From an optimization exercise on the open Yosys and OpenROAD flow, aimed at small area; shortcuts taken in it are not production practice. RTL that was checked went through simulation tests only; none was proved equivalent to the original. The series may have gaps, and a smaller design here may also do less where the tests do not look. Only the layout flow was run in runs 2 to 8; the RTL was not checked for function there. No driver is modelled on the clock port, so clocking that relies on it looks cheaper here than on a real chip.

run_1/gates.png
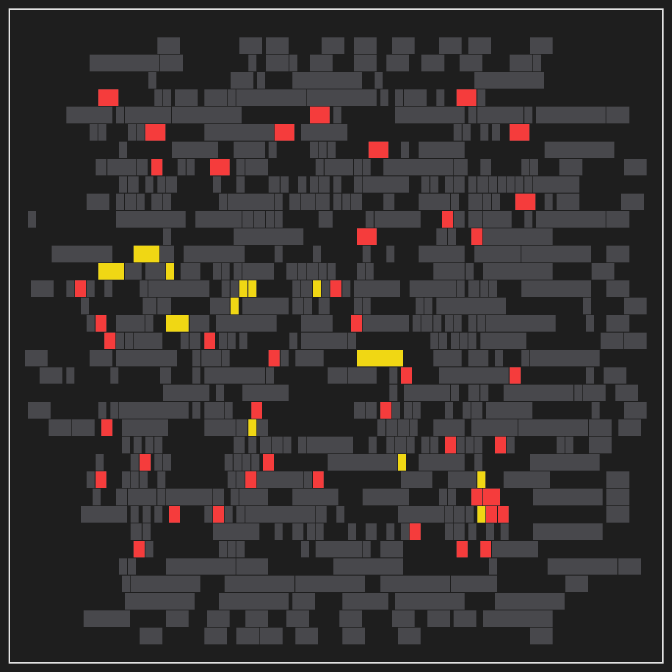
run_1/route_heat.png
Scale bar: 20 um. The die is cut into 20 by 20 equal tiles; dark blue is low, red is high, scaled to the fullest tile. Values are wire area over tile area, all layers added.
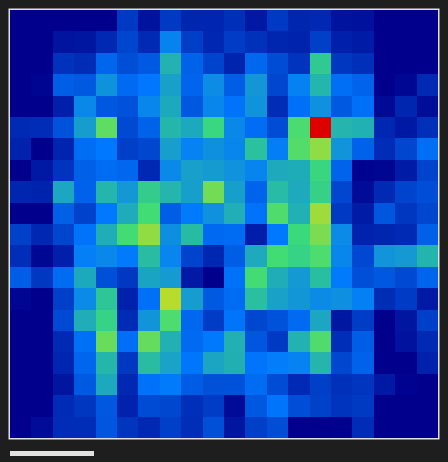
run_1/floorplan.png
Pins as bars on the die edge. Tap cells in gray.
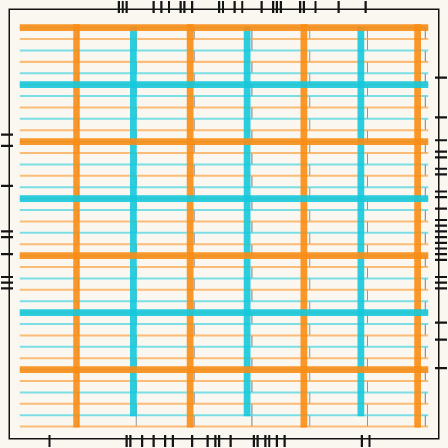
### flow/config.mk
export PLATFORM = sky130hd
export DESIGN_NAME = bin2bcd
export DESIGN_NICKNAME = bin2bcd
export VERILOG_FILES = /design/flow/design.v
export SDC_FILE = /design/flow/constraint.sdc
export NUM_CORES = 4
export LEC_CHECK = 0
export ABC_AREA = 1
export CAP_MARGIN = 20
export CORE_MARGIN = 2
export CORE_UTILIZATION = 40
export SLEW_MARGIN = 20
### flow/constraint.sdc
create_clock -name core_clock -period 10.0 [get_ports {CLK}]
set_input_delay 2.0000 -clock core_clock [delete_from_list [all_inputs] [get_ports {CLK}]]
set_output_delay 2.0000 -clock core_clock [all_outputs]
set_load 0.01 [all_outputs]
### flow/run.sh
#!/bin/bash
# synth_recipe.tcl (not shown) runs the flow's synth.tcl, then flattens the netlist and writes it again
# the make line also repeats each setting of config.mk as NAME=value (left out here)
make -C /OpenROAD-flow-scripts/flow DESIGN_CONFIG=/design/flow/config.mk WORK_HOME=/design/flow/orfs CLKGATE_MAP_FILE= SYNTH_SCRIPT=/design/flow/synth_recipe.tcl finish
### flow/design.v
module bin2bcd(CLK,RESET,ENABLE,  BIN ,BCD_o);
output	reg	[39:0]  BCD_o ;
input			CLK;
input		[31:0]	BIN;
input			ENABLE;
input			RESET;
	localparam W = 39;
	reg	[5:0]	c ;
	reg	[W-1:0]	R ;
	wire idle = c[5] & c[1];
	wire run  = ~c[5];
	wire copy = c[5] & ~c[0];
	wire done = c[5] & c[0] & ~c[1];
	wire [8:0] en;
	assign en[0] = 1'b1;
	assign en[1] = c[4] | c[3] | c[2];			 
	assign en[2] = c[4] | c[3];				 
	assign en[3] = c[4] | (c[3] & c[2]);			 
	assign en[4] = c[4];					 
	assign en[5] = c[4] & (c[3] | c[2] | c[1]);		 
	assign en[6] = c[4] & (c[3] | (c[2] & c[1]));		 
	assign en[7] = c[4] & c[3] & (c[2] | c[1]);		 
	assign en[8] = c[4] & c[3] & c[2] & (c[1] | c[0]);	 
	function [3:0] CORRECT;
	input [3:0] d;
	input       e;
	reg g;
	begin
		g = e & (d[3] | (d[2] & (d[1] | d[0])));
		CORRECT[0] = d[0] ^ g;
		CORRECT[1] = g ? ~(d[1] ^ d[0]) : d[1];
		CORRECT[2] = g ? (d[0] & ~d[2]) : d[2];
		CORRECT[3] = d[3] | g;
	end
	endfunction
	function integer POS;	 
	input integer d;
	input integer k;
	begin
		POS = (32 + 4*d + k) % W;
	end
	endfunction
	reg [W-1:0] C;	 
	reg [3:0]   t;
	integer d, k;
	always @* begin
		C = R;
		for (d = 0; d < 9; d = d + 1) begin
			for (k = 0; k < 4; k = k + 1) t[k] = R[POS(d,k)];
			t = CORRECT(t, en[d]);
			for (k = 0; k < 4; k = k + 1) C[POS(d,k)] = t[k];
		end
	end
	wire [W-1:0] step = {C[W-2:0], C[W-1]};
	wire [W-1:0] load = {{(W-32){1'b0}}, BIN};
	wire sl = idle;
	wire ss = ENABLE & run;
	wire sh = ~(sl | ss);
	wire [W-1:0] Rn = ({W{sl}} & load) | ({W{ss}} & step) | ({W{sh}} & R);
	always @(posedge CLK or posedge RESET) begin
		if (RESET)
			c <= 6'd63;
		else if (ENABLE && !done)
			c <= c + 6'd1;
	end
	always @(posedge CLK)
		R <= Rn;
	always @(posedge CLK) begin
		if (ENABLE && copy) begin
			for (d = 0; d < 10; d = d + 1)
				for (k = 0; k < 4; k = k + 1)
					if (4*d+k < 39)
						BCD_o[4*d+k] <= R[POS(d,k)];
			BCD_o[39] <= 1'b0;
		end
	end
endmodule
==> key figures, run 1 <==
Clock tree
  • Clock Latency Late Sink: 0.35 ns
  • Reg clk slew, reported paths: 0.08 ns
  • Post CTS Setup Buffer Count: 0
  • CTS root buffer: clkbuf_8
  • Post-cts resize count: 0
  • Hold buffers post-CTS: 0
  • H-tree depth: 3
  • Clock Path Buffers: 2
  • CTS tree: yes

STA
  • Setup Viol. Count Final: 0
  • Final Hold Fails: 0
  • Final WS setup: 6.53 ns
  • Tcrit/Tclk final: 34.7%
  • Tmin final: 3.47 ns
  • Max Clock Skew: 0.0131 ns
  • Final hold slack: 0.431 ns
  • Fmax: 289 MHz

Critical path
  • R2r setup slk: 8.22 ns
  • CP Capture Point: R[12]$_DFF_P_
  • Crit. End Element: register
  • R2r endpoint: R[12]$_DFF_P_
  • Arrival time of the worst setup path: 3.71 ns
  • WS Path Type: in2reg

Synthesis
  • Post-Synthesis Cell Area: 3850 um^2
  • Post-synth top area cell: edfxtp_1
  • Yosys top cell area share: 30.4%
  • Largest family of logic cells by synthesized area: simple AND/OR/NAND/NOR gates
  • Synth unique cells: 28
  • Post-Syn Area per Cell: 8.56 um^2
  • Seq/Total Area, Yosys: 54.8%
  • Adder-cell share of the synthesized area: 3.57%
  • Synth warn: 1
  • Post-Synth XOR/XNOR Area: 0.909%
  • Dominant cells by area after synthesis: edfxtp_1 (30%), dfxtp_1 (20%), nand2_1 (15%), inv_1 (6.9%), nand3_1 (6.1%)
  • Compound-Gate Fraction of Synth Area: 6.72%

GRT
  • Vias in the first global route: 2919
  • Overflow after GRT: 0
  • Largest net degree at the start of global routing: 41

Place
  • Placed inst area: 4680 um^2
  • DP HPWL: 5570 um
  • IO Port Bufs: 73
  • Placed cell count: 641
  • Pre-CTS worst setup slack: 6.06 ns

Floorplanning
  • Die Area: 10400 um^2

Hold path
  • Hold Crit Class: reg2reg

Route
  • Drc violations: 0
  • Vias per inst: 4.68
  • DR pass1 iterations: 4

Finish
  • Final net count: 570
  • Design area: 4930 um^2
  • Commonest cells after routing, fill and taps aside: nand2_1 (153), clkdlybuf4s50_1 (73), inv_1 (71)
  • Synth-to-Final Area Change: 28.1%

Job
  • Max Cap Viol: 0

Outcome
  • Status: timing/DRC/antenna clean
Notes on gates.png above:
family	color	cells	most used
aoi and oai cells	red	42	o21ai_0
nor cells	yellow	13	nor2_1
fraction of area in multi-input gates: 28.0%
commonest non-fill, non-tap cell in the layout: nand2_1
Finished Layout Cells: 658

Notes on route_heat.png above:
nearly empty tiles	15%
densest ninth of the die	center
fullest tile	0.63
tiles over half the peak	5.0%
mean over tiles	0.12
DR vias: 3079
Routed WL: 8060 um
Overall Global Routing Usage: 16.5%
Avg WL per Cell: 12.3 um

Notes on floorplan.png above:
net	color
VDD	cyan
VSS	orange
rows	35
met1 rails	36
Die W: 102 um
die height: 102 um
Core Footprint: 9280 um^2

[run 1: final cells by class]
type | instances | area [um^2]
fill | 855 | 4350
inverter | 74 | 285
timing repair buffer | 75 | 758
multi-input combinational | 280 | 1380
tap | 129 | 161
clock buffer | 10 | 128
clock inverter | 6 | 111
sequential | 84 | 2110
[run 1: registers in the layout (all words and copies together), names as in the netlist]
register and flops:
BCD_o 39, R 39, c 6
[run 1: cell usage after synthesis]
cell type	instances
a21oi_1	2
a31o_2	1
buf_2	4
buf_4	5
buf_6	2
clkbuf_1	1
conb_1	1
dfstp_2	6
dfxtp_1	39
edfxtp_1	39
ha_1	11
inv_1	71
inv_2	1
inv_4	1
inv_6	1
nand2_1	153
nand2_2	1
nand3_1	47
nand4_1	7
nor2_1	10
nor2_4	1
nor2_8	1
nor3_2	1
o21ai_0	19
o21ai_1	10
o21ai_2	10
o21bai_1	1
xor2_1	4
[run 1: per-layer routing]
| layer | global-route usage, % | up-vias | share of wire (%) |
|---|---|---|---|
| met2 | 26.9 | 87 | 47 |
| met3 | 2.87 | 12 | 5.1 |
| met4 | 8.41 | 0 | 1.7 |
| met1 | 21.2 | 1391 | 47 |
| met5 | 0 | - | 0 |
| li1 | - | 1589 | - |
[run 1: worst min-delay path by stage]
stage	start	end	slack, ns	depth (start not counted)
finish	R[10]$_DFF_P_	BCD_o[17]$_DFFE_PP_	0.43	0
floorplan	R[6]$_DFF_P_	BCD_o[13]$_DFFE_PP_	0.41	0
detailed placement	R[14]$_DFF_P_	BCD_o[21]$_DFFE_PP_	0.41	0
CTS	R[10]$_DFF_P_	BCD_o[17]$_DFFE_PP_	0.43	0
global route	R[27]$_DFF_P_	BCD_o[34]$_DFFE_PP_	0.44	0
global placement	R[10]$_DFF_P_	BCD_o[17]$_DFFE_PP_	0.41	0
[run 1: worst max-delay path, cell delays in order]
cell and delay [ns]:
clkdlybuf4s50_1 0.53, inv_2 0.07, nor2_4 0.07, buf_4 0.39
nor2_8 0.13, inv_6 0.25, o21ai_0 0.13, inv_1 0.06
nand2_1 0.04
==> inputs of run 2 (changes only) <==
--- a/flow/design.v
+++ b/flow/design.v
@@ -64,7 +64,7 @@
 			c <= c + 6'd1;
 	end
 	always @(posedge CLK)
-		R <= Rn;
+		if (sl) R <= load; else if (ss) R <= step;
 	always @(posedge CLK) begin
 		if (ENABLE && copy) begin
 			for (d = 0; d < 10; d = d + 1)
==> flow/flow/run.sh (new file) <==
#!/bin/bash
# Layout: the standard ORFS flow, with settings that keep cell area down:
# unit-size port buffers, ABC's buffers removed at floorplan, small clock
# buffers without dummy loads,.
set -euo pipefail
bash standard.sh \
  "BUFFER_PORTS_ARGS=-buffer_cell sky130_fd_sc_hd__buf_1" \
  "REMOVE_ABC_BUFFERS=1" \
  "CTS_ARGS=-sink_clustering_enable -repair_clock_nets -dont_use_dummy_load -buf_list {sky130_fd_sc_hd__clkbuf_2 sky130_fd_sc_hd__clkbuf_4 sky130_fd_sc_hd__clkbuf_8}" \
  finish > flow.log 2>&1
==> flow/standard.sh (new file) <==
#!/bin/bash
# synth_recipe.tcl (not shown) runs the flow's synth.tcl, then flattens the netlist and writes it again
# the make line also repeats each setting of config.mk as NAME=value (left out here)
make -C /OpenROAD-flow-scripts/flow DESIGN_CONFIG=/design/flow/config.mk WORK_HOME=/design/flow/orfs CLKGATE_MAP_FILE= SYNTH_SCRIPT=/design/flow/synth_recipe.tcl "${@:-finish}"
removed: flow/run.sh
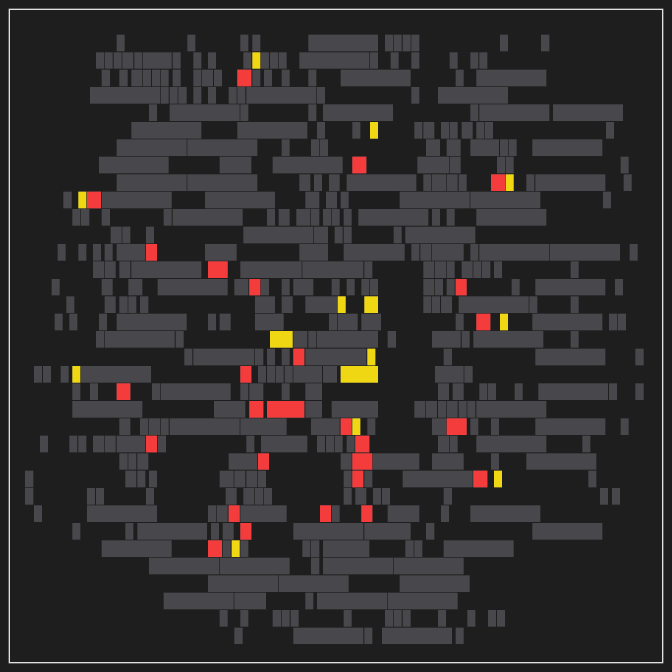
run_2/gates.png
family	color	cells	most used
aoi and oai cells	red	27	o21ai_0
nor cells	yellow	14	nor2_1
Finished Layout Cells: 575
fraction of area in multi-input gates: 26.2%

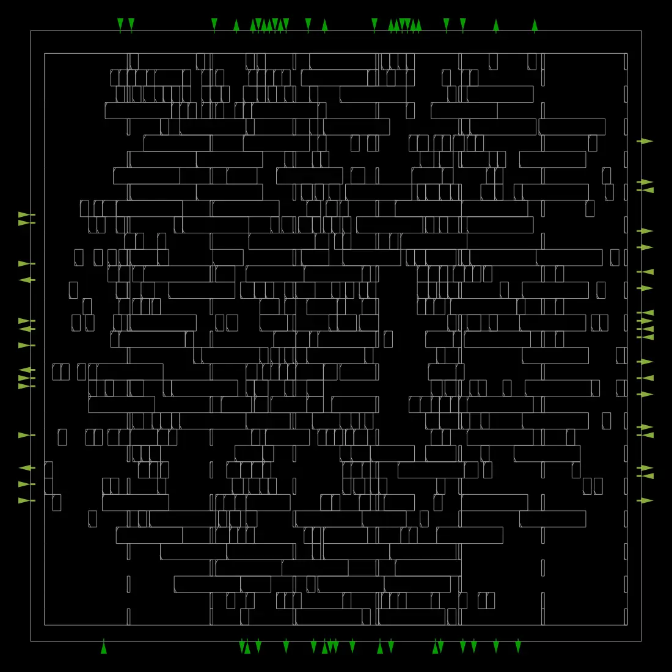
run_2/placed.png
flip-flop and latch count: 84
Core Footprint: 9240 um^2
Fillers: 890

==> run 2 against run 1 <==
  * Utilization fell by 6.2 points
  * Routed wire length shrank 9.1%
  * Worst hold slack improved by 0.012 ns
  * Register-to-register slack worse by 0.60 ns
  * Critical path type unchanged
==> key figures, run 2 <==
Finish
  • Synth-to-Final Area Change: 13.7% (was 28.1%)
  • Commonest cells after routing, fill and taps aside: nand2_1 (111), buf_1 (73), edfxtp_1 (71) (was nand2_1 (153), clkdlybuf4s50_1 (73), inv_1 (71))
  • Design area: 4340 um^2 (was 4930 um^2)
  • Biggest registers after layout: BCD_o x39, R x39, c x6 (unchanged)
  • Final net count: 494 (was 570)

Synthesis
  • Most numerous cell in the Yosys netlist: nand2_1 (unchanged)
  • Synth unique cells: 27 (was 28)
  • Post-synth top area cell: edfxtp_1 (unchanged)
  • Adder-cell share of the synthesized area: 3.60% (was 3.57%)
  • Synth warn: 1 (unchanged)
  • Yosys top cell area share: 55.8% (was 30.4%)
  • Largest family of logic cells by synthesized area: simple AND/OR/NAND/NOR gates (unchanged)
  • Ys async rst share: 7.14% (unchanged)

Floorplanning
  • Die W: 102 um (about the same)
  • Die height: 102 um (about the same)

GRT
  • Largest net degree at the start of global routing: 43 (was 41)
  • Vias in the first global route: 2511 (was 2919)
  • Overflow after GRT: 0 (unchanged)

STA
  • Fmax: 331 MHz (was 289 MHz)
  • Setup Viol. Count Final: 0 (unchanged)
  • Final Hold Fails: 0 (unchanged)
  • Max Clock Skew: 0.0191 ns (was 0.0131 ns)
  • Final hold slack: 0.443 ns (was 0.431 ns)

Hold path
  • Hold Crit Class: reg2reg (unchanged)
  • Hold path startpoint: R[35]$_SDFFE_PP0P_ (was R[10]$_DFF_P_)

Route
  • Drc violations: 0 (unchanged)
  • DR vias: 2695 (was 3079)

Place
  • Placed inst area: 4220 um^2 (was 4680 um^2)
  • IO Port Bufs: 73 (unchanged)

Clock tree
  • Clock Latency Late Sink: 0.35 ns (about the same)
  • CTS root buffer: clkbuf_8 (unchanged)
  • H-tree depth: 3 (unchanged)
  • Post CTS Setup Buffer Count: 0 (unchanged)
  • Clock Path Buffers: 2 (unchanged)
  • Post-cts resize count: 0 (unchanged)

Critical path
  • Crit. End Element: register (unchanged)
  • CP Capture Point: R[26]$_DFFE_PP_ (was R[12]$_DFF_P_)
  • WS Path Type: in2reg (unchanged)

Outcome
  • Status: timing/DRC/antenna clean (unchanged)
==> run 2: worst min-delay path by stage <==
stage	to	slack [ns]	cells after the start
5_1_grt	BCD_o[11]$_DFFE_PP_	0.46	0
2_1_floorplan	BCD_o[3]$_DFFE_PP_	0.41	0
3_3_place_gp	BCD_o[3]$_DFFE_PP_	0.42	0
4_1_cts	BCD_o[31]$_DFFE_PP_	0.45	0
6_report	BCD_o[3]$_DFFE_PP_	0.44	0
3_5_place_dp	BCD_o[6]$_DFFE_PP_	0.42	0
==> run 2: through the flow <==
stage	cells	setup slack (ns)
floorplan	362	4.78
global placement	566	6.64
detailed placement	566	6.62
CTS	575	6.98
global route	575	6.90
finish	575	6.98
==> run 2: routing by layer <==
metal	up-vias	GRT usage (%)	wire, um
met5	-	0	0
met2	62	23.2	3540
li1	1387	-	-
met3	7	2.90	353
met4	0	8.84	104
met1	1239	20.2	3340
==> run 2: logic make-up after synthesis <==
kind of cell             Yosys count
AO/OA/AOI/OAI                     27
XOR/XNOR                           4
adder cells (fa/ha/maj)           11
buffers and inverters             61
flip-flops                        84
other                              1
AND/OR/NAND/NOR                  182
==> run 2: final cells by class <==
cell class / instances / area (um^2)
clock buffer: 9 / 124
timing repair buffer: 75 / 289
sequential: 84 / 2430
tap: 129 / 161
fill: 890 / 4900
multi-input combinational: 225 / 1140
inverter: 53 / 201
==> run 2: worst max-delay path, stage by stage <==
cell,delay [ns]
buf_1,0.16
nand2_1,0.13
nand2_2,0.67
==> inputs of run 3 (changes only) <==
--- a/flow/config.mk
+++ b/flow/config.mk
@@ -5,7 +5,6 @@
 export SDC_FILE = /design/flow/constraint.sdc
 export NUM_CORES = 4
 export LEC_CHECK = 0
-export ABC_AREA = 1
 export CAP_MARGIN = 20
 export CORE_MARGIN = 2
 export CORE_UTILIZATION = 40
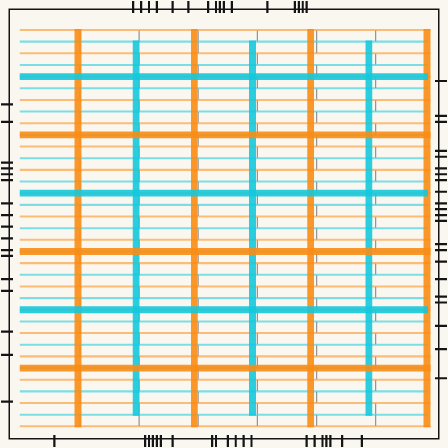
run_3/floorplan.png
Pins as bars on the die edge. Tap cells in gray.
net	color
VDD	cyan
VSS	orange
rows	34
tap cells	108
Core Footprint: 8810 um^2
Die W: 99.9 um
die height: 99.9 um

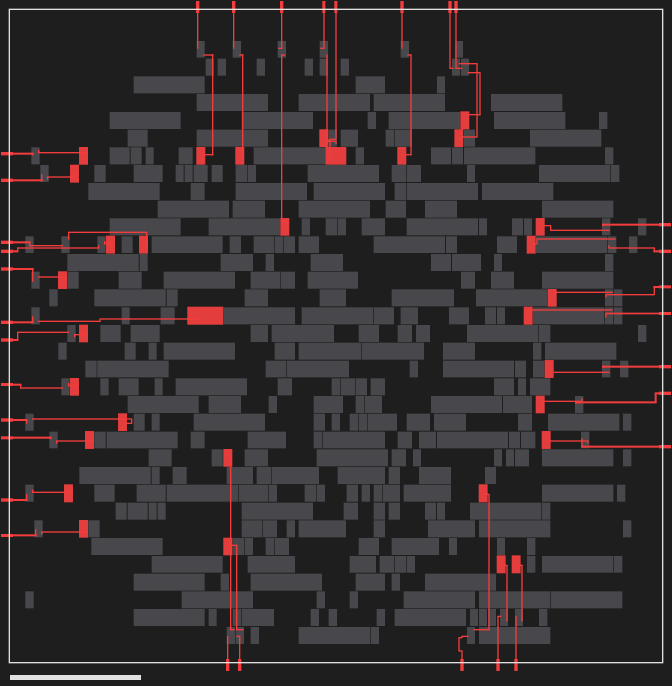
run_3/port_trees.png
Scale bar: 20 um.
port	color	bits	direction	edge	end cells	buffers	wire
BIN	red	32	input	12 west, 8 north, 7 east, 5 south	32	32	618 um
IO Port Bufs: 73
io pins: 75

==> run 3 against run 2 <==
  * Maximum frequency shrank 4.7%
  * Still clean
  * Final cell count shrank 18%
  * Critical endpoint is now BCD_o[30]$_DFFE_PP_
  * Utilization grew 0.30 points
  * Final area shrank 4.1%
  * Worst setup slack lost 0.15 ns
  * Via count shrank 14%
==> key figures, run 3 <==
Route
  • DR vias: 2328 (was 2695)
  • Avg WL per Cell: 14.4 um (was 12.7 um)
  • Routed WL: 6850 um (was 7330 um)
  • Vias per inst: 4.91 (was 4.69)

Finish
  • Commonest non-fill, non-tap cell in the layout: buf_1 (was nand2_1)
  • Synth-to-Final Area Change: 13.3% (was 13.7%)
  • Commonest cells after routing, fill and taps aside: buf_1 (73), edfxtp_1 (71), nand2_1 (33) (was nand2_1 (111), buf_1 (73), edfxtp_1 (71))
  • Final net count: 414 (was 494)
  • Design area: 4170 um^2 (was 4340 um^2)

Place
  • Placed inst area: 4040 um^2 (was 4220 um^2)
  • DP HPWL: 4600 um (was 5120 um)
  • Pre-CTS worst setup slack: 6.46 ns (was 6.62 ns)

Clock tree
  • CTS tree: yes (unchanged)
  • Hold buffers post-CTS: 0 (unchanged)
  • CTS root buffer: clkbuf_8 (unchanged)
  • Clock Path Buffers: 2 (unchanged)
  • Clock Latency Late Sink: 0.34 ns (was 0.35 ns)
  • Post-cts resize count: 0 (unchanged)

Hold path
  • Hold path startpoint: R[37]$_SDFFE_PP0P_ (was R[35]$_SDFFE_PP0P_)
  • Hold Crit Class: reg2reg (unchanged)
  • Hold EP: BCD_o[5]$_DFFE_PP_ (was BCD_o[3]$_DFFE_PP_)

STA
  • Setup Viol. Count Final: 0 (unchanged)
  • Fmax: 316 MHz (was 331 MHz)
  • Final hold slack: 0.441 ns (was 0.443 ns)
  • Max Clock Skew: 0.0210 ns (was 0.0191 ns)
  • Final WS setup: 6.83 ns (was 6.98 ns)

GRT
  • Largest net degree at the start of global routing: 45 (was 43)
  • Vias in the first global route: 2320 (was 2511)

Critical path
  • WS Path Type: in2reg (unchanged)
  • Slowest CP cell: and3_2 (was nand2_2)
  • Delay-heaviest family, CP: simple AND/OR/NAND/NOR gates (unchanged)
  • R2r setup slk: 8.05 ns (was 7.62 ns)
  • Crit. End Element: register (unchanged)

Synthesis
  • Post-Synthesis Cell Area: 3680 um^2 (was 3820 um^2)
  • Post-Syn Area per Cell: 12.5 um^2 (was 10.3 um^2)
  • Yosys top cell area share: 58.0% (was 55.8%)
  • Most numerous cell in the Yosys netlist: edfxtp_1 (was nand2_1)
  • Synth Flop Type: edfxtp_1 (unchanged)
  • Number of synthesized flops with an enable pin: 71 (unchanged)
  • Most frequent cells after synthesis: edfxtp_1 (71), nand2_1 (33), nor2_1 (25), inv_1 (24), o21ai_0 (18) (was nand2_1 (112), edfxtp_1 (71), inv_1 (51), nand3_1 (45))
  • Dominant cells by area after synthesis: edfxtp_1 (58%), dfstp_2 (4.3%), dfxtp_1 (3.8%), ha_1 (3.7%), nand2_1 (3.4%) (was edfxtp_1 (56%), nand2_1 (11%), nand3_1 (5.9%), inv_1 (5.0%), dfstp_2 (4.1%))
  • Seq/Total Area, Yosys: 66.1% (was 63.6%)
  • Post-synth top area cell: edfxtp_1 (unchanged)
  • Ys async rst share: 7.14% (unchanged)
  • Synth warn: 1 (unchanged)

Floorplanning
  • Die Area: 9970 um^2 (was 10300 um^2)

Outcome
  • Status: timing/DRC/antenna clean (unchanged)

Job
  • Max Cap Viol: 0 (unchanged)
[run 3: changes by cell type after synthesis, moves of 5 or more]
cell | before | now
a21oi_1 | 0 | 11
a31oi_1 | 8 | 3
inv_1 | 51 | 24
mux2i_1 | 0 | 5
nand2_1 | 112 | 33
nand3_1 | 45 | 6
nand4_1 | 7 | 2
nor2_1 | 11 | 25
nor2b_1 | 0 | 9
o21ai_0 | 9 | 18
o311ai_0 | 0 | 5
xnor2_1 | 0 | 13
[run 3: kinds of logic (layout without fill, tap and decap cells)]
family	count (synthesis)	after routing	synth area share [%]
simple gates	86	86	10.7
flops	84	84	66.1
compound gates	55	55	9.80
buf+inv	35	108	4.08
xor+xnor	13	13	3.10
fa+ha+maj	11	11	3.74
mux	8	8	2.38
other cells	1	1	0.102
[run 3: area by class of cell]
type / instances / area [um^2]
well taps: 108 / 135
inverters: 24 / 90.1
clock buffers: 9 / 124
multi-input cells: 174 / 1100
fillers: 833 / 4640
repair buffers: 75 / 289
flip-flops and latches: 84 / 2430
[run 3: worst max-delay path by stage]
stage | from | to | cells after the start | slack (ns)
3_5_place_dp | ENABLE | BCD_o[17]$_DFFE_PP_ | 2 | 6.46
3_3_place_gp | ENABLE | BCD_o[2]$_DFFE_PP_ | 2 | 6.52
6_report | ENABLE | BCD_o[30]$_DFFE_PP_ | 2 | 6.83
2_1_floorplan | ENABLE | R[0]$_DFFE_PP_ | 3 | 6.60
4_1_cts | ENABLE | BCD_o[35]$_DFFE_PP_ | 2 | 6.82
5_1_grt | ENABLE | BCD_o[35]$_DFFE_PP_ | 2 | 6.72
[run 3: through the flow]
stage	utilization (%)	instances
floorplan	-	282
global placement	45.9	465
detailed placement	45.9	465
CTS	47.3	474
global route	47.3	474
finish	47.3	474
[run 3: per-layer routing]
layer / wire, um / GRT usage (%)
met2: 3240 / 23.5
met5: 0 / 0
met4: 122 / 7.06
met3: 246 / 2.44
met1: 3240 / 19.6
==> inputs of run 4 (changes only) <==
==> flow/flow/run.sh (replaced) <==
#!/bin/bash
# Layout: the standard ORFS flow, with settings that keep cell area down:
# unit-size port buffers, ABC's buffers removed at floorplan, small clock
# buffers without dummy loads, and power recovery (downsizing of cells on
# paths with slack) after global routing.
set -euo pipefail
bash standard.sh \
  "BUFFER_PORTS_ARGS=-buffer_cell sky130_fd_sc_hd__buf_1" \
  "REMOVE_ABC_BUFFERS=1" \
  "RECOVER_POWER=100" \
  "CTS_ARGS=-sink_clustering_enable -repair_clock_nets -dont_use_dummy_load -buf_list {sky130_fd_sc_hd__clkbuf_2 sky130_fd_sc_hd__clkbuf_4 sky130_fd_sc_hd__clkbuf_8}" \
  finish > flow.log 2>&1
--- a/flow/config.mk
+++ b/flow/config.mk
@@ -5,6 +5,7 @@
 export SDC_FILE = /design/flow/constraint.sdc
 export NUM_CORES = 4
 export LEC_CHECK = 0
+export ABC_AREA = 1
 export CAP_MARGIN = 20
 export CORE_MARGIN = 2
 export CORE_UTILIZATION = 40
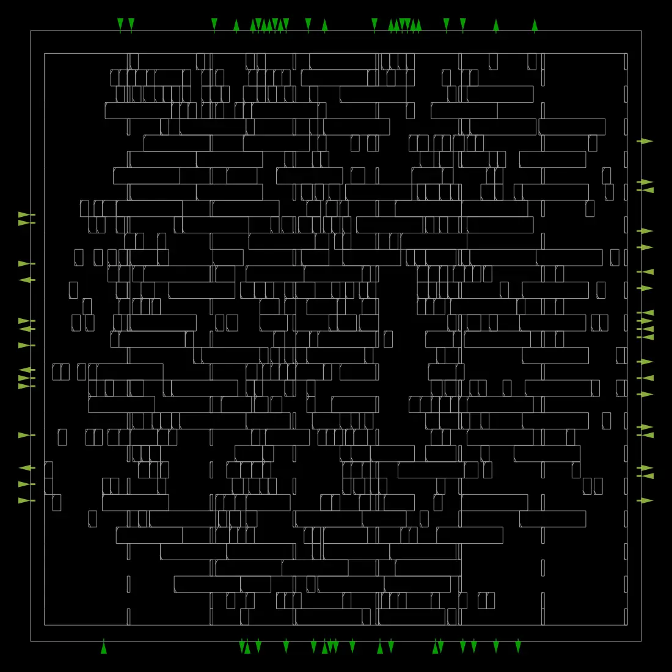
run_4/placed.png
n_taps: 129
Placement Rows: 35

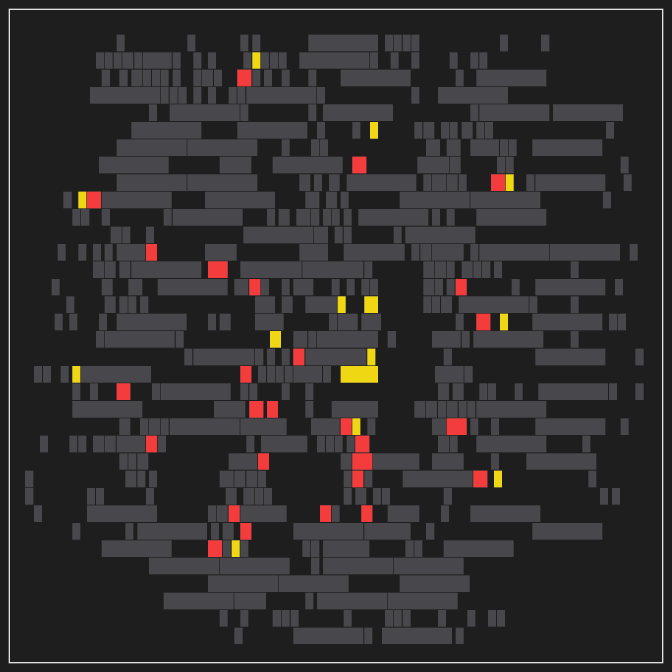
run_4/gates.png
family	color	cells	most used
nor cells	yellow	14	nor2_1
aoi and oai cells	red	27	o21ai_0
fraction of area in multi-input gates: 25.9%

==> run 4 against run 3 <==
  * Now fails the layout checks on capacitance limit, slew limit
  * Routed wire length increased by 6.5%
  * First-iteration DRC count up 64%
  * Die area increased by 3.7%
  * Critical path type is now reg2reg
==> key figures, run 4 <==
Finish
  • Fillers: 892 (was 833)
  • Final net count: 494 (was 414)
  • Commonest cells after routing, fill and taps aside: nand2_1 (113), buf_1 (73), edfxtp_1 (71) (was buf_1 (73), edfxtp_1 (71), nand2_1 (33))
  • Finished Layout Cells: 575 (was 474)
  • Commonest non-fill, non-tap cell in the layout: nand2_1 (was buf_1)

Synthesis
  • Number of synthesized flops with an enable pin: 71 (unchanged)
  • Most numerous cell in the Yosys netlist: nand2_1 (was edfxtp_1)
  • Seq/Total Area, Yosys: 63.6% (was 66.1%)
  • Dominant cells by area after synthesis: edfxtp_1 (56%), nand2_1 (11%), nand3_1 (5.9%), inv_1 (5.0%), dfstp_2 (4.1%) (was edfxtp_1 (58%), dfstp_2 (4.3%), dfxtp_1 (3.8%), ha_1 (3.7%), nand2_1 (3.4%))
  • Synth unique cells: 27 (was 42)
  • Yosys top cell area share: 55.8% (was 58.0%)
  • Post-Synthesis Cell Area: 3820 um^2 (was 3680 um^2)
  • Most frequent cells after synthesis: nand2_1 (112), edfxtp_1 (71), inv_1 (51), nand3_1 (45) (was edfxtp_1 (71), nand2_1 (33), nor2_1 (25), inv_1 (24), o21ai_0 (18))
  • Post-Syn Area per Cell: 10.3 um^2 (was 12.5 um^2)
  • Ys async rst share: 7.14% (unchanged)

Hold path
  • Hold EP: BCD_o[3]$_DFFE_PP_ (was BCD_o[5]$_DFFE_PP_)
  • Hold path startpoint: R[35]$_SDFFE_PP0P_ (was R[37]$_SDFFE_PP0P_)
  • Hold Crit Depth: 0 (unchanged)

Job
  • Max Cap Viol: 2 (was 0)

Outcome
  • Layout Check Fails: capacitance limit, slew limit
  • Status: finished with violations (was timing/DRC/antenna clean)

Critical path
  • R2r endpoint: R[15]$_DFFE_PP_ (was R[28]$_DFFE_PP_)
  • Arrival time of the worst setup path: 3.44 ns (was 3.11 ns)
  • R2r setup slk: 6.50 ns (was 8.05 ns)
  • Crit. End Element: register (unchanged)
  • WS Path Type: reg2reg (was in2reg)

Place
  • Placed inst area: 4220 um^2 (was 4040 um^2)
  • DP HPWL: 5120 um (was 4600 um)
  • IO Port Bufs: 73 (unchanged)

GRT
  • Overflow after GRT: 0 (unchanged)
  • Overall Global Routing Usage: 15.2% (was 14.7%)
  • Vias in the first global route: 2511 (was 2320)

Floorplanning
  • Die Area: 10300 um^2 (was 9970 um^2)
  • Core Footprint: 9240 um^2 (was 8810 um^2)
  • Die height: 102 um (was 99.9 um)
  • Die W: 102 um (was 99.9 um)

Route
  • Avg WL per Cell: 12.7 um (was 14.4 um)
  • DR pass1 iterations: 4 (unchanged)
  • DR vias: 2707 (was 2328)
  • Vias per inst: 4.71 (was 4.91)
  • Routed WL: 7290 um (was 6850 um)

STA
  • Tcrit/Tclk final: 35.0% (was 31.7%)
  • Max-slew violation count: 40 (was 0)
  • Fmax: 286 MHz (was 316 MHz)
  • Tmin final: 3.50 ns (was 3.17 ns)
  • Max Clock Skew: 0.0178 ns (was 0.0210 ns)
  • Setup Viol. Count Final: 0 (unchanged)
  • Final Hold Fails: 0 (unchanged)

Clock tree
  • CTS tree: yes (unchanged)
  • Post-cts resize count: 0 (unchanged)
  • Clock Latency Late Sink: 0.35 ns (was 0.34 ns)
  • Clock Path Buffers: 2 (unchanged)
  • Post CTS Setup Buffer Count: 0 (unchanged)
  • Hold buffers post-CTS: 0 (unchanged)
==> run 4: worst max-delay path by stage <==
| stage | startpoint | end | slack (ns) | cells after the start |
|---|---|---|---|---|
| floorplan | ENABLE | BCD_o[0]$_DFFE_PP_ | 4.78 | 2 |
| global placement | ENABLE | R[19]$_DFFE_PP_ | 6.64 | 3 |
| detailed placement | ENABLE | R[8]$_DFFE_PP_ | 6.62 | 3 |
| CTS | ENABLE | R[4]$_DFFE_PP_ | 6.98 | 3 |
| global route | c[1]$_DFFE_PP1P_ | R[34]$_SDFFE_PP0P_ | 6.10 | 3 |
| finish | c[1]$_DFFE_PP1P_ | R[15]$_DFFE_PP_ | 6.50 | 2 |
==> run 4: area by class of cell <==
cell class	count	area, um^2	share of cell area (%)
clock buffers	9	124	2.87
inverters	53	201	4.67
multi-input cells	225	1120	25.9
flip-flops and latches	84	2430	56.3
well taps	129	161	3.74
repair buffers	75	282	6.53
==> run 4: kinds of logic (layout without fill, tap and decap cells) <==
logic type / count (synthesis) / count (layout) / synth area share, %
buffers and inverters: 61 / 137 / 6.81
DFF: 84 / 84 / 63.6
and+or+nand+nor: 182 / 182 / 20.5
adders and majority gates: 11 / 11 / 3.60
xor gates and xnor gates: 4 / 4 / 0.917
other: 1 / 1 / 0.0982
AOI/OAI and AO/OA: 27 / 27 / 4.45
==> run 4: routing by layer <==
layer | share of wire [%] | routed length, um | global-route usage, %
met5 | 0 | 0 | 0
met4 | 1.1 | 77 | 8.84
met1 | 47 | 3400 | 20.2
met2 | 48 | 3510 | 23.2
met3 | 4.2 | 307 | 2.90
==> run 4: stage by stage <==
stage | worst slack [ns] | hold WS, ns
3_5_place_dp | 6.62 | 0.425
2_1_floorplan | 4.78 | 0.408
6_report | 6.50 | 0.447
4_1_cts | 6.98 | 0.451
5_1_grt | 6.10 | 0.463
3_3_place_gp | 6.64 | 0.424
==> run 4: worst max-delay path, stage by stage, from the launching register on <==
cell     delay, ns
dfstp_1       0.62
nand2_1       0.89
nand2_1       1.58
==> inputs of run 5 (changes only) <==
==> flow/flow/run.sh (replaced) <==
#!/bin/bash
# Layout: the standard ORFS flow, with settings that keep cell area down:
# unit-size port buffers, ABC's buffers removed at floorplan, small clock
# buffers without dummy loads,.
set -euo pipefail
bash standard.sh \
  "BUFFER_PORTS_ARGS=-buffer_cell sky130_fd_sc_hd__buf_1" \
  "REMOVE_ABC_BUFFERS=1" \
  "CTS_ARGS=-sink_clustering_enable -repair_clock_nets -dont_use_dummy_load -buf_list sky130_fd_sc_hd__clkbuf_4 -root_buf sky130_fd_sc_hd__clkbuf_8" \
  finish > flow.log 2>&1
--- a/flow/config.mk
+++ b/flow/config.mk
@@ -5,7 +5,6 @@
 export SDC_FILE = /design/flow/constraint.sdc
 export NUM_CORES = 4
 export LEC_CHECK = 0
-export ABC_AREA = 1
 export CAP_MARGIN = 20
 export CORE_MARGIN = 2
 export CORE_UTILIZATION = 40
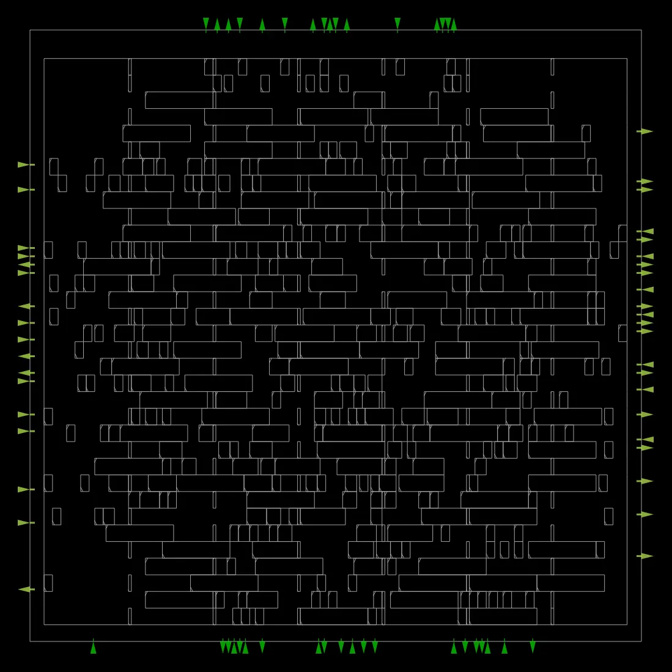
run_5/placed.png
Seq/total area: 58.3%
Placement Rows: 34
Fillers: 833
post-layout util: 47.3%

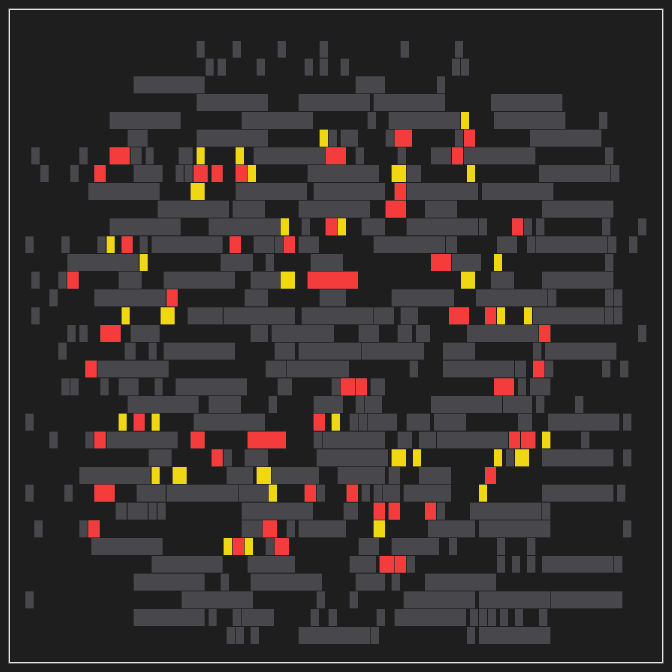
run_5/gates.png
fraction of area in multi-input gates: 26.3%
commonest non-fill, non-tap cell in the layout: buf_1
Finished Layout Cells: 474

==> run 5 against run 4 <==
  * The run now finishes clean
  * Non-clock buffer count stayed put
  * Synthesized cell count fell by 21%
  * Final area is 3.5% lower
  * Register-to-register slack better by 1.5 ns
  * Clock-buffer cell count stayed put
  * First-iteration DRC count down 39%
  * Synthesized area shrank 3.8%
  * Highest routed layer unchanged
==> key figures, run 5 <==
Outcome
  • Status: timing/DRC/antenna clean (was finished with violations)

STA
  • Tmin final: 3.17 ns (was 3.50 ns)
  • Max Clock Skew: 0.0210 ns (was 0.0178 ns)
  • Tcrit/Tclk final: 31.7% (was 35.0%)
  • Max-slew violation count: 0 (was 40)
  • Final hold slack: 0.441 ns (was 0.447 ns)
  • Final Hold Fails: 0 (unchanged)

Synthesis
  • Post-synth top area cell: edfxtp_1 (unchanged)
  • Number of synthesized flops with an enable pin: 71 (unchanged)
  • Ys async rst share: 7.14% (unchanged)
  • Most numerous cell in the Yosys netlist: edfxtp_1 (was nand2_1)
  • Dominant cells by area after synthesis: edfxtp_1 (58%), dfstp_2 (4.3%), dfxtp_1 (3.8%), ha_1 (3.7%), nand2_1 (3.4%) (was edfxtp_1 (56%), nand2_1 (11%), nand3_1 (5.9%), inv_1 (5.0%), dfstp_2 (4.1%))
  • Post-Syn Area per Cell: 12.5 um^2 (was 10.3 um^2)
  • Most frequent cells after synthesis: edfxtp_1 (71), nand2_1 (33), nor2_1 (25), inv_1 (24), o21ai_0 (18) (was nand2_1 (112), edfxtp_1 (71), inv_1 (51), nand3_1 (45))
  • Post-Synthesis Cell Area: 3680 um^2 (was 3820 um^2)
  • Seq/Total Area, Yosys: 66.1% (was 63.6%)
  • Synth Flop Type: edfxtp_1 (unchanged)

Hold path
  • Hold EP: BCD_o[5]$_DFFE_PP_ (was BCD_o[3]$_DFFE_PP_)
  • Hold path startpoint: R[37]$_SDFFE_PP0P_ (was R[35]$_SDFFE_PP0P_)
  • Hold Crit Depth: 0 (unchanged)

Place
  • IO Port Bufs: 73 (unchanged)

Critical path
  • Critical path origin: ENABLE (was c[1]$_DFFE_PP1P_)
  • R2r endpoint: R[28]$_DFFE_PP_ (was R[15]$_DFFE_PP_)
  • Crit. End Element: register (unchanged)
  • Crit path cell chain: buf_1 > and3_2 (was nand2_1 > nand2_1)

Finish
  • Final net count: 414 (was 494)
  • Commonest cells after routing, fill and taps aside: buf_1 (73), edfxtp_1 (71), nand2_1 (33) (was nand2_1 (113), buf_1 (73), edfxtp_1 (71))
  • Total area of sequential cells: 2430 um^2 (unchanged)
  • Design area: 4170 um^2 (was 4310 um^2)
  • Synth-to-Final Area Change: 13.3% (was 12.9%)
  • Multi-input logic area: 1100 um^2 (was 1120 um^2)
  • Biggest registers after layout: BCD_o x39, R x39, c x6 (unchanged)

Route
  • DR vias: 2328 (was 2707)
  • Drc violations: 0 (unchanged)
  • Routed WL: 6850 um (was 7290 um)
  • DR pass1 iterations: 4 (unchanged)

Clock tree
  • Reg clk slew, reported paths: 0.07 ns (about the same)
  • CTS root buffer: clkbuf_8 (unchanged)
  • Post CTS Setup Buffer Count: 0 (unchanged)
  • CTS tree: yes (unchanged)
  • Clock Path Buffers: 2 (unchanged)
  • Hold buffers post-CTS: 0 (unchanged)
  • Post-cts resize count: 0 (unchanged)

GRT
  • Vias in the first global route: 2320 (was 2511)
  • Overall Global Routing Usage: 14.7% (was 15.2%)
  • Largest net degree at the start of global routing: 45 (was 43)

Floorplanning
  • Core Footprint: 8810 um^2 (was 9240 um^2)
  • Die W: 99.9 um (was 102 um)
  • Die height: 99.9 um (was 102 um)
  • Io pins: 75 (unchanged)
  • Die Area: 9970 um^2 (was 10300 um^2)
run 5: changes by cell type after synthesis, sizes merged, moves of 9 or more:
cell | before | now
xnor2 | 0 | 13
inv | 53 | 24
nand3 | 45 | 6
nor2 | 12 | 25
nor2b | 0 | 9
a21oi | 1 | 11
nand2 | 116 | 33
run 5: stage by stage:
stage | worst slack, ns | util (%) | cells
6_report | 6.83 | 47.3 | 474
5_1_grt | 6.72 | 47.3 | 474
4_1_cts | 6.82 | 47.3 | 474
3_5_place_dp | 6.46 | 45.9 | 465
3_3_place_gp | 6.52 | 45.9 | 465
2_1_floorplan | 6.60 | - | 282
run 5: cell families (layout without fill, tap and decap cells):
| kind of cell | after synthesis | after routing | synth area share [%] |
|---|---|---|---|
| AOI/OAI and AO/OA | 55 | 55 | 9.80 |
| xor gates and xnor gates | 13 | 13 | 3.10 |
| adders and majority gates | 11 | 11 | 3.74 |
| buffers and inverters | 35 | 108 | 4.08 |
| DFF | 84 | 84 | 66.1 |
| muxes | 8 | 8 | 2.38 |
| other | 1 | 1 | 0.102 |
| and+or+nand+nor | 86 | 86 | 10.7 |
run 5: routing by layer:
metal	vias to the layer above	track usage (%)	share of wire (%)
met2	55	23.5	47
li1	1186	-	-
met5	-	0	0
met1	1080	19.6	47
met3	7	2.44	3.6
met4	0	7.06	1.8
run 5: worst max-delay path by stage:
stage | end | slack (ns) | cells after the start
floorplan | R[0]$_DFFE_PP_ | 6.60 | 3
global placement | BCD_o[2]$_DFFE_PP_ | 6.52 | 2
detailed placement | BCD_o[17]$_DFFE_PP_ | 6.46 | 2
CTS | BCD_o[35]$_DFFE_PP_ | 6.82 | 2
global route | BCD_o[35]$_DFFE_PP_ | 6.72 | 2
finish | BCD_o[30]$_DFFE_PP_ | 6.83 | 2
run 5: final cells by class:
cell class / count / area share (%)
Sequential cell: 84 / 58.3
Multi-Input combinational cell: 174 / 26.3
Timing Repair Buffer: 75 / 6.94
Tap cell: 108 / 3.24
Clock buffer: 9 / 2.97
Inverter: 24 / 2.16
==> inputs of run 6 (changes only) <==
==> flow/flow/run.sh (replaced) <==
#!/bin/bash
# Layout: the standard ORFS flow, with settings that keep cell area down:
# unit-size port buffers, ABC's buffers removed at floorplan, small clock
# buffers without dummy loads,.
set -euo pipefail
bash standard.sh \
  "BUFFER_PORTS_ARGS=-buffer_cell sky130_fd_sc_hd__buf_1" \
  "REMOVE_ABC_BUFFERS=1" \
  "CTS_ARGS=-sink_clustering_enable -dont_use_dummy_load -buf_list sky130_fd_sc_hd__clkbuf_4 -root_buf sky130_fd_sc_hd__clkbuf_8" \
  finish > flow.log 2>&1
--- a/flow/config.mk
+++ b/flow/config.mk
@@ -7,5 +7,6 @@
 export LEC_CHECK = 0
 export CAP_MARGIN = 20
 export CORE_MARGIN = 2
-export CORE_UTILIZATION = 40
+export CORE_UTILIZATION = 70
+export PLACE_DENSITY = 0.75
 export SLEW_MARGIN = 20
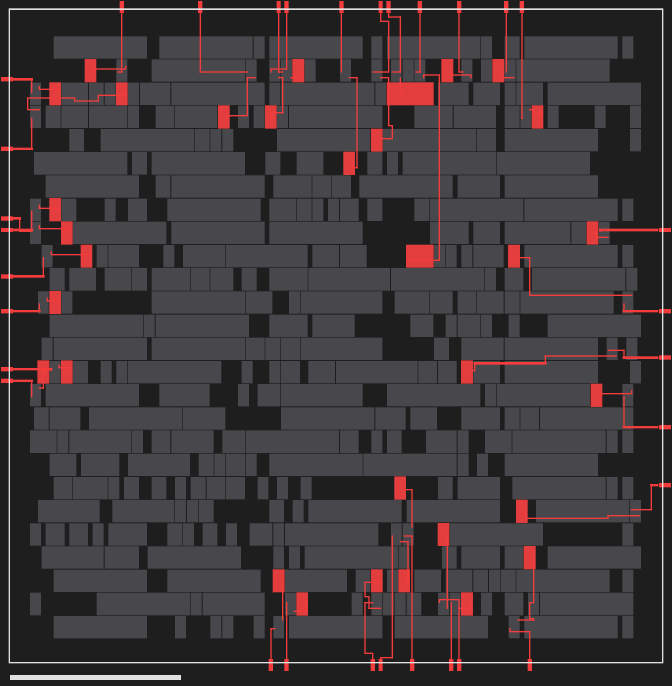
run_6/port_trees.png
Scale bar: 20 um.

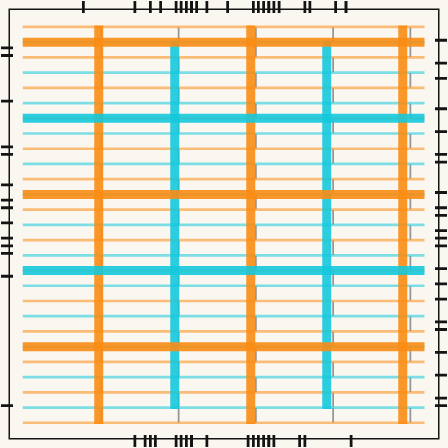
run_6/floorplan.png
Pins as bars on the die edge. Tap cells in gray.
Die W: 76.5 um
Core Footprint: 5070 um^2
die height: 76.5 um

==> run 6 against run 5 <==
  * Synthesized area stayed put
  * Critical endpoint is now R[20]$_DFFE_PP_
  * Critical path type unchanged
  * Sequential share of layout area is 0.67 points higher
  * Final area is 1.1% lower
  * Maximum frequency is 9.1% lower
  * Still clean
==> key figures, run 6 <==
Hold path
  • Hold Crit Depth: 0 (unchanged)
  • Hold Crit Class: reg2reg (unchanged)
  • Hold path startpoint: R[37]$_SDFFE_PP0P_ (unchanged)

Route
  • Vias per inst: 5.55 (was 4.91)
  • Drc violations: 0 (unchanged)
  • Avg WL per Cell: 15.1 um (was 14.4 um)
  • DR pass1 iterations: 4 (unchanged)
  • DR vias: 2418 (was 2328)

Finish
  • Synth-to-Final Area Change: 12.0% (was 13.3%)
  • Finished Layout Cells: 436 (was 474)
  • Biggest registers after layout: BCD_o x39, R x39, c x6 (unchanged)
  • Final net count: 414 (unchanged)
  • Commonest non-fill, non-tap cell in the layout: buf_1 (unchanged)

STA
  • Final Hold Fails: 0 (unchanged)
  • Tmin final: 3.48 ns (was 3.17 ns)
  • Fmax: 287 MHz (was 316 MHz)
  • Rel. slew slack: 36.9% (was 35.8%)
  • Final WS setup: 6.52 ns (was 6.83 ns)

Clock tree
  • Post-cts resize count: 0 (unchanged)
  • Hold buffers post-CTS: 0 (unchanged)
  • Post CTS Setup Buffer Count: 0 (unchanged)
  • Clock Path Buffers: 2 (unchanged)
  • CTS tree: yes (unchanged)
  • Reg clk slew, reported paths: 0.08 ns (was 0.07 ns)
  • Clock Latency Late Sink: 0.33 ns (was 0.34 ns)
  • H-tree depth: 3 (unchanged)

Place
  • DP HPWL: 4380 um (was 4600 um)
  • Placed cell count: 427 (was 465)
  • IO Port Bufs: 73 (unchanged)

Synthesis
  • Post-synth top area cell: edfxtp_1 (unchanged)
  • Synth warn: 1 (unchanged)
  • Most frequent cells after synthesis: edfxtp_1 (71), nand2_1 (33), nor2_1 (25), inv_1 (24), o21ai_0 (18) (unchanged)
  • Seq/Total Area, Yosys: 66.1% (unchanged)
  • Ys async rst share: 7.14% (unchanged)
  • Yosys top cell area share: 58.0% (unchanged)
  • Number of synthesized flops with an enable pin: 71 (unchanged)
  • Post-Syn Area per Cell: 12.5 um^2 (unchanged)
  • Synth Flop Type: edfxtp_1 (unchanged)
  • Most numerous cell in the Yosys netlist: edfxtp_1 (unchanged)

Critical path
  • WS Path Type: in2reg (unchanged)
  • Delay-heaviest family, CP: buffers and inverters (was simple AND/OR/NAND/NOR gates)
  • WP depth: 5 (was 2)
  • Slowest CP cell: inv_1 (was and3_2)
  • Worst path max stage delay: 0.48 ns (was 0.85 ns)
  • Arrival time of the worst setup path: 3.48 ns (was 3.11 ns)
  • R2r endpoint: R[28]$_DFFE_PP_ (unchanged)
  • R2r setup slk: 7.92 ns (was 8.05 ns)
  • Crit path cell chain: buf_1 > nor2b_1 > nor2_1 > inv_1 > buf_4 (was buf_1 > and3_2)
  • Crit. End Element: register (unchanged)

GRT
  • Largest net degree at the start of global routing: 45 (unchanged)
  • Vias in the first global route: 2332 (was 2320)
  • Overflow after GRT: 0 (unchanged)
  • Overall Global Routing Usage: 23.3% (was 14.7%)

Floorplanning
  • Die Area: 5850 um^2 (was 9970 um^2)
  • Io pins: 75 (unchanged)
  • Placement Rows: 26 (was 34)

Job
  • Max Cap Viol: 0 (unchanged)

Outcome
  • Status: timing/DRC/antenna clean (unchanged)
## run 6: final cells by class
class / count / area, um^2
Timing Repair Buffer: 75 / 289
Sequential cell: 84 / 2430
Tap cell: 70 / 87.6
Multi-Input combinational cell: 174 / 1100
Clock buffer: 9 / 124
Fill cell: 313 / 957
Inverter: 24 / 90.1
## run 6: through the flow
stage,utilization [%],hold slack (ns),instance area [um^2]
finish,81.1,0.433,4120
global route,81.1,0.458,4120
CTS,81.1,0.437,4120
detailed placement,78.7,0.423,3990
global placement,78.7,0.424,3990
floorplan,-,0.408,3620
## run 6: cell families after synthesis
group / count (synthesis) / share of synthesized area [%]
buffers and inverters: 35 / 4.08
AO/OA/AOI/OAI: 55 / 9.80
multiplexers: 8 / 2.38
flip-flops: 84 / 66.1
XOR/XNOR: 13 / 3.10
other: 1 / 0.102
AND/OR/NAND/NOR: 86 / 10.7
adder cells (fa/ha/maj): 11 / 3.74
## run 6: worst max-delay path by stage
stage	startpoint	end	slack, ns
floorplan	ENABLE	R[0]$_DFFE_PP_	6.60
global placement	ENABLE	R[14]$_DFFE_PP_	6.28
detailed placement	ENABLE	R[19]$_DFFE_PP_	6.19
CTS	ENABLE	R[17]$_DFFE_PP_	6.53
global route	ENABLE	R[17]$_DFFE_PP_	6.39
finish	ENABLE	R[20]$_DFFE_PP_	6.52
## run 6: per-layer routing
layer  vias up  global-route usage [%]  routed length (um)  part of all wire [%]
met5         -                       0                   0                     0
met4         0                    13.6                 122                   1.9
met3        11                    3.91                 288                   4.4
met2        75                    37.2                3320                    51
met1      1142                    30.3                2830                    43
li1       1190                       -                   -                     -
==> inputs of run 7 (changes only) <==
--- a/flow/flow/run.sh
+++ b/flow/flow/run.sh
@@ -6,5 +6,5 @@
 bash standard.sh \
   "BUFFER_PORTS_ARGS=-buffer_cell sky130_fd_sc_hd__buf_1" \
   "REMOVE_ABC_BUFFERS=1" \
-  "CTS_ARGS=-sink_clustering_enable -dont_use_dummy_load -buf_list sky130_fd_sc_hd__clkbuf_4 -root_buf sky130_fd_sc_hd__clkbuf_8" \
+  "CTS_ARGS=-sink_clustering_enable -dont_use_dummy_load -buf_list sky130_fd_sc_hd__clkbuf_4 -root_buf sky130_fd_sc_hd__clkbuf_8 -sink_clustering_max_diameter 40 -sink_clustering_size 12" \
   finish > flow.log 2>&1
--- a/flow/config.mk
+++ b/flow/config.mk
@@ -7,6 +7,5 @@
 export LEC_CHECK = 0
 export CAP_MARGIN = 20
 export CORE_MARGIN = 2
-export CORE_UTILIZATION = 70
-export PLACE_DENSITY = 0.75
+export CORE_UTILIZATION = 40
 export SLEW_MARGIN = 20
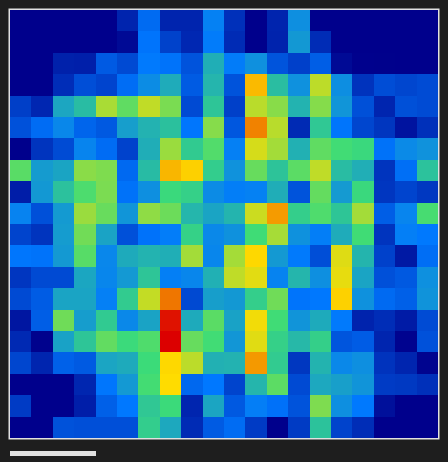
run_7/route_heat.png
Scale bar: 20 um. The die is cut into 20 by 20 equal tiles; dark blue is low, red is high, scaled to the fullest tile. Values are wire area over tile area, all layers added.
mean over tiles	0.11
fullest tile	0.37
tiles over half the peak	18%
nearly empty tiles	13%
densest ninth of the die	center
Overall Global Routing Usage: 14.7%
Avg WL per Cell: 14.4 um
Routed WL: 6850 um
DR vias: 2328

==> run 7 against run 6 <==
  * Worst hold slack gained 0.0075 ns
  * Still clean on timing, DRC and antenna
  * Global-route usage shrank 8.6 points
==> key figures, run 7 <==
Finish
  • Fillers: 833 (was 313)
  • Commonest cells after routing, fill and taps aside: buf_1 (73), edfxtp_1 (71), nand2_1 (33) (unchanged)

Clock tree
  • Post-cts resize count: 0 (unchanged)
  • CTS root buffer: clkbuf_8 (unchanged)
  • Post CTS Setup Buffer Count: 0 (unchanged)
  • Clock Latency Late Sink: 0.34 ns (was 0.33 ns)
  • CTS tree: yes (unchanged)

Synthesis
  • Yosys top cell area share: 58.0% (unchanged)
  • Ys async rst share: 7.14% (unchanged)
  • Number of synthesized flops with an enable pin: 71 (unchanged)
  • Post-Synthesis Cell Area: 3680 um^2 (unchanged)
  • Synth warn: 1 (unchanged)
  • Seq/Total Area, Yosys: 66.1% (unchanged)
  • Most frequent cells after synthesis: edfxtp_1 (71), nand2_1 (33), nor2_1 (25), inv_1 (24), o21ai_0 (18) (unchanged)
  • Synth Flop Type: edfxtp_1 (unchanged)

STA
  • Tcrit/Tclk final: 31.7% (was 34.8%)
  • Max Clock Skew: 0.0210 ns (was 0.0187 ns)
  • Final Hold Fails: 0 (unchanged)
  • Setup Viol. Count Final: 0 (unchanged)

Critical path
  • Slowest CP cell: and3_2 (was inv_1)
  • Crit path buffers/inverters: 1 (was 3)
  • Crit. End Element: register (unchanged)
  • WS Path Type: in2reg (unchanged)

Route
  • Drc violations: 0 (unchanged)
  • Vias per inst: 4.91 (was 5.55)

GRT
  • Overflow after GRT: 0 (unchanged)
  • GR Util met1: 19.6% (was 30.3%)
  • Vias in the first global route: 2320 (was 2332)

Place
  • DP HPWL: 4600 um (was 4380 um)

Floorplanning
  • Die height: 99.9 um (was 76.5 um)
  • Core Footprint: 8810 um^2 (was 5070 um^2)

Outcome
  • Status: timing/DRC/antenna clean (unchanged)
[run 7: cell counts in the layout (fill, tap and decap cells not counted)]
No cell type changed its count.
[run 7: cells by family after synthesis]
family	Yosys count	synth area share [%]
fa+ha+maj	11	3.74
simple gates	86	10.7
buf+inv	35	4.08
compound gates	55	9.80
xor+xnor	13	3.10
flops	84	66.1
mux	8	2.38
other cells	1	0.102
[run 7: final cells by class]
type | count | area (um^2) | share of cell area, %
inverters | 24 | 90.1 | 2.16
repair buffers | 75 | 289 | 6.94
flip-flops and latches | 84 | 2430 | 58.3
clock buffers | 9 | 124 | 2.97
well taps | 108 | 135 | 3.24
multi-input cells | 174 | 1100 | 26.3
[run 7: per-layer routing]
metal  vias to the layer above  wire length, um
met3                         7              246
met4                         0              122
li1                       1186                -
met1                      1080             3240
met2                        55             3240
met5                         -                0
[run 7: path summary, 6_finish.rpt]
path                                  endpoint  slack (ns)  depth (start not counted)
setup / recovery           BCD_o[30]$_DFFE_PP_        6.83                          2
hold / removal              BCD_o[5]$_DFFE_PP_        0.44                          0
setup reg to reg               R[28]$_DFFE_PP_        8.05                          6
hold reg to reg             BCD_o[5]$_DFFE_PP_        0.44                          0
max in group asynchronous     c[3]$_DFFE_PP1P_        8.17                          2
min in group asynchronous     c[4]$_DFFE_PP1P_        1.79                          2
[run 7: per-stage QoR]
| step | hold WS [ns] | worst slack [ns] | utilization (%) | instance area [um^2] | instances |
|---|---|---|---|---|---|
| 2_1_floorplan | 0.408 | 6.60 | - | 3620 | 282 |
| 3_3_place_gp | 0.422 | 6.52 | 45.9 | 4040 | 465 |
| 3_5_place_dp | 0.421 | 6.46 | 45.9 | 4040 | 465 |
| 4_1_cts | 0.440 | 6.82 | 47.3 | 4170 | 474 |
| 5_1_grt | 0.459 | 6.72 | 47.3 | 4170 | 474 |
| 6_report | 0.441 | 6.83 | 47.3 | 4170 | 474 |
==> inputs of run 8 (changes only) <==
==> flow/flow/run.sh (replaced) <==
#!/bin/bash
# Layout: the standard ORFS flow, with settings that keep cell area down:
# unit-size port buffers, ABC's buffers removed at floorplan, combinational
# cells set to their smallest size before the placement repair (which then
# buffers or resizes only where needed), and small clock buffers without
# dummy loads.
set -euo pipefail
bash standard.sh \
  "BUFFER_PORTS_ARGS=-buffer_cell sky130_fd_sc_hd__buf_1" \
  "REMOVE_ABC_BUFFERS=1" \
  "PRE_RESIZE_TCL=$PWD/flow/downsize.tcl" \
  "CTS_ARGS=-sink_clustering_enable -repair_clock_nets -dont_use_dummy_load -buf_list sky130_fd_sc_hd__clkbuf_4 -root_buf sky130_fd_sc_hd__clkbuf_8" \
  finish > flow.log 2>&1
==> flow/flow/downsize.tcl (new file) <==
# Before the placement-stage repair_design: set every combinational cell to
# the smallest drive strength of its kind. repair_design, which runs next,
# then fixes slew and capacitance where a small cell is not enough.
set db [ord::get_db]
set n 0
foreach inst [[ord::get_db_block] getInsts] {
  set m [$inst getMaster]
  set name [$m getName]
  if {![regexp {^(sky130_fd_sc_hd__(\w+))_(\d+)$} $name -> base kind drive]} { continue }
  # leave registers, clock cells, tie cells and physical cells alone
  if {[regexp {^(df|edf|sdf|dl|clk|conb|tap|fill|decap|diode)} $kind]} { continue }
  set best $m
  set best_area [expr {[$m getWidth] * [$m getHeight]}]
  foreach d {0 1 2} {
    set c [$db findMaster ${base}_$d]
    if {$c eq "NULL" || $c eq ""} { continue }
    set a [expr {[$c getWidth] * [$c getHeight]}]
    if {$a < $best_area} { set best $c; set best_area $a }
  }
  if {$best ne $m} {
    $inst swapMaster $best
    incr n
  }
}
puts "downsize.tcl: resized $n instances to a smaller drive strength"
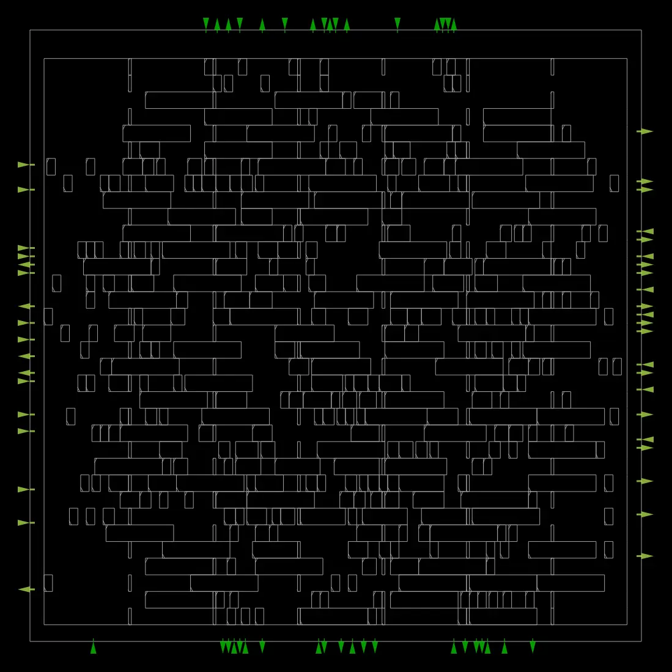
run_8/placed.png
n_taps: 108
post-layout util: 47.8%
Core Footprint: 8810 um^2
Finished Layout Cells: 477
Seq/total area: 57.7%

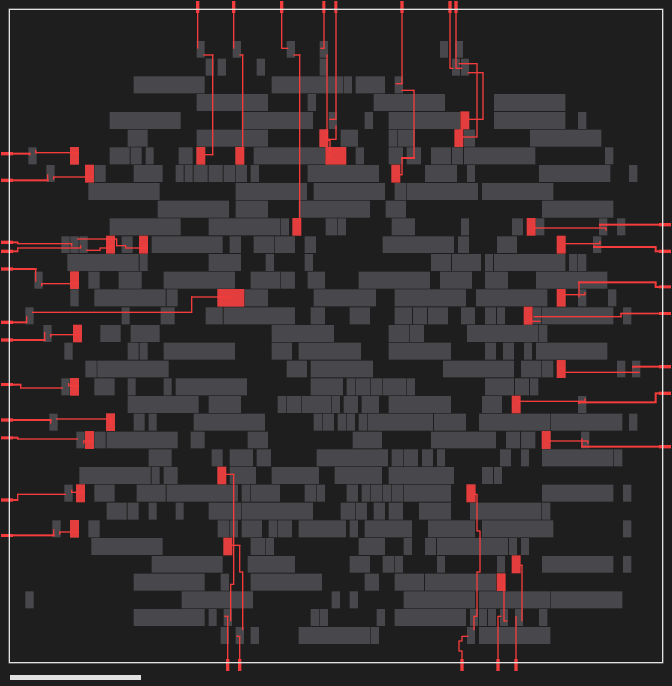
run_8/port_trees.png
Scale bar: 20 um.
port	color	bits	direction	edge	end cells	buffers	wire
BIN	red	32	input	12 west, 8 north, 7 east, 5 south	32	32	624 um

==> run 8 against run 7 <==
  * Still clean on timing, DRC and antenna
  * Global-route usage up 0.22 points
  * Critical path depth increased by 4
  * Worst hold slack about the same
  * Utilization grew 0.54 points
==> key figures, run 8 <==
STA
  • Tcrit/Tclk final: 32.5% (was 31.7%)
  • Max-slew violation count: 0 (unchanged)
  • Tmin final: 3.25 ns (was 3.17 ns)
  • Setup Viol. Count Final: 0 (unchanged)
  • Final Hold Fails: 0 (unchanged)
  • Max Clock Skew: 0.0199 ns (was 0.0210 ns)
  • Rel. slew slack: 35.8% (about the same)
  • Fmax: 307 MHz (was 316 MHz)
  • Final WS setup: 6.75 ns (was 6.83 ns)

GRT
  • Largest net degree at the start of global routing: 25 (was 45)
  • Overflow after GRT: 0 (unchanged)
  • Overall Global Routing Usage: 14.9% (was 14.7%)

Place
  • DP HPWL: 4890 um (was 4600 um)
  • IO Port Bufs: 73 (unchanged)
  • Pre-CTS worst setup slack: 6.39 ns (was 6.46 ns)
  • Placed cell count: 468 (was 465)

Critical path
  • Delay-heaviest family, CP: buffers and inverters (was simple AND/OR/NAND/NOR gates)
  • Crit path cell chain: buf_1 > nor2b_1 > nor2_1 > inv_1 > buf_2 > buf_16 (was buf_1 > and3_2)
  • WS Path Type: in2reg (unchanged)
  • Arrival time of the worst setup path: 3.30 ns (was 3.11 ns)
  • Crit. End Element: register (unchanged)

Clock tree
  • Post-cts resize count: 0 (unchanged)
  • CTS root buffer: clkbuf_8 (unchanged)
  • Reg clk slew, reported paths: 0.07 ns (about the same)
  • Hold buffers post-CTS: 0 (unchanged)
  • Clock Latency Late Sink: 0.34 ns (about the same)
  • Post CTS Setup Buffer Count: 0 (unchanged)

Floorplanning
  • Die height: 99.9 um (unchanged)
  • Die W: 99.9 um (unchanged)
  • Placement Rows: 34 (unchanged)
  • Io pins: 75 (unchanged)
  • Initial Util: 41.7% (unchanged)
  • Die Area: 9970 um^2 (unchanged)

Outcome
  • Status: timing/DRC/antenna clean (unchanged)

Synthesis
  • Most numerous cell in the Yosys netlist: edfxtp_1 (unchanged)
  • Most frequent cells after synthesis: edfxtp_1 (71), nand2_1 (33), nor2_1 (25), inv_1 (24), o21ai_0 (18) (unchanged)
  • Synth unique cells: 42 (unchanged)
  • Post-Syn Area per Cell: 12.5 um^2 (unchanged)
  • Synth warn: 1 (unchanged)
  • Post-synth top area cell: edfxtp_1 (unchanged)
  • Dominant cells by area after synthesis: edfxtp_1 (58%), dfstp_2 (4.3%), dfxtp_1 (3.8%), ha_1 (3.7%), nand2_1 (3.4%) (unchanged)
  • Number of synthesized flops with an enable pin: 71 (unchanged)
  • Post-Synthesis Cell Area: 3680 um^2 (unchanged)
  • Ys async rst share: 7.14% (unchanged)
  • Seq/Total Area, Yosys: 66.1% (unchanged)
  • Synth Flop Type: edfxtp_1 (unchanged)

Route
  • Routed WL: 7070 um (was 6850 um)
  • DR vias: 2356 (was 2328)
  • Vias per inst: 4.94 (was 4.91)
  • DR pass1 iterations: 4 (unchanged)

Job
  • Max Cap Viol: 0 (unchanged)

Finish
  • Commonest non-fill, non-tap cell in the layout: buf_1 (unchanged)
  • Commonest cells after routing, fill and taps aside: buf_1 (73), edfxtp_1 (71), nand2_1 (33) (unchanged)
[run 8: cell counts after synthesis]
Identical to the previous run, type by type.
[run 8: area by class of cell]
cell class / count / area (um^2)
Tap cell: 108 / 135
Clock buffer: 9 / 124
Multi-Input combinational cell: 174 / 1070
Fill cell: 850 / 4590
Sequential cell: 84 / 2430
Inverter: 24 / 90.1
Timing Repair Buffer: 78 / 367
[run 8: path summary, 6_finish.rpt]
kind | from | endpoint | slack, ns | cells past startpoint
worst max-delay path | ENABLE | R[14]$_DFFE_PP_ | 6.75 | 6
worst min-delay path | R[37]$_SDFFE_PP0P_ | BCD_o[5]$_DFFE_PP_ | 0.44 | 0
worst max register to register | c[1]$_DFFE_PP1P_ | R[28]$_DFFE_PP_ | 8.00 | 6
worst min register to register | R[37]$_SDFFE_PP0P_ | BCD_o[5]$_DFFE_PP_ | 0.44 | 0
max in group asynchronous | RESET | c[1]$_DFFE_PP1P_ | 8.18 | 2
min in group asynchronous | RESET | c[4]$_DFFE_PP1P_ | 1.79 | 2
[run 8: per-stage QoR]
stage	utilization [%]	hold slack, ns	area (um^2)
after floorplan	-	0.408	3620
after global placement	45.9	0.422	4040
after detailed placement	46.4	0.424	4090
after CTS	47.8	0.441	4210
after global routing	47.8	0.455	4210
final	47.8	0.441	4210
[run 8: cell families (layout without fill, tap and decap cells)]
family          count (synthesis)  in the layout  synth area share, %
other cells                     1              1                0.102
simple gates                   86             86                 10.7
buf+inv                        35            111                 4.08
flops                          84             84                 66.1
compound gates                 55             55                 9.80
xor+xnor                       13             13                 3.10
mux                             8              8                 2.38
fa+ha+maj                      11             11                 3.74
[run 8: per-layer routing]
metal  up-vias  track usage, %  routed length [um]
met2        60            23.6                3350
met5         -               0                   0
met3        10            2.92                 317
met4         0            7.38                 125
met1      1096            19.7                3280
li1       1190               -                   -
==> inputs of run 9 (changes only) <==
--- a/flow/design.v
+++ b/flow/design.v
@@ -7,20 +7,20 @@
 	localparam W = 39;
 	reg	[5:0]	c ;
 	reg	[W-1:0]	R ;
-	wire idle = c[5] & c[1];
-	wire run  = ~c[5];
-	wire copy = c[5] & ~c[0];
-	wire done = c[5] & c[0] & ~c[1];
+	wire idle = ~(c[5] | c[4] | c[3] | c[2] | c[0]);
+	wire copy = c[5] & c[1] & c[0];
+	wire done = c[5] & c[2];
+	wire run  = ~(idle | copy | done);
 	wire [8:0] en;
 	assign en[0] = 1'b1;
-	assign en[1] = c[4] | c[3] | c[2];			 
-	assign en[2] = c[4] | c[3];				 
-	assign en[3] = c[4] | (c[3] & c[2]);			 
-	assign en[4] = c[4];					 
-	assign en[5] = c[4] & (c[3] | c[2] | c[1]);		 
-	assign en[6] = c[4] & (c[3] | (c[2] & c[1]));		 
-	assign en[7] = c[4] & c[3] & (c[2] | c[1]);		 
-	assign en[8] = c[4] & c[3] & c[2] & (c[1] | c[0]);	 
+	assign en[1] = c[5] | c[4] | c[3];			 
+	assign en[2] = c[5] | c[4] | c[3];			 
+	assign en[3] = c[5] | c[4];				 
+	assign en[4] = c[5] | c[4];				 
+	assign en[5] = c[5] | (c[4] & (c[3] | c[2]));		 
+	assign en[6] = c[5] | (c[4] & c[3]);			 
+	assign en[7] = c[5] | (c[4] & c[3] & c[2]);		 
+	assign en[8] = c[5];					 
 	function [3:0] CORRECT;
 	input [3:0] d;
 	input       e;
@@ -28,8 +28,8 @@
 	begin
 		g = e & (d[3] | (d[2] & (d[1] | d[0])));
 		CORRECT[0] = d[0] ^ g;
-		CORRECT[1] = g ? ~(d[1] ^ d[0]) : d[1];
-		CORRECT[2] = g ? (d[0] & ~d[2]) : d[2];
+		CORRECT[1] = d[1] ^ (g & ~d[0]);
+		CORRECT[2] = d[2] ^ (g & (d[2] | d[0]));
 		CORRECT[3] = d[3] | g;
 	end
 	endfunction
@@ -59,7 +59,7 @@
 	wire [W-1:0] Rn = ({W{sl}} & load) | ({W{ss}} & step) | ({W{sh}} & R);
 	always @(posedge CLK or posedge RESET) begin
 		if (RESET)
-			c <= 6'd63;
+			c <= 6'd2;
 		else if (ENABLE && !done)
 			c <= c + 6'd1;
 	end
==> flow/flow/run.sh (replaced) <==
#!/bin/bash
# Layout: the standard ORFS flow (standard.sh), with settings that keep
# cell area down:
# - port buffers are buf_1 instead of the resizer's default choice;
# - the buffers ABC inserted are removed at floorplan;
# - CTS without dummy loads, clkbuf_8 root, and leaf buffers that drive at
#   most 10 flip-flops set to clkbuf_4 afterwards (flow/clkleaf.tcl).
# ORFS writes each step's full log under orfs/logs; make's output is in
# flow.log.
set -euo pipefail
bash standard.sh \
  "BUFFER_PORTS_ARGS=-buffer_cell sky130_fd_sc_hd__buf_1" \
  "REMOVE_ABC_BUFFERS=1" \
  "CTS_ARGS=-sink_clustering_enable -dont_use_dummy_load -buf_list sky130_fd_sc_hd__clkbuf_4 -root_buf sky130_fd_sc_hd__clkbuf_8" \
  "POST_CTS_TCL=$PWD/flow/clkleaf.tcl" \
  finish > flow.log 2>&1
==> flow/flow/clkleaf.tcl (new file) <==
set db [ord::get_db]
set small [$db findMaster sky130_fd_sc_hd__clkbuf_4]
set n 0
foreach inst [[ord::get_db_block] getInsts] {
  if {[[$inst getMaster] getName] ne "sky130_fd_sc_hd__clkbuf_8"} { continue }
  set in_net [[$inst findITerm A] getNet]
  if {$in_net eq "NULL" || [$in_net getName] eq "CLK"} { continue }
  set out_net [[$inst findITerm X] getNet]
  if {$out_net eq "NULL"} { continue }
  set fanout [expr {[llength [$out_net getITerms]] - 1}]
  if {$fanout > 10} { continue }
  $inst swapMaster $small
  incr n
}
puts "clkleaf.tcl: $n leaf clock buffers set to clkbuf_4"
removed: flow/flow/downsize.tcl
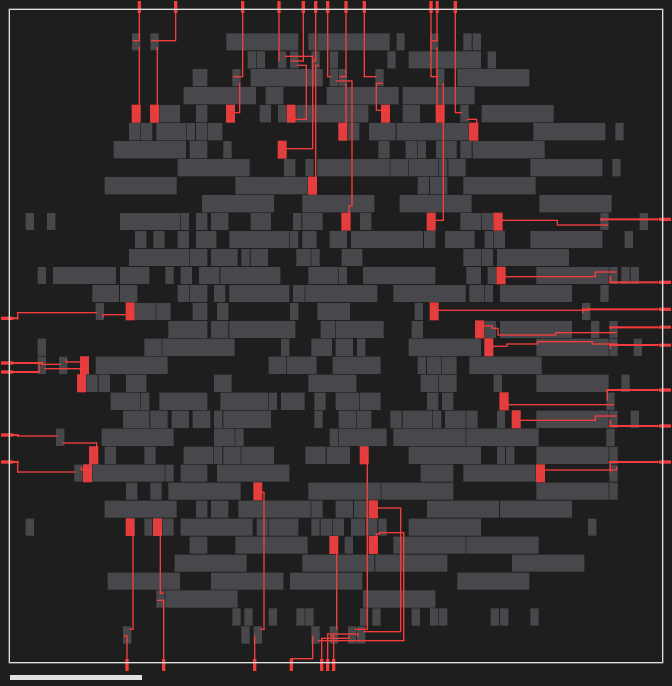
run_9/port_trees.png
Scale bar: 20 um.

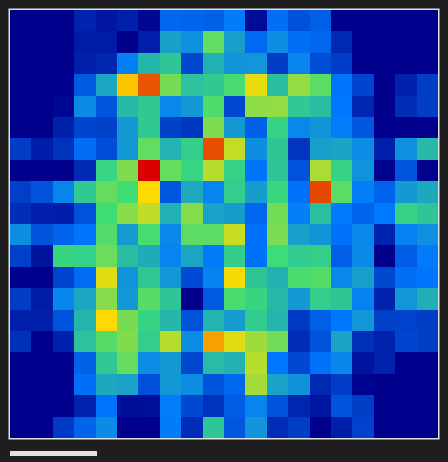
run_9/route_heat.png
Scale bar: 20 um. The die is cut into 20 by 20 equal tiles; dark blue is low, red is high, scaled to the fullest tile. Values are wire area over tile area, all layers added.
fullest tile	0.42
densest ninth of the die	center
tiles over half the peak	14%
mean over tiles	0.11
nearly empty tiles	18%
Avg WL per Cell: 14.8 um
Overall Global Routing Usage: 13.9%
DR vias: 2296
Routed WL: 6840 um

==> run 9 against run 8 <==
  * Die area is 2.4% lower
  * Non-clock buffer count is 2 lower
  * Sequential share of layout area is 2.1 points higher
  * Final area is 3.8% lower
  * Worst hold slack better by 0.018 ns
  * Sequential cell count stayed put
  * Register-to-register slack worse by 0.61 ns
  * Routed wire length is 3.4% lower
  * Worst setup slack worse by 0.13 ns
  * Clock-buffer cell count stayed put
  * Critical path type unchanged
==> key figures, run 9 <==
STA
  • Final Hold Fails: 0 (unchanged)
  • Tmin final: 3.39 ns (was 3.25 ns)
  • Rel. slew slack: 46.4% (was 35.8%)
  • Setup Viol. Count Final: 0 (unchanged)
  • Tcrit/Tclk final: 33.9% (was 32.5%)
  • Final WS setup: 6.61 ns (was 6.75 ns)
  • Max-slew violation count: 0 (unchanged)

Floorplanning
  • Die Area: 9730 um^2 (was 9970 um^2)
  • Die W: 98.7 um (was 99.9 um)
  • Die height: 98.7 um (was 99.9 um)
  • Placement Rows: 34 (unchanged)
  • Io pins: 75 (unchanged)
  • Core Footprint: 8720 um^2 (was 8810 um^2)

Hold path
  • Hold Crit Class: reg2reg (unchanged)

Clock tree
  • Clock Latency Late Sink: 0.34 ns (about the same)
  • Reg clk slew, reported paths: 0.09 ns (was 0.07 ns)

Synthesis
  • Post-synth top area cell: edfxtp_1 (unchanged)
  • Ys async rst share: 7.14% (unchanged)
  • Most numerous cell in the Yosys netlist: edfxtp_1 (unchanged)
  • Synth warn: 1 (unchanged)
  • Dominant cells by area after synthesis: edfxtp_1 (59%), dfxtp_1 (3.9%), dfrtp_1 (3.5%), ha_1 (3.5%), o21ai_0 (3.1%) (was edfxtp_1 (58%), dfstp_2 (4.3%), dfxtp_1 (3.8%), ha_1 (3.7%), nand2_1 (3.4%))
  • Post-Synthesis Cell Area: 3580 um^2 (was 3680 um^2)

Route
  • Vias per inst: 4.97 (was 4.94)
  • Drc violations: 0 (unchanged)

Outcome
  • Status: timing/DRC/antenna clean (unchanged)

Critical path
  • Crit path cell chain: buf_1 > o21a_1 > or2_2 (was buf_1 > nor2b_1 > nor2_1 > inv_1 > buf_2 > buf_16)
  • Crit path buffers/inverters: 1 (was 4)
  • Crit. End Element: register (unchanged)
  • Arrival time of the worst setup path: 3.35 ns (was 3.30 ns)

Finish
  • Final net count: 401 (was 417)
  • Design area: 4050 um^2 (was 4210 um^2)
  • Biggest registers after layout: BCD_o x39, R x39, c x6 (unchanged)
  • Commonest non-fill, non-tap cell in the layout: buf_1 (unchanged)
  • Commonest cells after routing, fill and taps aside: buf_1 (73), edfxtp_1 (71), nand2_1 (29) (was buf_1 (73), edfxtp_1 (71), nand2_1 (33))

Place
  • IO Port Bufs: 73 (unchanged)
  • Pre-CTS worst setup slack: 6.24 ns (was 6.39 ns)

GRT
  • Largest net degree at the start of global routing: 40 (was 25)
  • Overflow after GRT: 0 (unchanged)
## run 9: changes by cell type after synthesis, sizes merged, moves of 4 or more
cell,previous run,this run
nand2,33,29
inv,24,17
o311ai,5,0
or4,0,4
o21a,1,9
a21oi,11,17
xnor2,13,9
a211oi,0,4
nor2b,9,0
dfstp,6,1
dfrtp,0,5
## run 9: cell families after synthesis
| kind of cell | share of synthesized area [%] |
|---|---|
| flip-flops | 67.6 |
| AND/OR/NAND/NOR | 9.57 |
| AO/OA/AOI/OAI | 10.4 |
| buffers and inverters | 4.05 |
| XOR/XNOR | 2.93 |
| adder cells (fa/ha/maj) | 3.49 |
| multiplexers | 1.82 |
| other | 0.105 |
## run 9: final cells by class
type                            count  area (um^2)
Sequential cell                    84         2420
Clock buffer                        9         86.3
Tap cell                          108          135
Multi-Input combinational cell    168         1030
Inverter                           17         63.8
Timing Repair Buffer               76          317
Fill cell                         820         4670
## run 9: worst reg2reg max path, stage by stage (launching register included)
cell	delay [ns]
dfrtp_1	0.51
or3_1	0.49
nor3_4	0.14
buf_4	0.35
or2_2	0.73
## run 9: final timing paths
path	end	slack [ns]	cells after the start	startpoint
max	R[1]$_DFFE_PP_	6.61	3	ENABLE
min	BCD_o[37]$_DFFE_PP_	0.46	0	R[30]$_DFFE_PP_
max reg2reg	R[1]$_DFFE_PP_	7.39	4	c[5]$_DFFE_PP0P_
min reg2reg	BCD_o[37]$_DFFE_PP_	0.46	0	R[30]$_DFFE_PP_
max in group asynchronous	c[1]$_DFFE_PP1P_	8.21	2	RESET
min in group asynchronous	c[2]$_DFFE_PP0P_	1.53	2	RESET
## run 9: metrics by stage
stage	cells	hold slack, ns	utilization [%]
floorplan	269	0.426	-
global placement	452	0.442	45.2
detailed placement	452	0.441	45.2
global route	462	0.475	46.5
finish	462	0.459	46.5
## run 9: per-layer routing
layer,up-vias,share of wire (%),GRT usage [%]
met5,-,0,0
met4,0,1.9,6.95
met3,10,3.9,2.62
met2,49,48,21.1
met1,1088,47,19.4
li1,1149,-,-
==> inputs of run 10 (changes only) <==
--- a/flow/flow/run.sh
+++ b/flow/flow/run.sh
@@ -1,6 +1,9 @@
 #!/bin/bash
 # Layout: the standard ORFS flow (standard.sh), with settings that keep
 # cell area down:
+# - synthesis is the standard synthesis (synth_recipe.tcl), but ABC maps
+#   the logic with flow/abc_area.script (area-oriented amap) through
+#   flow/my_synth.tcl; registers and their names are unchanged;
 # - port buffers are buf_1 instead of the resizer's default choice;
 # - the buffers ABC inserted are removed at floorplan;
 # - CTS without dummy loads, clkbuf_8 root, and leaf buffers that drive at
@@ -8,7 +11,10 @@
 # ORFS writes each step's full log under orfs/logs; make's output is in
 # flow.log.
 set -euo pipefail
+export FLOW_SYNTH_TCL=$PWD/synth_recipe.tcl
+export MY_ABC_SCRIPT=$PWD/flow/abc_area.script
 bash standard.sh \
+  "SYNTH_SCRIPT=$PWD/flow/my_synth.tcl" \
   "BUFFER_PORTS_ARGS=-buffer_cell sky130_fd_sc_hd__buf_1" \
   "REMOVE_ABC_BUFFERS=1" \
   "CTS_ARGS=-sink_clustering_enable -dont_use_dummy_load -buf_list sky130_fd_sc_hd__clkbuf_4 -root_buf sky130_fd_sc_hd__clkbuf_8" \
==> flow/flow/abc_area.script (new file) <==
strash
dch -f
amap
topo
stime -c
buffer -c
upsize -c
dnsize -c
==> flow/flow/my_synth.tcl (new file) <==
# The standard synthesis (synth_recipe.tcl), with ABC run on a script of this
# flow's own (MY_ABC_SCRIPT) in place of ORFS's: only the mapping of the
# logic between registers changes.
proc abc {args} {
  set i [lsearch -exact $args -script]
  if {$i >= 0} { lset args [expr {$i + 1}] $::env(MY_ABC_SCRIPT) }
  yosys abc {*}$args
}
source $::env(FLOW_SYNTH_TCL)
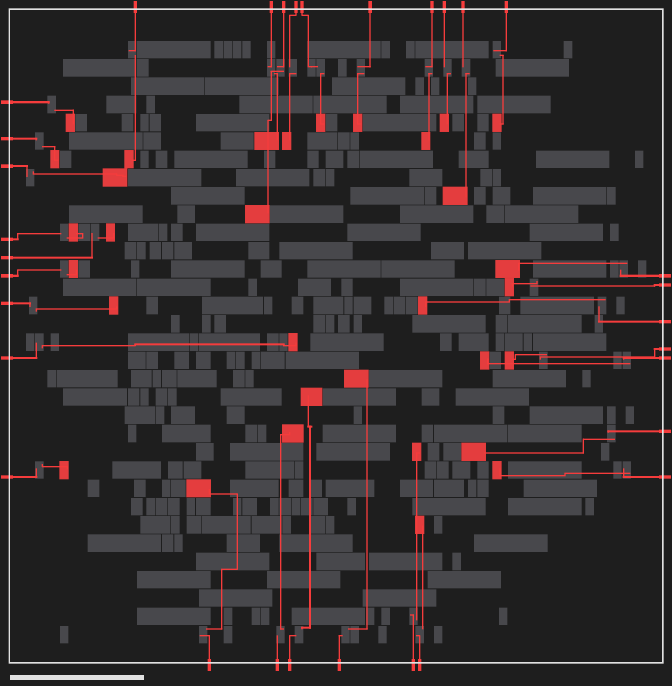
run_10/port_trees.png
Scale bar: 20 um.

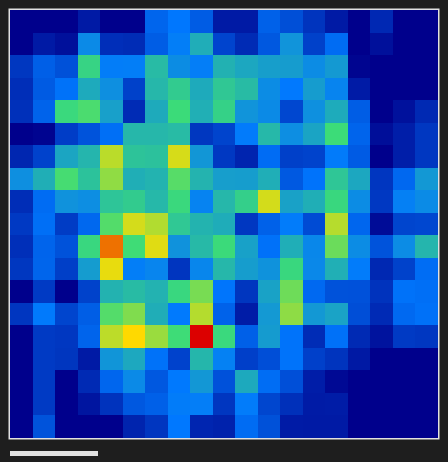
run_10/route_heat.png
Scale bar: 20 um. The die is cut into 19 by 19 equal tiles; dark blue is low, red is high, scaled to the fullest tile. Values are wire area over tile area, all layers added.
emptiest ninth of the die	south-east
densest ninth of the die	center
tiles over half the peak	7.8%
fullest tile	0.48
Avg WL per Cell: 15.0 um
Overall Global Routing Usage: 14.8%
Routed WL: 6770 um
DR vias: 2257

==> run 10 against run 9 <==
  * Routed wire length down 1.0%
  * Final area down 2.7%
  * Highest routed layer unchanged
==> key figures, run 10 <==
Floorplanning
  • Die height: 97.0 um (was 98.7 um)
  • Io pins: 75 (unchanged)
  • Core Footprint: 8300 um^2 (was 8720 um^2)
  • Placement Rows: 33 (was 34)

Clock tree
  • CTS tree: yes (unchanged)
  • Reg clk slew, reported paths: 0.08 ns (was 0.09 ns)

Critical path
  • R2r startpoint: c[5]$_DFFE_PP0P_ (unchanged)
  • R2r endpoint: R[8]$_DFFE_PP_ (was R[1]$_DFFE_PP_)
  • WS Path Type: in2reg (unchanged)

Synthesis
  • Compound-Gate Fraction of Synth Area: 15.8% (was 10.4%)
  • Synth warn: 1 (unchanged)
  • Dominant cells by area after synthesis: edfxtp_1 (62%), o21ai_0 (6.4%), dfxtp_1 (4.0%), dfrtp_1 (3.6%), ha_1 (3.6%) (was edfxtp_1 (59%), dfxtp_1 (3.9%), dfrtp_1 (3.5%), ha_1 (3.5%), o21ai_0 (3.1%))
  • Synth Area in Simple Gates: 6.69% (was 9.57%)
  • Adder-cell share of the synthesized area: 3.62% (was 3.49%)
  • Most frequent cells after synthesis: edfxtp_1 (71), o21ai_0 (44), nand2_1 (31), inv_1 (21), nor2_1 (13) (was edfxtp_1 (71), nand2_1 (29), nor2_1 (26), o21ai_0 (22))
  • Post-Synth XOR/XNOR Area: 0% (was 2.93%)

Finish
  • Biggest registers after layout: BCD_o x39, R x39, c x6 (unchanged)
  • Total area of sequential cells: 2420 um^2 (unchanged)
  • Fillers: 774 (was 820)

Outcome
  • Status: timing/DRC/antenna clean (unchanged)

STA
  • Tcrit/Tclk final: 34.9% (was 33.9%)
  • Setup Viol. Count Final: 0 (unchanged)
  • Fmax: 287 MHz (was 295 MHz)

Hold path
  • Hold EP: BCD_o[2]$_DFFE_PP_ (was BCD_o[37]$_DFFE_PP_)

GRT
  • Largest net degree at the start of global routing: 40 (unchanged)
run 10: worst max-delay path by stage:
stage          startpoint            endpoint  slack [ns]  cells past startpoint
5_1_grt            ENABLE      R[8]$_DFFE_PP_        6.36                      5
6_report           ENABLE      R[8]$_DFFE_PP_        6.51                      5
3_5_place_dp       ENABLE     R[20]$_DFFE_PP_        6.19                      5
3_3_place_gp       ENABLE     R[11]$_DFFE_PP_        6.29                      5
2_1_floorplan      ENABLE  BCD_o[0]$_DFFE_PP_        6.65                      1
run 10: cells by family (layout without fill, tap and decap cells):
kind of cell / count (synthesis) / in the layout
AOI/OAI and AO/OA: 90 / 90
adders and majority gates: 10 / 10
buffers and inverters: 32 / 108
DFF: 84 / 84
other: 1 / 1
and+or+nand+nor: 52 / 52
run 10: final cells by class:
class / count / area share (%)
Tap cell: 105 / 3.33
Inverter: 25 / 2.38
Multi-Input combinational cell: 153 / 23.0
Sequential cell: 84 / 61.5
Clock buffer: 9 / 2.66
Timing Repair Buffer: 74 / 7.14
run 10: routing by layer:
metal / GRT usage (%) / up-vias / wire length [um]
met5: 0 / - / 0
met1: 19.2 / 1044 / 3090
li1: - / 1140 / -
met4: 8.67 / 0 / 128
met2: 23.2 / 65 / 3210
met3: 3.03 / 8 / 339
run 10: worst max-delay path, delay by kind of cell:
kind / cells / cell delay, ns
simple gates: 2 / 1.02
compound gates: 1 / 0.12
buf+inv: 2 / 0.26
run 10: per-stage QoR:
stage / utilization [%] / setup slack [ns] / std cells / area (um^2)
5_1_grt: 47.5 / 6.36 / 450 / 3940
6_report: 47.5 / 6.51 / 450 / 3940
2_1_floorplan: - / 6.65 / 262 / 3420
3_5_place_dp: 46.3 / 6.19 / 441 / 3840
3_3_place_gp: 46.3 / 6.29 / 441 / 3840
==> inputs of run 11 (changes only) <==
==> flow/flow/abc_area.script (replaced) <==
strash
dch -f
amap
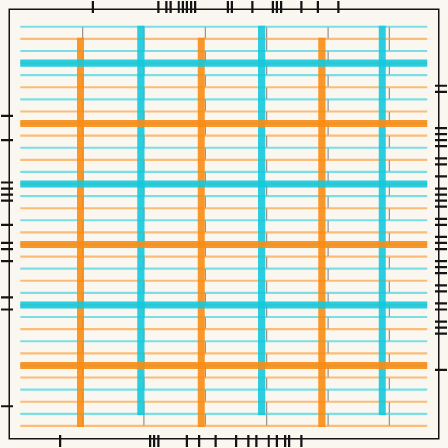
run_11/floorplan.png
Pins as bars on the die edge. Tap cells in gray.
net	color
VDD	cyan
VSS	orange
rows	33
signal pins	75
tap cells	105
met5 straps	6
Die W: 96.3 um

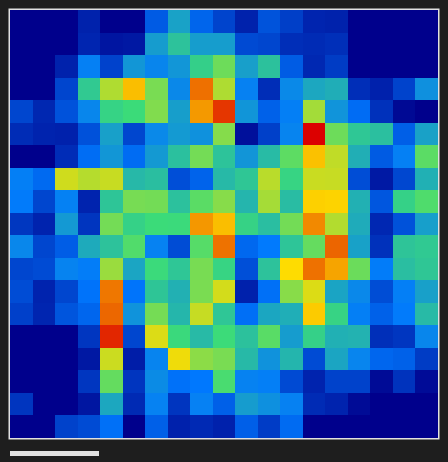
run_11/route_heat.png
Scale bar: 20 um. The die is cut into 19 by 19 equal tiles; dark blue is low, red is high, scaled to the fullest tile. Values are wire area over tile area, all layers added.
fullest tile	0.38
mean over tiles	0.11
nearly empty tiles	14%
tiles over half the peak	19%
DR vias: 2262
Avg WL per Cell: 14.3 um
Routed WL: 6460 um
Overall Global Routing Usage: 14.9%

==> run 11 against run 10 <==
  * Register-to-register slack better by 0.08 ns
  * Still clean on timing, DRC and antenna
  * Maximum frequency decreased by 8.3%
  * First-iteration DRC count shrank 26%
  * Critical path type unchanged
  * Non-clock buffer count did not move
==> key figures, run 11 <==
Route
  • M1 WL: 2990 um (was 3090 um)
  • DR pass1 iterations: 4 (was 5)
  • Top Layer Used: met4 (unchanged)
  • Vias per inst: 5.03 (was 5.02)
  • Met2 Wirelength: 2920 um (was 3210 um)

Finish
  • Final net count: 392 (unchanged)
  • Biggest registers after layout: BCD_o x39, R x39, c x6 (unchanged)
  • Multi-input logic area: 888 um^2 (was 908 um^2)
  • Fillers: 772 (was 774)
  • Design area: 3920 um^2 (was 3940 um^2)
  • Total area of sequential cells: 2420 um^2 (unchanged)

Synthesis
  • Synth Flop Type: edfxtp_1 (unchanged)
  • Number of synthesized flops with an enable pin: 71 (unchanged)
  • Most frequent cells after synthesis: edfxtp_1 (71), o21ai_0 (47), nand2_1 (32), clkinv_1 (25), nor2_1 (13) (was edfxtp_1 (71), o21ai_0 (44), nand2_1 (31), inv_1 (21), nor2_1 (13))
  • Dominant cells by area after synthesis: edfxtp_1 (63%), o21ai_0 (6.9%), dfxtp_1 (4.1%), dfrtp_1 (3.7%), ha_1 (3.7%) (was edfxtp_1 (62%), o21ai_0 (6.4%), dfxtp_1 (4.0%), dfrtp_1 (3.6%), ha_1 (3.6%))
  • Yosys top cell area share: 62.6% (was 61.6%)
  • Most numerous cell in the Yosys netlist: edfxtp_1 (unchanged)
  • Post-synth top area cell: edfxtp_1 (unchanged)
  • Post-Syn Area per Cell: 12.9 um^2 (about the same)

Floorplanning
  • Die Area: 9270 um^2 (was 9410 um^2)
  • Io pins: 75 (unchanged)
  • Core Footprint: 8220 um^2 (was 8300 um^2)
  • Initial Util: 41.4% (was 41.7%)

Job
  • Max Cap Viol: 0 (unchanged)

Hold path
  • Hold Crit Class: reg2reg (unchanged)
  • Hold Crit Depth: 0 (unchanged)
  • Hold EP: BCD_o[2]$_DFFE_PP_ (unchanged)

Critical path
  • R2r setup slk: 6.94 ns (was 6.86 ns)
  • R2r endpoint: R[26]$_DFFE_PP_ (was R[8]$_DFFE_PP_)
  • R2r startpoint: c[5]$_DFFE_PP0P_ (unchanged)
  • WS Path Type: in2reg (unchanged)

Place
  • Placed inst area: 3820 um^2 (was 3840 um^2)
  • DP HPWL: 4470 um (was 4590 um)

STA
  • Max Clock Skew: 0.0274 ns (was 0.0400 ns)
  • Fmax: 263 MHz (was 287 MHz)
  • Tcrit/Tclk final: 38.0% (was 34.9%)

Clock tree
  • Reg clk slew, reported paths: 0.07 ns (was 0.08 ns)

Outcome
  • Status: timing/DRC/antenna clean (unchanged)
[run 11: critical path, cell delays in order]
cell and delay (ns):
buf_1 0.10, o21ai_0 0.22, nor3_1 0.42, clkinv_1 0.27, nand2_2 0.72
[run 11: layer usage]
metal | vias to the layer above | global-route usage (%)
met2 | 72 | 21.9
met4 | 0 | 9.05
met1 | 1034 | 20.0
met3 | 14 | 3.37
li1 | 1142 | -
met5 | - | 0
[run 11: how the worst max path moves through the flow]
stage	startpoint	to	slack [ns]	cells past startpoint
floorplan	c[5]$_DFFE_PP0P_	R[0]$_DFFE_PP_	4.65	5
global placement	ENABLE	R[26]$_DFFE_PP_	5.94	5
detailed placement	ENABLE	R[27]$_DFFE_PP_	5.83	5
global route	ENABLE	R[26]$_DFFE_PP_	6.01	5
finish	ENABLE	R[26]$_DFFE_PP_	6.20	5
[run 11: metrics by stage]
stage	cells	setup slack [ns]	hold WS, ns
floorplan	262	4.65	0.416
global placement	441	5.94	0.436
detailed placement	441	5.83	0.444
global route	450	6.01	0.477
finish	450	6.20	0.456
[run 11: kinds of logic (layout without fill, tap and decap cells)]
| group | after synthesis | after routing | synth area share (%) |
|---|---|---|---|
| flops | 84 | 84 | 71.2 |
| fa+ha+maj | 10 | 10 | 3.68 |
| other cells | 1 | 1 | 0.110 |
| compound gates | 90 | 90 | 16.0 |
| simple gates | 52 | 52 | 6.10 |
| buf+inv | 26 | 108 | 2.98 |
[run 11: cell type report]
cell class                 count  share of cell area, %
clock buffer                   9                   2.52
inverter                      25                   2.40
multi-input combinational    153                   22.7
sequential                    84                   61.9
tap                          105                   3.35
timing repair buffer          74                   7.19
==> inputs of run 12 (changes only) <==
--- a/flow/design.v
+++ b/flow/design.v
@@ -64,7 +64,7 @@
 			c <= c + 6'd1;
 	end
 	always @(posedge CLK)
-		if (sl) R <= load; else if (ss) R <= step;
+		R <= ({W{sl}} & load) | ({W{ss}} & step) | ({W{~(sl|ss)}} & R);
 	always @(posedge CLK) begin
 		if (ENABLE && copy) begin
 			for (d = 0; d < 10; d = d + 1)
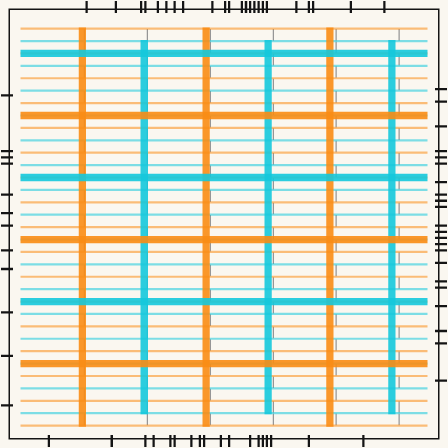
run_12/floorplan.png
Pins as bars on the die edge. Tap cells in gray.
net	color
VSS	orange
VDD	cyan
met4 straps	6
tap cells	102
met5 straps	6
rows	32
signal pins	75
Die W: 93.9 um
die height: 93.9 um
Core Footprint: 7770 um^2

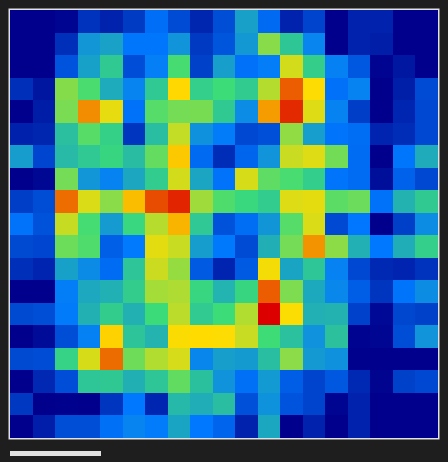
run_12/route_heat.png
Scale bar: 20 um. The die is cut into 19 by 19 equal tiles; dark blue is low, red is high, scaled to the fullest tile. Values are wire area over tile area, all layers added.
Avg WL per Cell: 14.6 um
Routed WL: 6600 um
Overall Global Routing Usage: 16.0%
DR vias: 2351

==> run 12 against run 11 <==
  * Clock skew increased by 0.0046 ns
  * Die area is 4.9% lower
  * Final cell count rose by 0.67%
  * Via count grew 3.9%
  * Non-clock buffer count rose by 1
  * Sequential share of layout area fell by 5.7 points
  * Clock-buffer cell count unchanged
  * Synthesized area decreased by 5.1%
  * Utilization grew 0.55 points
  * Synthesized cell count increased by 1.9%
  * Maximum frequency fell by 14%
  * Highest routed layer unchanged
==> key figures, run 12 <==
Route
  • Drc violations: 0 (unchanged)
  • DR pass1 iterations: 4 (unchanged)
  • Vias per inst: 5.19 (was 5.03)

Synthesis
  • Post-Synthesis Cell Area: 3230 um^2 (was 3400 um^2)
  • Yosys top cell area share: 36.3% (was 62.6%)
  • Post-synth top area cell: edfxtp_1 (unchanged)
  • Synth warn: 1 (unchanged)
  • Synth Flop Type: edfxtp_1 (unchanged)
  • Most frequent cells after synthesis: dfxtp_1 (39), edfxtp_1 (39), clkinv_1 (27), nor2_1 (25), o21ai_0 (19) (was edfxtp_1 (71), o21ai_0 (47), nand2_1 (32), clkinv_1 (25), nor2_1 (13))
  • Ys async rst share: 7.14% (unchanged)
  • Post-Syn Area per Cell: 12.0 um^2 (was 12.9 um^2)
  • Seq/Total Area, Yosys: 65.1% (was 71.2%)
  • Number of synthesized flops with an enable pin: 39 (was 71)

Critical path
  • Arrival time of the worst setup path: 4.68 ns (was 3.76 ns)
  • WS Path Type: in2reg (unchanged)

Place
  • IO Port Bufs: 73 (unchanged)
  • Pre-CTS worst setup slack: 5.22 ns (was 5.83 ns)
  • DP HPWL: 4460 um (was 4470 um)
  • Placed cell count: 444 (was 441)

Finish
  • Finished Layout Cells: 453 (was 450)
  • Biggest registers after layout: BCD_o x39, R x39, c x6 (unchanged)
  • Synth-to-Final Area Change: 16.0% (was 15.1%)
  • Fillers: 771 (was 772)
  • Commonest cells after routing, fill and taps aside: buf_1 (73), edfxtp_1 (39), dfxtp_1 (39) (was buf_1 (73), edfxtp_1 (71), o21ai_0 (47))
  • Commonest non-fill, non-tap cell in the layout: buf_1 (unchanged)
  • Final net count: 398 (was 392)

GRT
  • Largest net degree at the start of global routing: 40 (was 42)

Floorplanning
  • Placement Rows: 32 (was 33)
  • Io pins: 75 (unchanged)
  • Initial Util: 41.6% (was 41.4%)

Hold path
  • Hold Crit Class: reg2reg (unchanged)

Outcome
  • Status: timing/DRC/antenna clean (unchanged)

STA
  • Tmin final: 4.40 ns (was 3.80 ns)
  • Max Clock Skew: 0.0320 ns (was 0.0274 ns)
  • Rel. slew slack: 33.0% (was 38.1%)
  • Final WS setup: 5.60 ns (was 6.20 ns)
  • Setup Viol. Count Final: 0 (unchanged)
  • Tcrit/Tclk final: 44.0% (was 38.0%)
  • Max-slew violation count: 0 (unchanged)

Clock tree
  • Reg clk slew, reported paths: 0.07 ns (about the same)
  • CTS tree: yes (unchanged)

Job
  • Max Cap Viol: 0 (unchanged)
run 12: layout make-up:
| class | count | area (um^2) | area share, % |
|---|---|---|---|
| sequential | 84 | 2100 | 56.1 |
| multi-input combinational | 156 | 1030 | 27.4 |
| timing repair buffer | 75 | 289 | 7.72 |
| tap | 102 | 128 | 3.41 |
| inverter | 27 | 101 | 2.71 |
| clock buffer | 9 | 98.8 | 2.64 |
run 12: final timing paths:
| path | start | to | slack [ns] | cells past startpoint |
|---|---|---|---|---|
| max in group asynchronous | RESET | c[1]$_DFFE_PP1P_ | 8.26 | 2 |
| min in group asynchronous | RESET | c[3]$_DFFE_PP0P_ | 1.49 | 2 |
| max reg2reg | c[5]$_DFFE_PP0P_ | R[8]$_DFF_P_ | 6.72 | 6 |
| max | ENABLE | R[8]$_DFF_P_ | 5.60 | 6 |
| min reg2reg | R[34]$_DFF_P_ | BCD_o[2]$_DFFE_PP_ | 0.44 | 0 |
| min | R[34]$_DFF_P_ | BCD_o[2]$_DFFE_PP_ | 0.44 | 0 |
run 12: through the flow:
stage               hold WS, ns  cell area, um^2
finish                    0.442             3750
global route              0.475             3750
detailed placement        0.423             3650
global placement          0.427             3650
floorplan                 0.416             3220
run 12: logic make-up after synthesis:
family / Yosys count / share of synthesized area, %
AND/OR/NAND/NOR: 48 / 5.93
adder cells (fa/ha/maj): 10 / 3.87
other: 1 / 0.116
flip-flops: 84 / 65.1
buffers and inverters: 28 / 3.37
AO/OA/AOI/OAI: 97 / 21.6
run 12: routing by layer:
metal / global-route usage, % / routed length (um)
met5: 0 / 0
met4: 7.73 / 142
met3: 4.01 / 364
met2: 24.6 / 3010
met1: 21.0 / 3080
run 12: worst max-delay path, cell delays in order:
cell      delay, ns
buf_1          0.09
o21ai_0        0.23
nor3_1         0.70
clkinv_1       1.02
a211oi_1       0.47
a221o_1        0.15
==> inputs of run 13 (changes only) <==
--- a/flow/flow/clkleaf.tcl
+++ b/flow/flow/clkleaf.tcl
@@ -8,7 +8,7 @@
   set out_net [[$inst findITerm X] getNet]
   if {$out_net eq "NULL"} { continue }
   set fanout [expr {[llength [$out_net getITerms]] - 1}]
-  if {$fanout > 10} { continue }
+  if {$fanout > 16} { continue }
   $inst swapMaster $small
   incr n
 }
--- a/flow/config.mk
+++ b/flow/config.mk
@@ -7,5 +7,6 @@
 export LEC_CHECK = 0
 export CAP_MARGIN = 20
 export CORE_MARGIN = 2
-export CORE_UTILIZATION = 40
+export CORE_UTILIZATION = 70
+export PLACE_DENSITY = 0.75
 export SLEW_MARGIN = 20
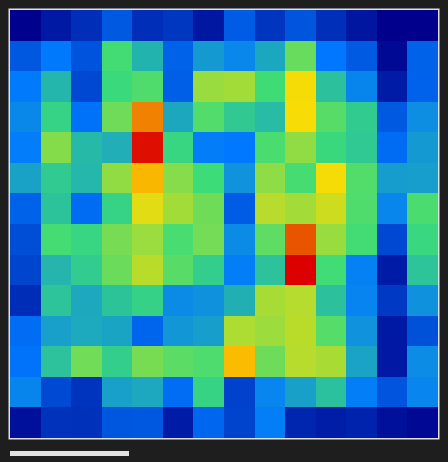
run_13/route_heat.png
Scale bar: 20 um. The die is cut into 14 by 14 equal tiles; dark blue is low, red is high, scaled to the fullest tile. Values are wire area over tile area, all layers added.
mean over tiles	0.21
nearly empty tiles	2.6%
tiles over half the peak	31%
fullest tile	0.56
Routed WL: 6510 um
Overall Global Routing Usage: 26.6%
DR vias: 2470
Avg WL per Cell: 16.1 um

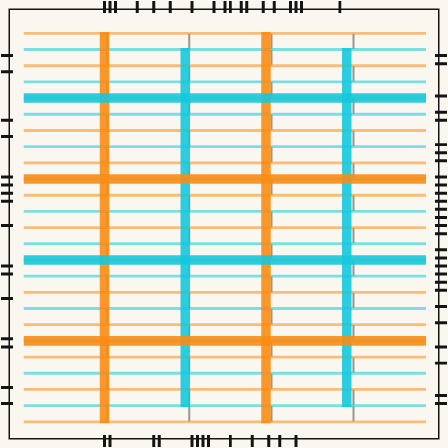
run_13/floorplan.png
Pins as bars on the die edge. Tap cells in gray.
Core Footprint: 4410 um^2
die height: 71.9 um

==> run 13 against run 12 <==
  * Largest cell class unchanged
  * Via count is 5.1% higher
  * Still clean on timing, DRC and antenna
  * Utilization is 35 points higher
==> key figures, run 13 <==
Finish
  • Commonest non-fill, non-tap cell in the layout: buf_1 (unchanged)
  • Final net count: 398 (unchanged)
  • Biggest registers after layout: BCD_o x39, R x39, c x6 (unchanged)
  • Commonest cells after routing, fill and taps aside: buf_1 (73), edfxtp_1 (39), dfxtp_1 (39) (unchanged)
  • Synth-to-Final Area Change: 13.3% (was 16.0%)

Synthesis
  • Post-Synth XOR/XNOR Area: 0% (unchanged)
  • Adder-cell share of the synthesized area: 3.87% (unchanged)
  • Most frequent cells after synthesis: dfxtp_1 (39), edfxtp_1 (39), clkinv_1 (27), nor2_1 (25), o21ai_0 (19) (unchanged)
  • Seq/Total Area, Yosys: 65.1% (unchanged)
  • Compound-Gate Fraction of Synth Area: 21.6% (unchanged)
  • Yosys top cell area share: 36.3% (unchanged)
  • Synth Flop Type: edfxtp_1 (unchanged)
  • Number of synthesized flops with an enable pin: 39 (unchanged)
  • Synth unique cells: 24 (unchanged)
  • Post-synth top area cell: edfxtp_1 (unchanged)
  • Synth Area in Simple Gates: 5.93% (unchanged)

Place
  • IO Port Bufs: 73 (unchanged)
  • DP HPWL: 4400 um (was 4460 um)

Critical path
  • Crit. End Element: register (unchanged)
  • Crit path cell chain: buf_1 > o21ai_0 > nor3_1 > clkinv_1 > a211oi_1 > a221o_1 (unchanged)
  • Crit path buffers/inverters: 2 (unchanged)
  • Slowest CP cell: clkinv_1 (unchanged)
  • WS Path Type: in2reg (unchanged)
  • Arrival time of the worst setup path: 4.69 ns (was 4.68 ns)

Floorplanning
  • Placement Rows: 24 (was 32)
  • Io pins: 75 (unchanged)
  • Die W: 71.9 um (was 93.9 um)
  • Initial Util: 73.2% (was 41.6%)

STA
  • Setup Viol. Count Final: 0 (unchanged)
  • Max-slew violation count: 0 (unchanged)
  • Fmax: 228 MHz (was 227 MHz)
  • Tmin final: 4.39 ns (was 4.40 ns)
  • Final hold slack: 0.452 ns (was 0.442 ns)
  • Rel. slew slack: 37.5% (was 33.0%)
  • Tcrit/Tclk final: 43.9% (was 44.0%)
  • Max Clock Skew: 0.0179 ns (was 0.0320 ns)
  • Final Hold Fails: 0 (unchanged)

GRT
  • Vias in the first global route: 2250 (was 2186)
  • Overflow after GRT: 0 (unchanged)
  • Largest net degree at the start of global routing: 40 (unchanged)

Route
  • DR pass1 iterations: 5 (was 4)
  • Drc violations: 0 (unchanged)

Clock tree
  • Reg clk slew, reported paths: 0.11 ns (was 0.07 ns)

Outcome
  • Status: timing/DRC/antenna clean (unchanged)
[run 13: cell counts after synthesis]
No cell type changed its count.
[run 13: layer usage]
metal	GRT usage [%]	up-vias	wire length [um]	share of wire, %
met5	0	-	0	0
met4	13.6	0	135	2.1
met3	5.28	13	491	7.5
met2	42.9	118	3140	48
met1	34.6	1141	2740	42
li1	-	1198	-	-
[run 13: stage by stage]
step / setup WS (ns) / area (um^2) / utilization, %
3_3_place_gp: 5.44 / 3580 / 81.2
2_1_floorplan: 5.37 / 3220 / -
3_5_place_dp: 5.36 / 3580 / 81.2
5_1_grt: 5.26 / 3660 / 82.9
6_report: 5.61 / 3660 / 82.9
[run 13: worst register-to-register path, delay by kind of cell, from the launching register on]
kind	cells	cell delay, ns
compound gates	3	0.95
simple gates	1	0.70
flops	1	0.42
buf+inv	2	1.11
[run 13: cell type report]
| type | instances | area [um^2] |
|---|---|---|
| clock buffer | 9 | 73.8 |
| fill | 262 | 756 |
| inverter | 27 | 101 |
| multi-input combinational | 156 | 1030 |
| sequential | 84 | 2100 |
| tap | 52 | 65.1 |
| timing repair buffer | 75 | 289 |
[run 13: path summary, 6_finish.rpt]
kind                                   from            endpoint  slack (ns)  cells after the start
setup reg to reg           c[5]$_DFFE_PP0P_       R[15]$_DFF_P_        6.78                      6
max in group asynchronous             RESET    c[1]$_DFFE_PP1P_        8.26                      2
hold reg to reg               R[34]$_DFF_P_  BCD_o[2]$_DFFE_PP_        0.45                      0
setup / recovery                     ENABLE       R[15]$_DFF_P_        5.61                      6
hold / removal                R[34]$_DFF_P_  BCD_o[2]$_DFFE_PP_        0.45                      0
min in group asynchronous             RESET    c[4]$_DFFE_PP0P_        1.49                      2
[run 13: kinds of logic after synthesis]
kind of cell               count (synthesis)
and+or+nand+nor                           48
buffers and inverters                     28
DFF                                       84
other                                      1
adders and majority gates                 10
AOI/OAI and AO/OA                         97
==> inputs of run 14 (changes only) <==
--- a/flow/flow/run.sh
+++ b/flow/flow/run.sh
@@ -2,8 +2,9 @@
 # Layout: the standard ORFS flow (standard.sh), with settings that keep
 # cell area down:
 # - synthesis is the standard synthesis (synth_recipe.tcl), but ABC maps
-#   the logic with flow/abc_area.script (area-oriented amap) through
-#   flow/my_synth.tcl; registers and their names are unchanged;
+#   the logic with flow/abc_area.script (area-oriented amap, no upsizing) through
+#   flow/my_synth.tcl, and without the half/full adder extraction
+#   (ADDER_MAP_FILE empty); registers and their names are unchanged;
 # - port buffers are buf_1 instead of the resizer's default choice;
 # - the buffers ABC inserted are removed at floorplan;
 # - CTS without dummy loads, clkbuf_8 root, and leaf buffers that drive at
@@ -15,6 +16,7 @@
 export MY_ABC_SCRIPT=$PWD/flow/abc_area.script
 bash standard.sh \
   "SYNTH_SCRIPT=$PWD/flow/my_synth.tcl" \
+  "ADDER_MAP_FILE=" \
   "BUFFER_PORTS_ARGS=-buffer_cell sky130_fd_sc_hd__buf_1" \
   "REMOVE_ABC_BUFFERS=1" \
   "CTS_ARGS=-sink_clustering_enable -dont_use_dummy_load -buf_list sky130_fd_sc_hd__clkbuf_4 -root_buf sky130_fd_sc_hd__clkbuf_8" \
--- a/flow/flow/clkleaf.tcl
+++ b/flow/flow/clkleaf.tcl
@@ -8,7 +8,7 @@
   set out_net [[$inst findITerm X] getNet]
   if {$out_net eq "NULL"} { continue }
   set fanout [expr {[llength [$out_net getITerms]] - 1}]
-  if {$fanout > 16} { continue }
+  if {$fanout > 10} { continue }
   $inst swapMaster $small
   incr n
 }
--- a/flow/config.mk
+++ b/flow/config.mk
@@ -7,6 +7,5 @@
 export LEC_CHECK = 0
 export CAP_MARGIN = 20
 export CORE_MARGIN = 2
-export CORE_UTILIZATION = 70
-export PLACE_DENSITY = 0.75
+export CORE_UTILIZATION = 40
 export SLEW_MARGIN = 20
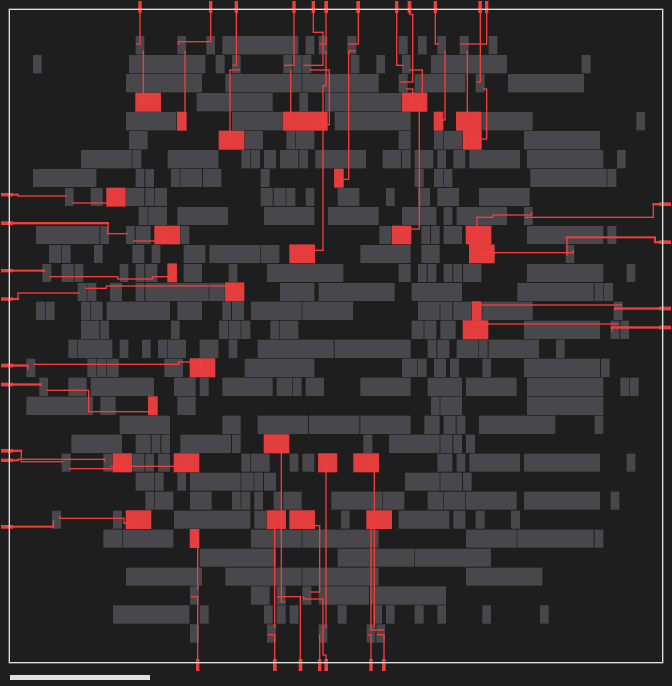
run_14/port_trees.png
Scale bar: 20 um.
port	color	bits	direction	edge	end cells	buffers	wire
BIN	red	32	input	12 north, 9 west, 7 south, 4 east	32	32	771 um

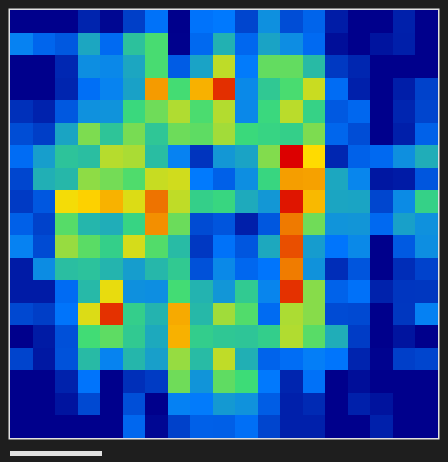
run_14/route_heat.png
Scale bar: 20 um. The die is cut into 19 by 19 equal tiles; dark blue is low, red is high, scaled to the fullest tile. Values are wire area over tile area, all layers added.
Avg WL per Cell: 14.3 um
Routed WL: 6700 um
DR vias: 2395
Overall Global Routing Usage: 16.1%

==> run 14 against run 13 <==
  * Sequential cell count unchanged
  * Final cell count increased by 16%
  * Maximum frequency is 17% higher
  * First-iteration DRC count fell by 60%
  * Synthesized cell count up 5.2%
  * Critical path type unchanged
==> key figures, run 14 <==
GRT
  • Largest net degree at the start of global routing: 40 (unchanged)
  • Overflow after GRT: 0 (unchanged)

Synthesis
  • Synth Area in Simple Gates: 8.41% (was 5.93%)
  • Post-Synth XOR/XNOR Area: 0% (unchanged)
  • Number of synthesized flops with an enable pin: 39 (unchanged)
  • Adder-cell share of the synthesized area: 0% (was 3.87%)
  • Dominant cells by area after synthesis: edfxtp_1 (37%), dfxtp_1 (24%), nor2_1 (5.7%), a221o_1 (4.7%), dfrtp_1 (3.9%) (was edfxtp_1 (36%), dfxtp_1 (24%), a221o_1 (5.0%), dfrtp_1 (3.9%), ha_1 (3.9%))
  • Ys async rst share: 7.14% (unchanged)
  • Synth warn: 1 (unchanged)
  • Synth Flop Type: edfxtp_1 (unchanged)
  • Most numerous cell in the Yosys netlist: nor2_1

STA
  • Max-slew violation count: 0 (unchanged)
  • Tcrit/Tclk final: 37.6% (was 43.9%)
  • Final WS setup: 6.24 ns (was 5.61 ns)
  • Max Clock Skew: 0.0319 ns (was 0.0179 ns)
  • Setup Viol. Count Final: 0 (unchanged)
  • Tmin final: 3.76 ns (was 4.39 ns)
  • Final Hold Fails: 0 (unchanged)
  • Fmax: 266 MHz (was 228 MHz)

Job
  • Max Cap Viol: 0 (unchanged)

Critical path
  • R2r startpoint: c[5]$_DFFE_PP0P_ (unchanged)
  • CP Capture Point: R[0]$_DFF_P_ (was R[15]$_DFF_P_)
  • Critical path origin: ENABLE (unchanged)
  • Arrival time of the worst setup path: 4.06 ns (was 4.69 ns)
  • Cell depth of the worst flop-to-flop path: 8 (was 6)
  • WS Path Type: in2reg (unchanged)
  • Crit. End Element: register (unchanged)

Finish
  • Total area of sequential cells: 2100 um^2 (unchanged)
  • Biggest registers after layout: BCD_o x39, R x39, c x6 (unchanged)
  • Commonest cells after routing, fill and taps aside: buf_1 (73), nor2_1 (48), edfxtp_1 (39), dfxtp_1 (39), clkinv_1 (32) (was buf_1 (73), edfxtp_1 (39), dfxtp_1 (39))
  • Synth-to-Final Area Change: 17.2% (was 13.3%)
  • Final net count: 404 (was 398)

Clock tree
  • Reg clk slew, reported paths: 0.11 ns (about the same)
  • CTS tree: yes (unchanged)

Place
  • DP HPWL: 4570 um (was 4400 um)

Outcome
  • Status: timing/DRC/antenna clean (unchanged)

Floorplanning
  • Placement Rows: 32 (was 24)
  • Die Area: 8730 um^2 (was 5170 um^2)
## run 14: cell count changes in the layout (fill, tap and decap cells not counted), moves of 3 or more
cell / before / now
a21oi_1: 13 / 6
clkbuf_8: 1 / 4
ha_1: 10 / 0
clkbuf_4: 8 / 5
clkinv_1: 27 / 32
o21ai_0: 19 / 23
nor2_1: 24 / 48
o32ai_1: 0 / 3
nand2_1: 16 / 11
## run 14: logic make-up after synthesis
group                  count (synthesis)
AND/OR/NAND/NOR                       68
AO/OA/AOI/OAI                         96
buffers and inverters                 33
other                                  1
flip-flops                            84
## run 14: stage by stage
stage          cell area, um^2  hold slack (ns)  instances
2_1_floorplan             3190            0.416        281
5_1_grt                   3750            0.455        469
6_report                  3750            0.442        469
3_3_place_gp              3630            0.422        459
3_5_place_dp              3630            0.427        459
## run 14: worst max-delay path, cell delays in order
cell       delay [ns]
buf_1            0.09
o21a_1           0.17
nand2_1          0.06
nor2_1           0.08
buf_4            0.21
clkinv_1         0.67
a2111oi_0        0.60
a221o_1          0.17
## run 14: cell type report
| type | count | area share [%] |
|---|---|---|
| sequential | 84 | 56.1 |
| multi-input combinational | 165 | 26.2 |
| timing repair buffer | 77 | 8.64 |
| tap | 102 | 3.40 |
| inverter | 32 | 3.20 |
| clock buffer | 9 | 2.47 |
## run 14: routing by layer
layer,GRT usage [%],share of wire [%],up-vias
li1,-,-,1225
met1,22.7,47,1103
met2,24.3,47,62
met3,3.22,5.2,5
met4,6.25,0.94,0
met5,0,0,-
## run 14: worst min path at each step
stage | start | end | slack [ns] | cells after the start
after global placement | R[34]$_DFF_P_ | BCD_o[2]$_DFFE_PP_ | 0.42 | 0
after floorplan | R[34]$_DFF_P_ | BCD_o[2]$_DFFE_PP_ | 0.42 | 0
final | R[38]$_DFF_P_ | BCD_o[6]$_DFFE_PP_ | 0.44 | 0
after detailed placement | R[35]$_DFF_P_ | BCD_o[3]$_DFFE_PP_ | 0.43 | 0
after global routing | R[35]$_DFF_P_ | BCD_o[3]$_DFFE_PP_ | 0.45 | 0

==> layout pictures side by side <==
PDN straps and rails.
Pins as bars on the die edge. Tap cells in gray.
(a)
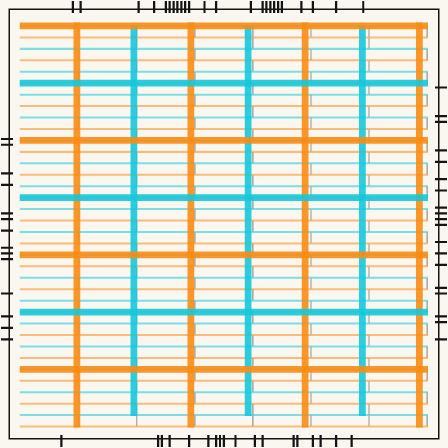
(b)
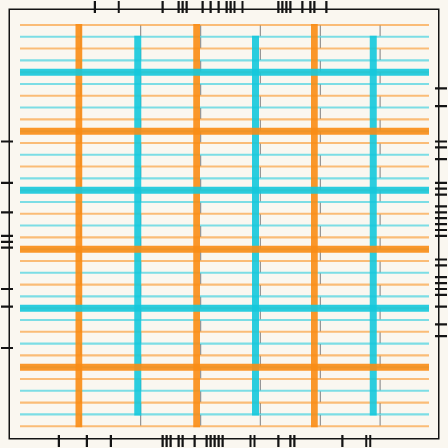
(c)
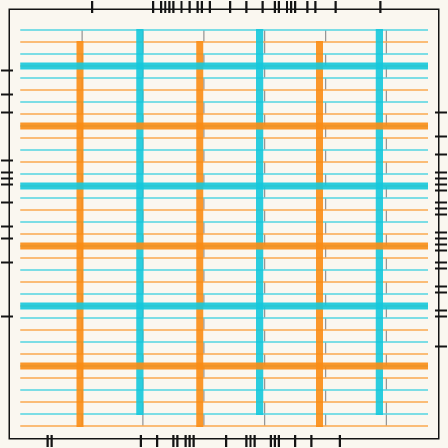
(a) is run 4.
(b) is run 9.
(c) is run 10.

Key to (c):
net	color
VDD	cyan
VSS	orange
met5 straps	6
signal pins	75
rows	33


==> screenshots <==
Wire density map.
Plate I
Scale bar: 20 um. The die is cut into 20 by 20 equal tiles; dark blue is low, red is high, scaled to the fullest tile. Values are wire area over tile area, all layers added.
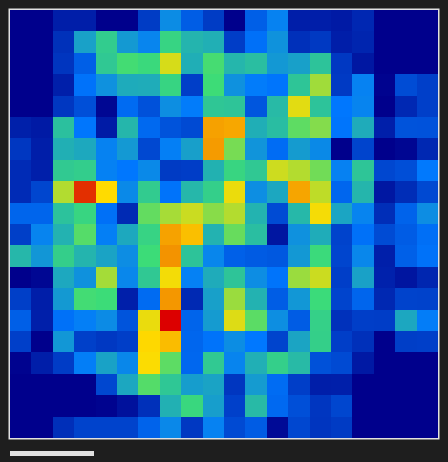
Plate II
Scale bar: 20 um. The die is cut into 20 by 20 equal tiles; dark blue is low, red is high, scaled to the fullest tile. Values are wire area over tile area, all layers added.
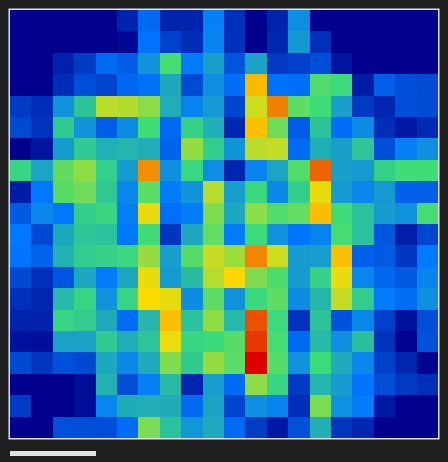
Plate III
Scale bar: 20 um. The die is cut into 15 by 15 equal tiles; dark blue is low, red is high, scaled to the fullest tile. Values are wire area over tile area, all layers added.
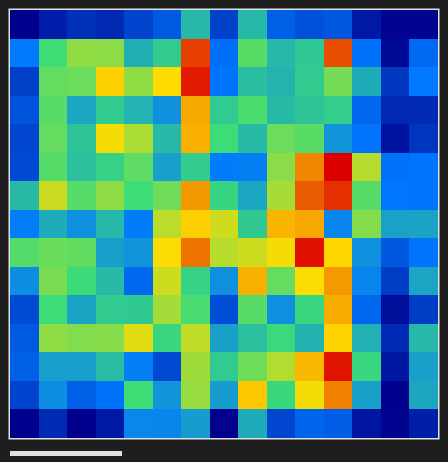
Plate II comes from run 8.
Plate I comes from run 2.
Plate III comes from run 6.
The one with the smallest die is Plate III.

Key to Plate I:
mean over tiles	0.11
densest ninth of the die	center
emptiest ninth of the die	south-east
fullest tile	0.43
tiles over half the peak	12%

[static timing again, ports no longer ideal]
How much do the figures lean on ideal ports? The routed layouts below were timed once more, with nothing changed but the port constraints. Step 1: set_driving_cell puts a clkbuf_16 on CLK and a buf_2 on each other input, an assumption about the parent block. Step 2, shift: input delay + t, output delay - t, t = (earliest + latest rising clock arrival at the registers) / 2. This alone moves slack from input paths to output paths. a / b / c = ideal / step 1 / step 2; a / b = the first two.
| run | shift t [ns] | setup WS [ns] | hold slack, ns | slew at the worst register clock pin (ns) |
|---|---|---|---|---|
| run 1 | 0.380 | 6.534 / 6.543 / 6.163 | 0.431 / 0.431 / 0.431 | 0.09 / 0.09 |
| run 2 | 0.373 | 6.982 / 6.975 / 6.602 | 0.443 / 0.443 / 0.443 | 0.08 / 0.08 |
| run 3 | 0.360 | 6.835 / 6.842 / 6.482 | 0.441 / 0.441 / 0.441 | 0.08 / 0.08 |
| run 4 | 0.371 | 6.502 / 6.502 / 6.152 | 0.447 / 0.447 / 0.447 | 0.08 / 0.08 |
| run 5 | 0.360 | 6.835 / 6.842 / 6.482 | 0.441 / 0.441 / 0.441 | 0.08 / 0.08 |
| run 6 | 0.354 | 6.516 / 6.515 / 6.161 | 0.433 / 0.433 / 0.433 | 0.08 / 0.08 |
| run 7 | 0.360 | 6.835 / 6.842 / 6.482 | 0.441 / 0.441 / 0.441 | 0.08 / 0.08 |
| run 8 | 0.359 | 6.748 / 6.752 / 6.393 | 0.441 / 0.441 / 0.441 | 0.08 / 0.08 |
| run 9 | 0.367 | 6.614 / 6.625 / 6.257 | 0.459 / 0.459 / 0.459 | 0.11 / 0.11 |
| run 10 | 0.369 | 6.511 / 6.518 / 6.149 | 0.449 / 0.449 / 0.449 | 0.11 / 0.11 |
| run 11 | 0.366 | 6.195 / 6.191 / 5.825 | 0.456 / 0.456 / 0.456 | 0.10 / 0.10 |
| run 12 | 0.374 | 5.595 / 5.600 / 5.226 | 0.442 / 0.442 / 0.442 | 0.10 / 0.10 |
| run 13 | 0.372 | 5.613 / 5.620 / 5.248 | 0.452 / 0.452 / 0.452 | 0.11 / 0.11 |
| run 14 | 0.359 | 6.243 / 6.248 / 5.889 | 0.442 / 0.442 / 0.442 | 0.11 / 0.11 |
For run 2, which loses most, drivers alone change the setup slack by -0.007 ns; drivers and shift together by -0.380 ns.
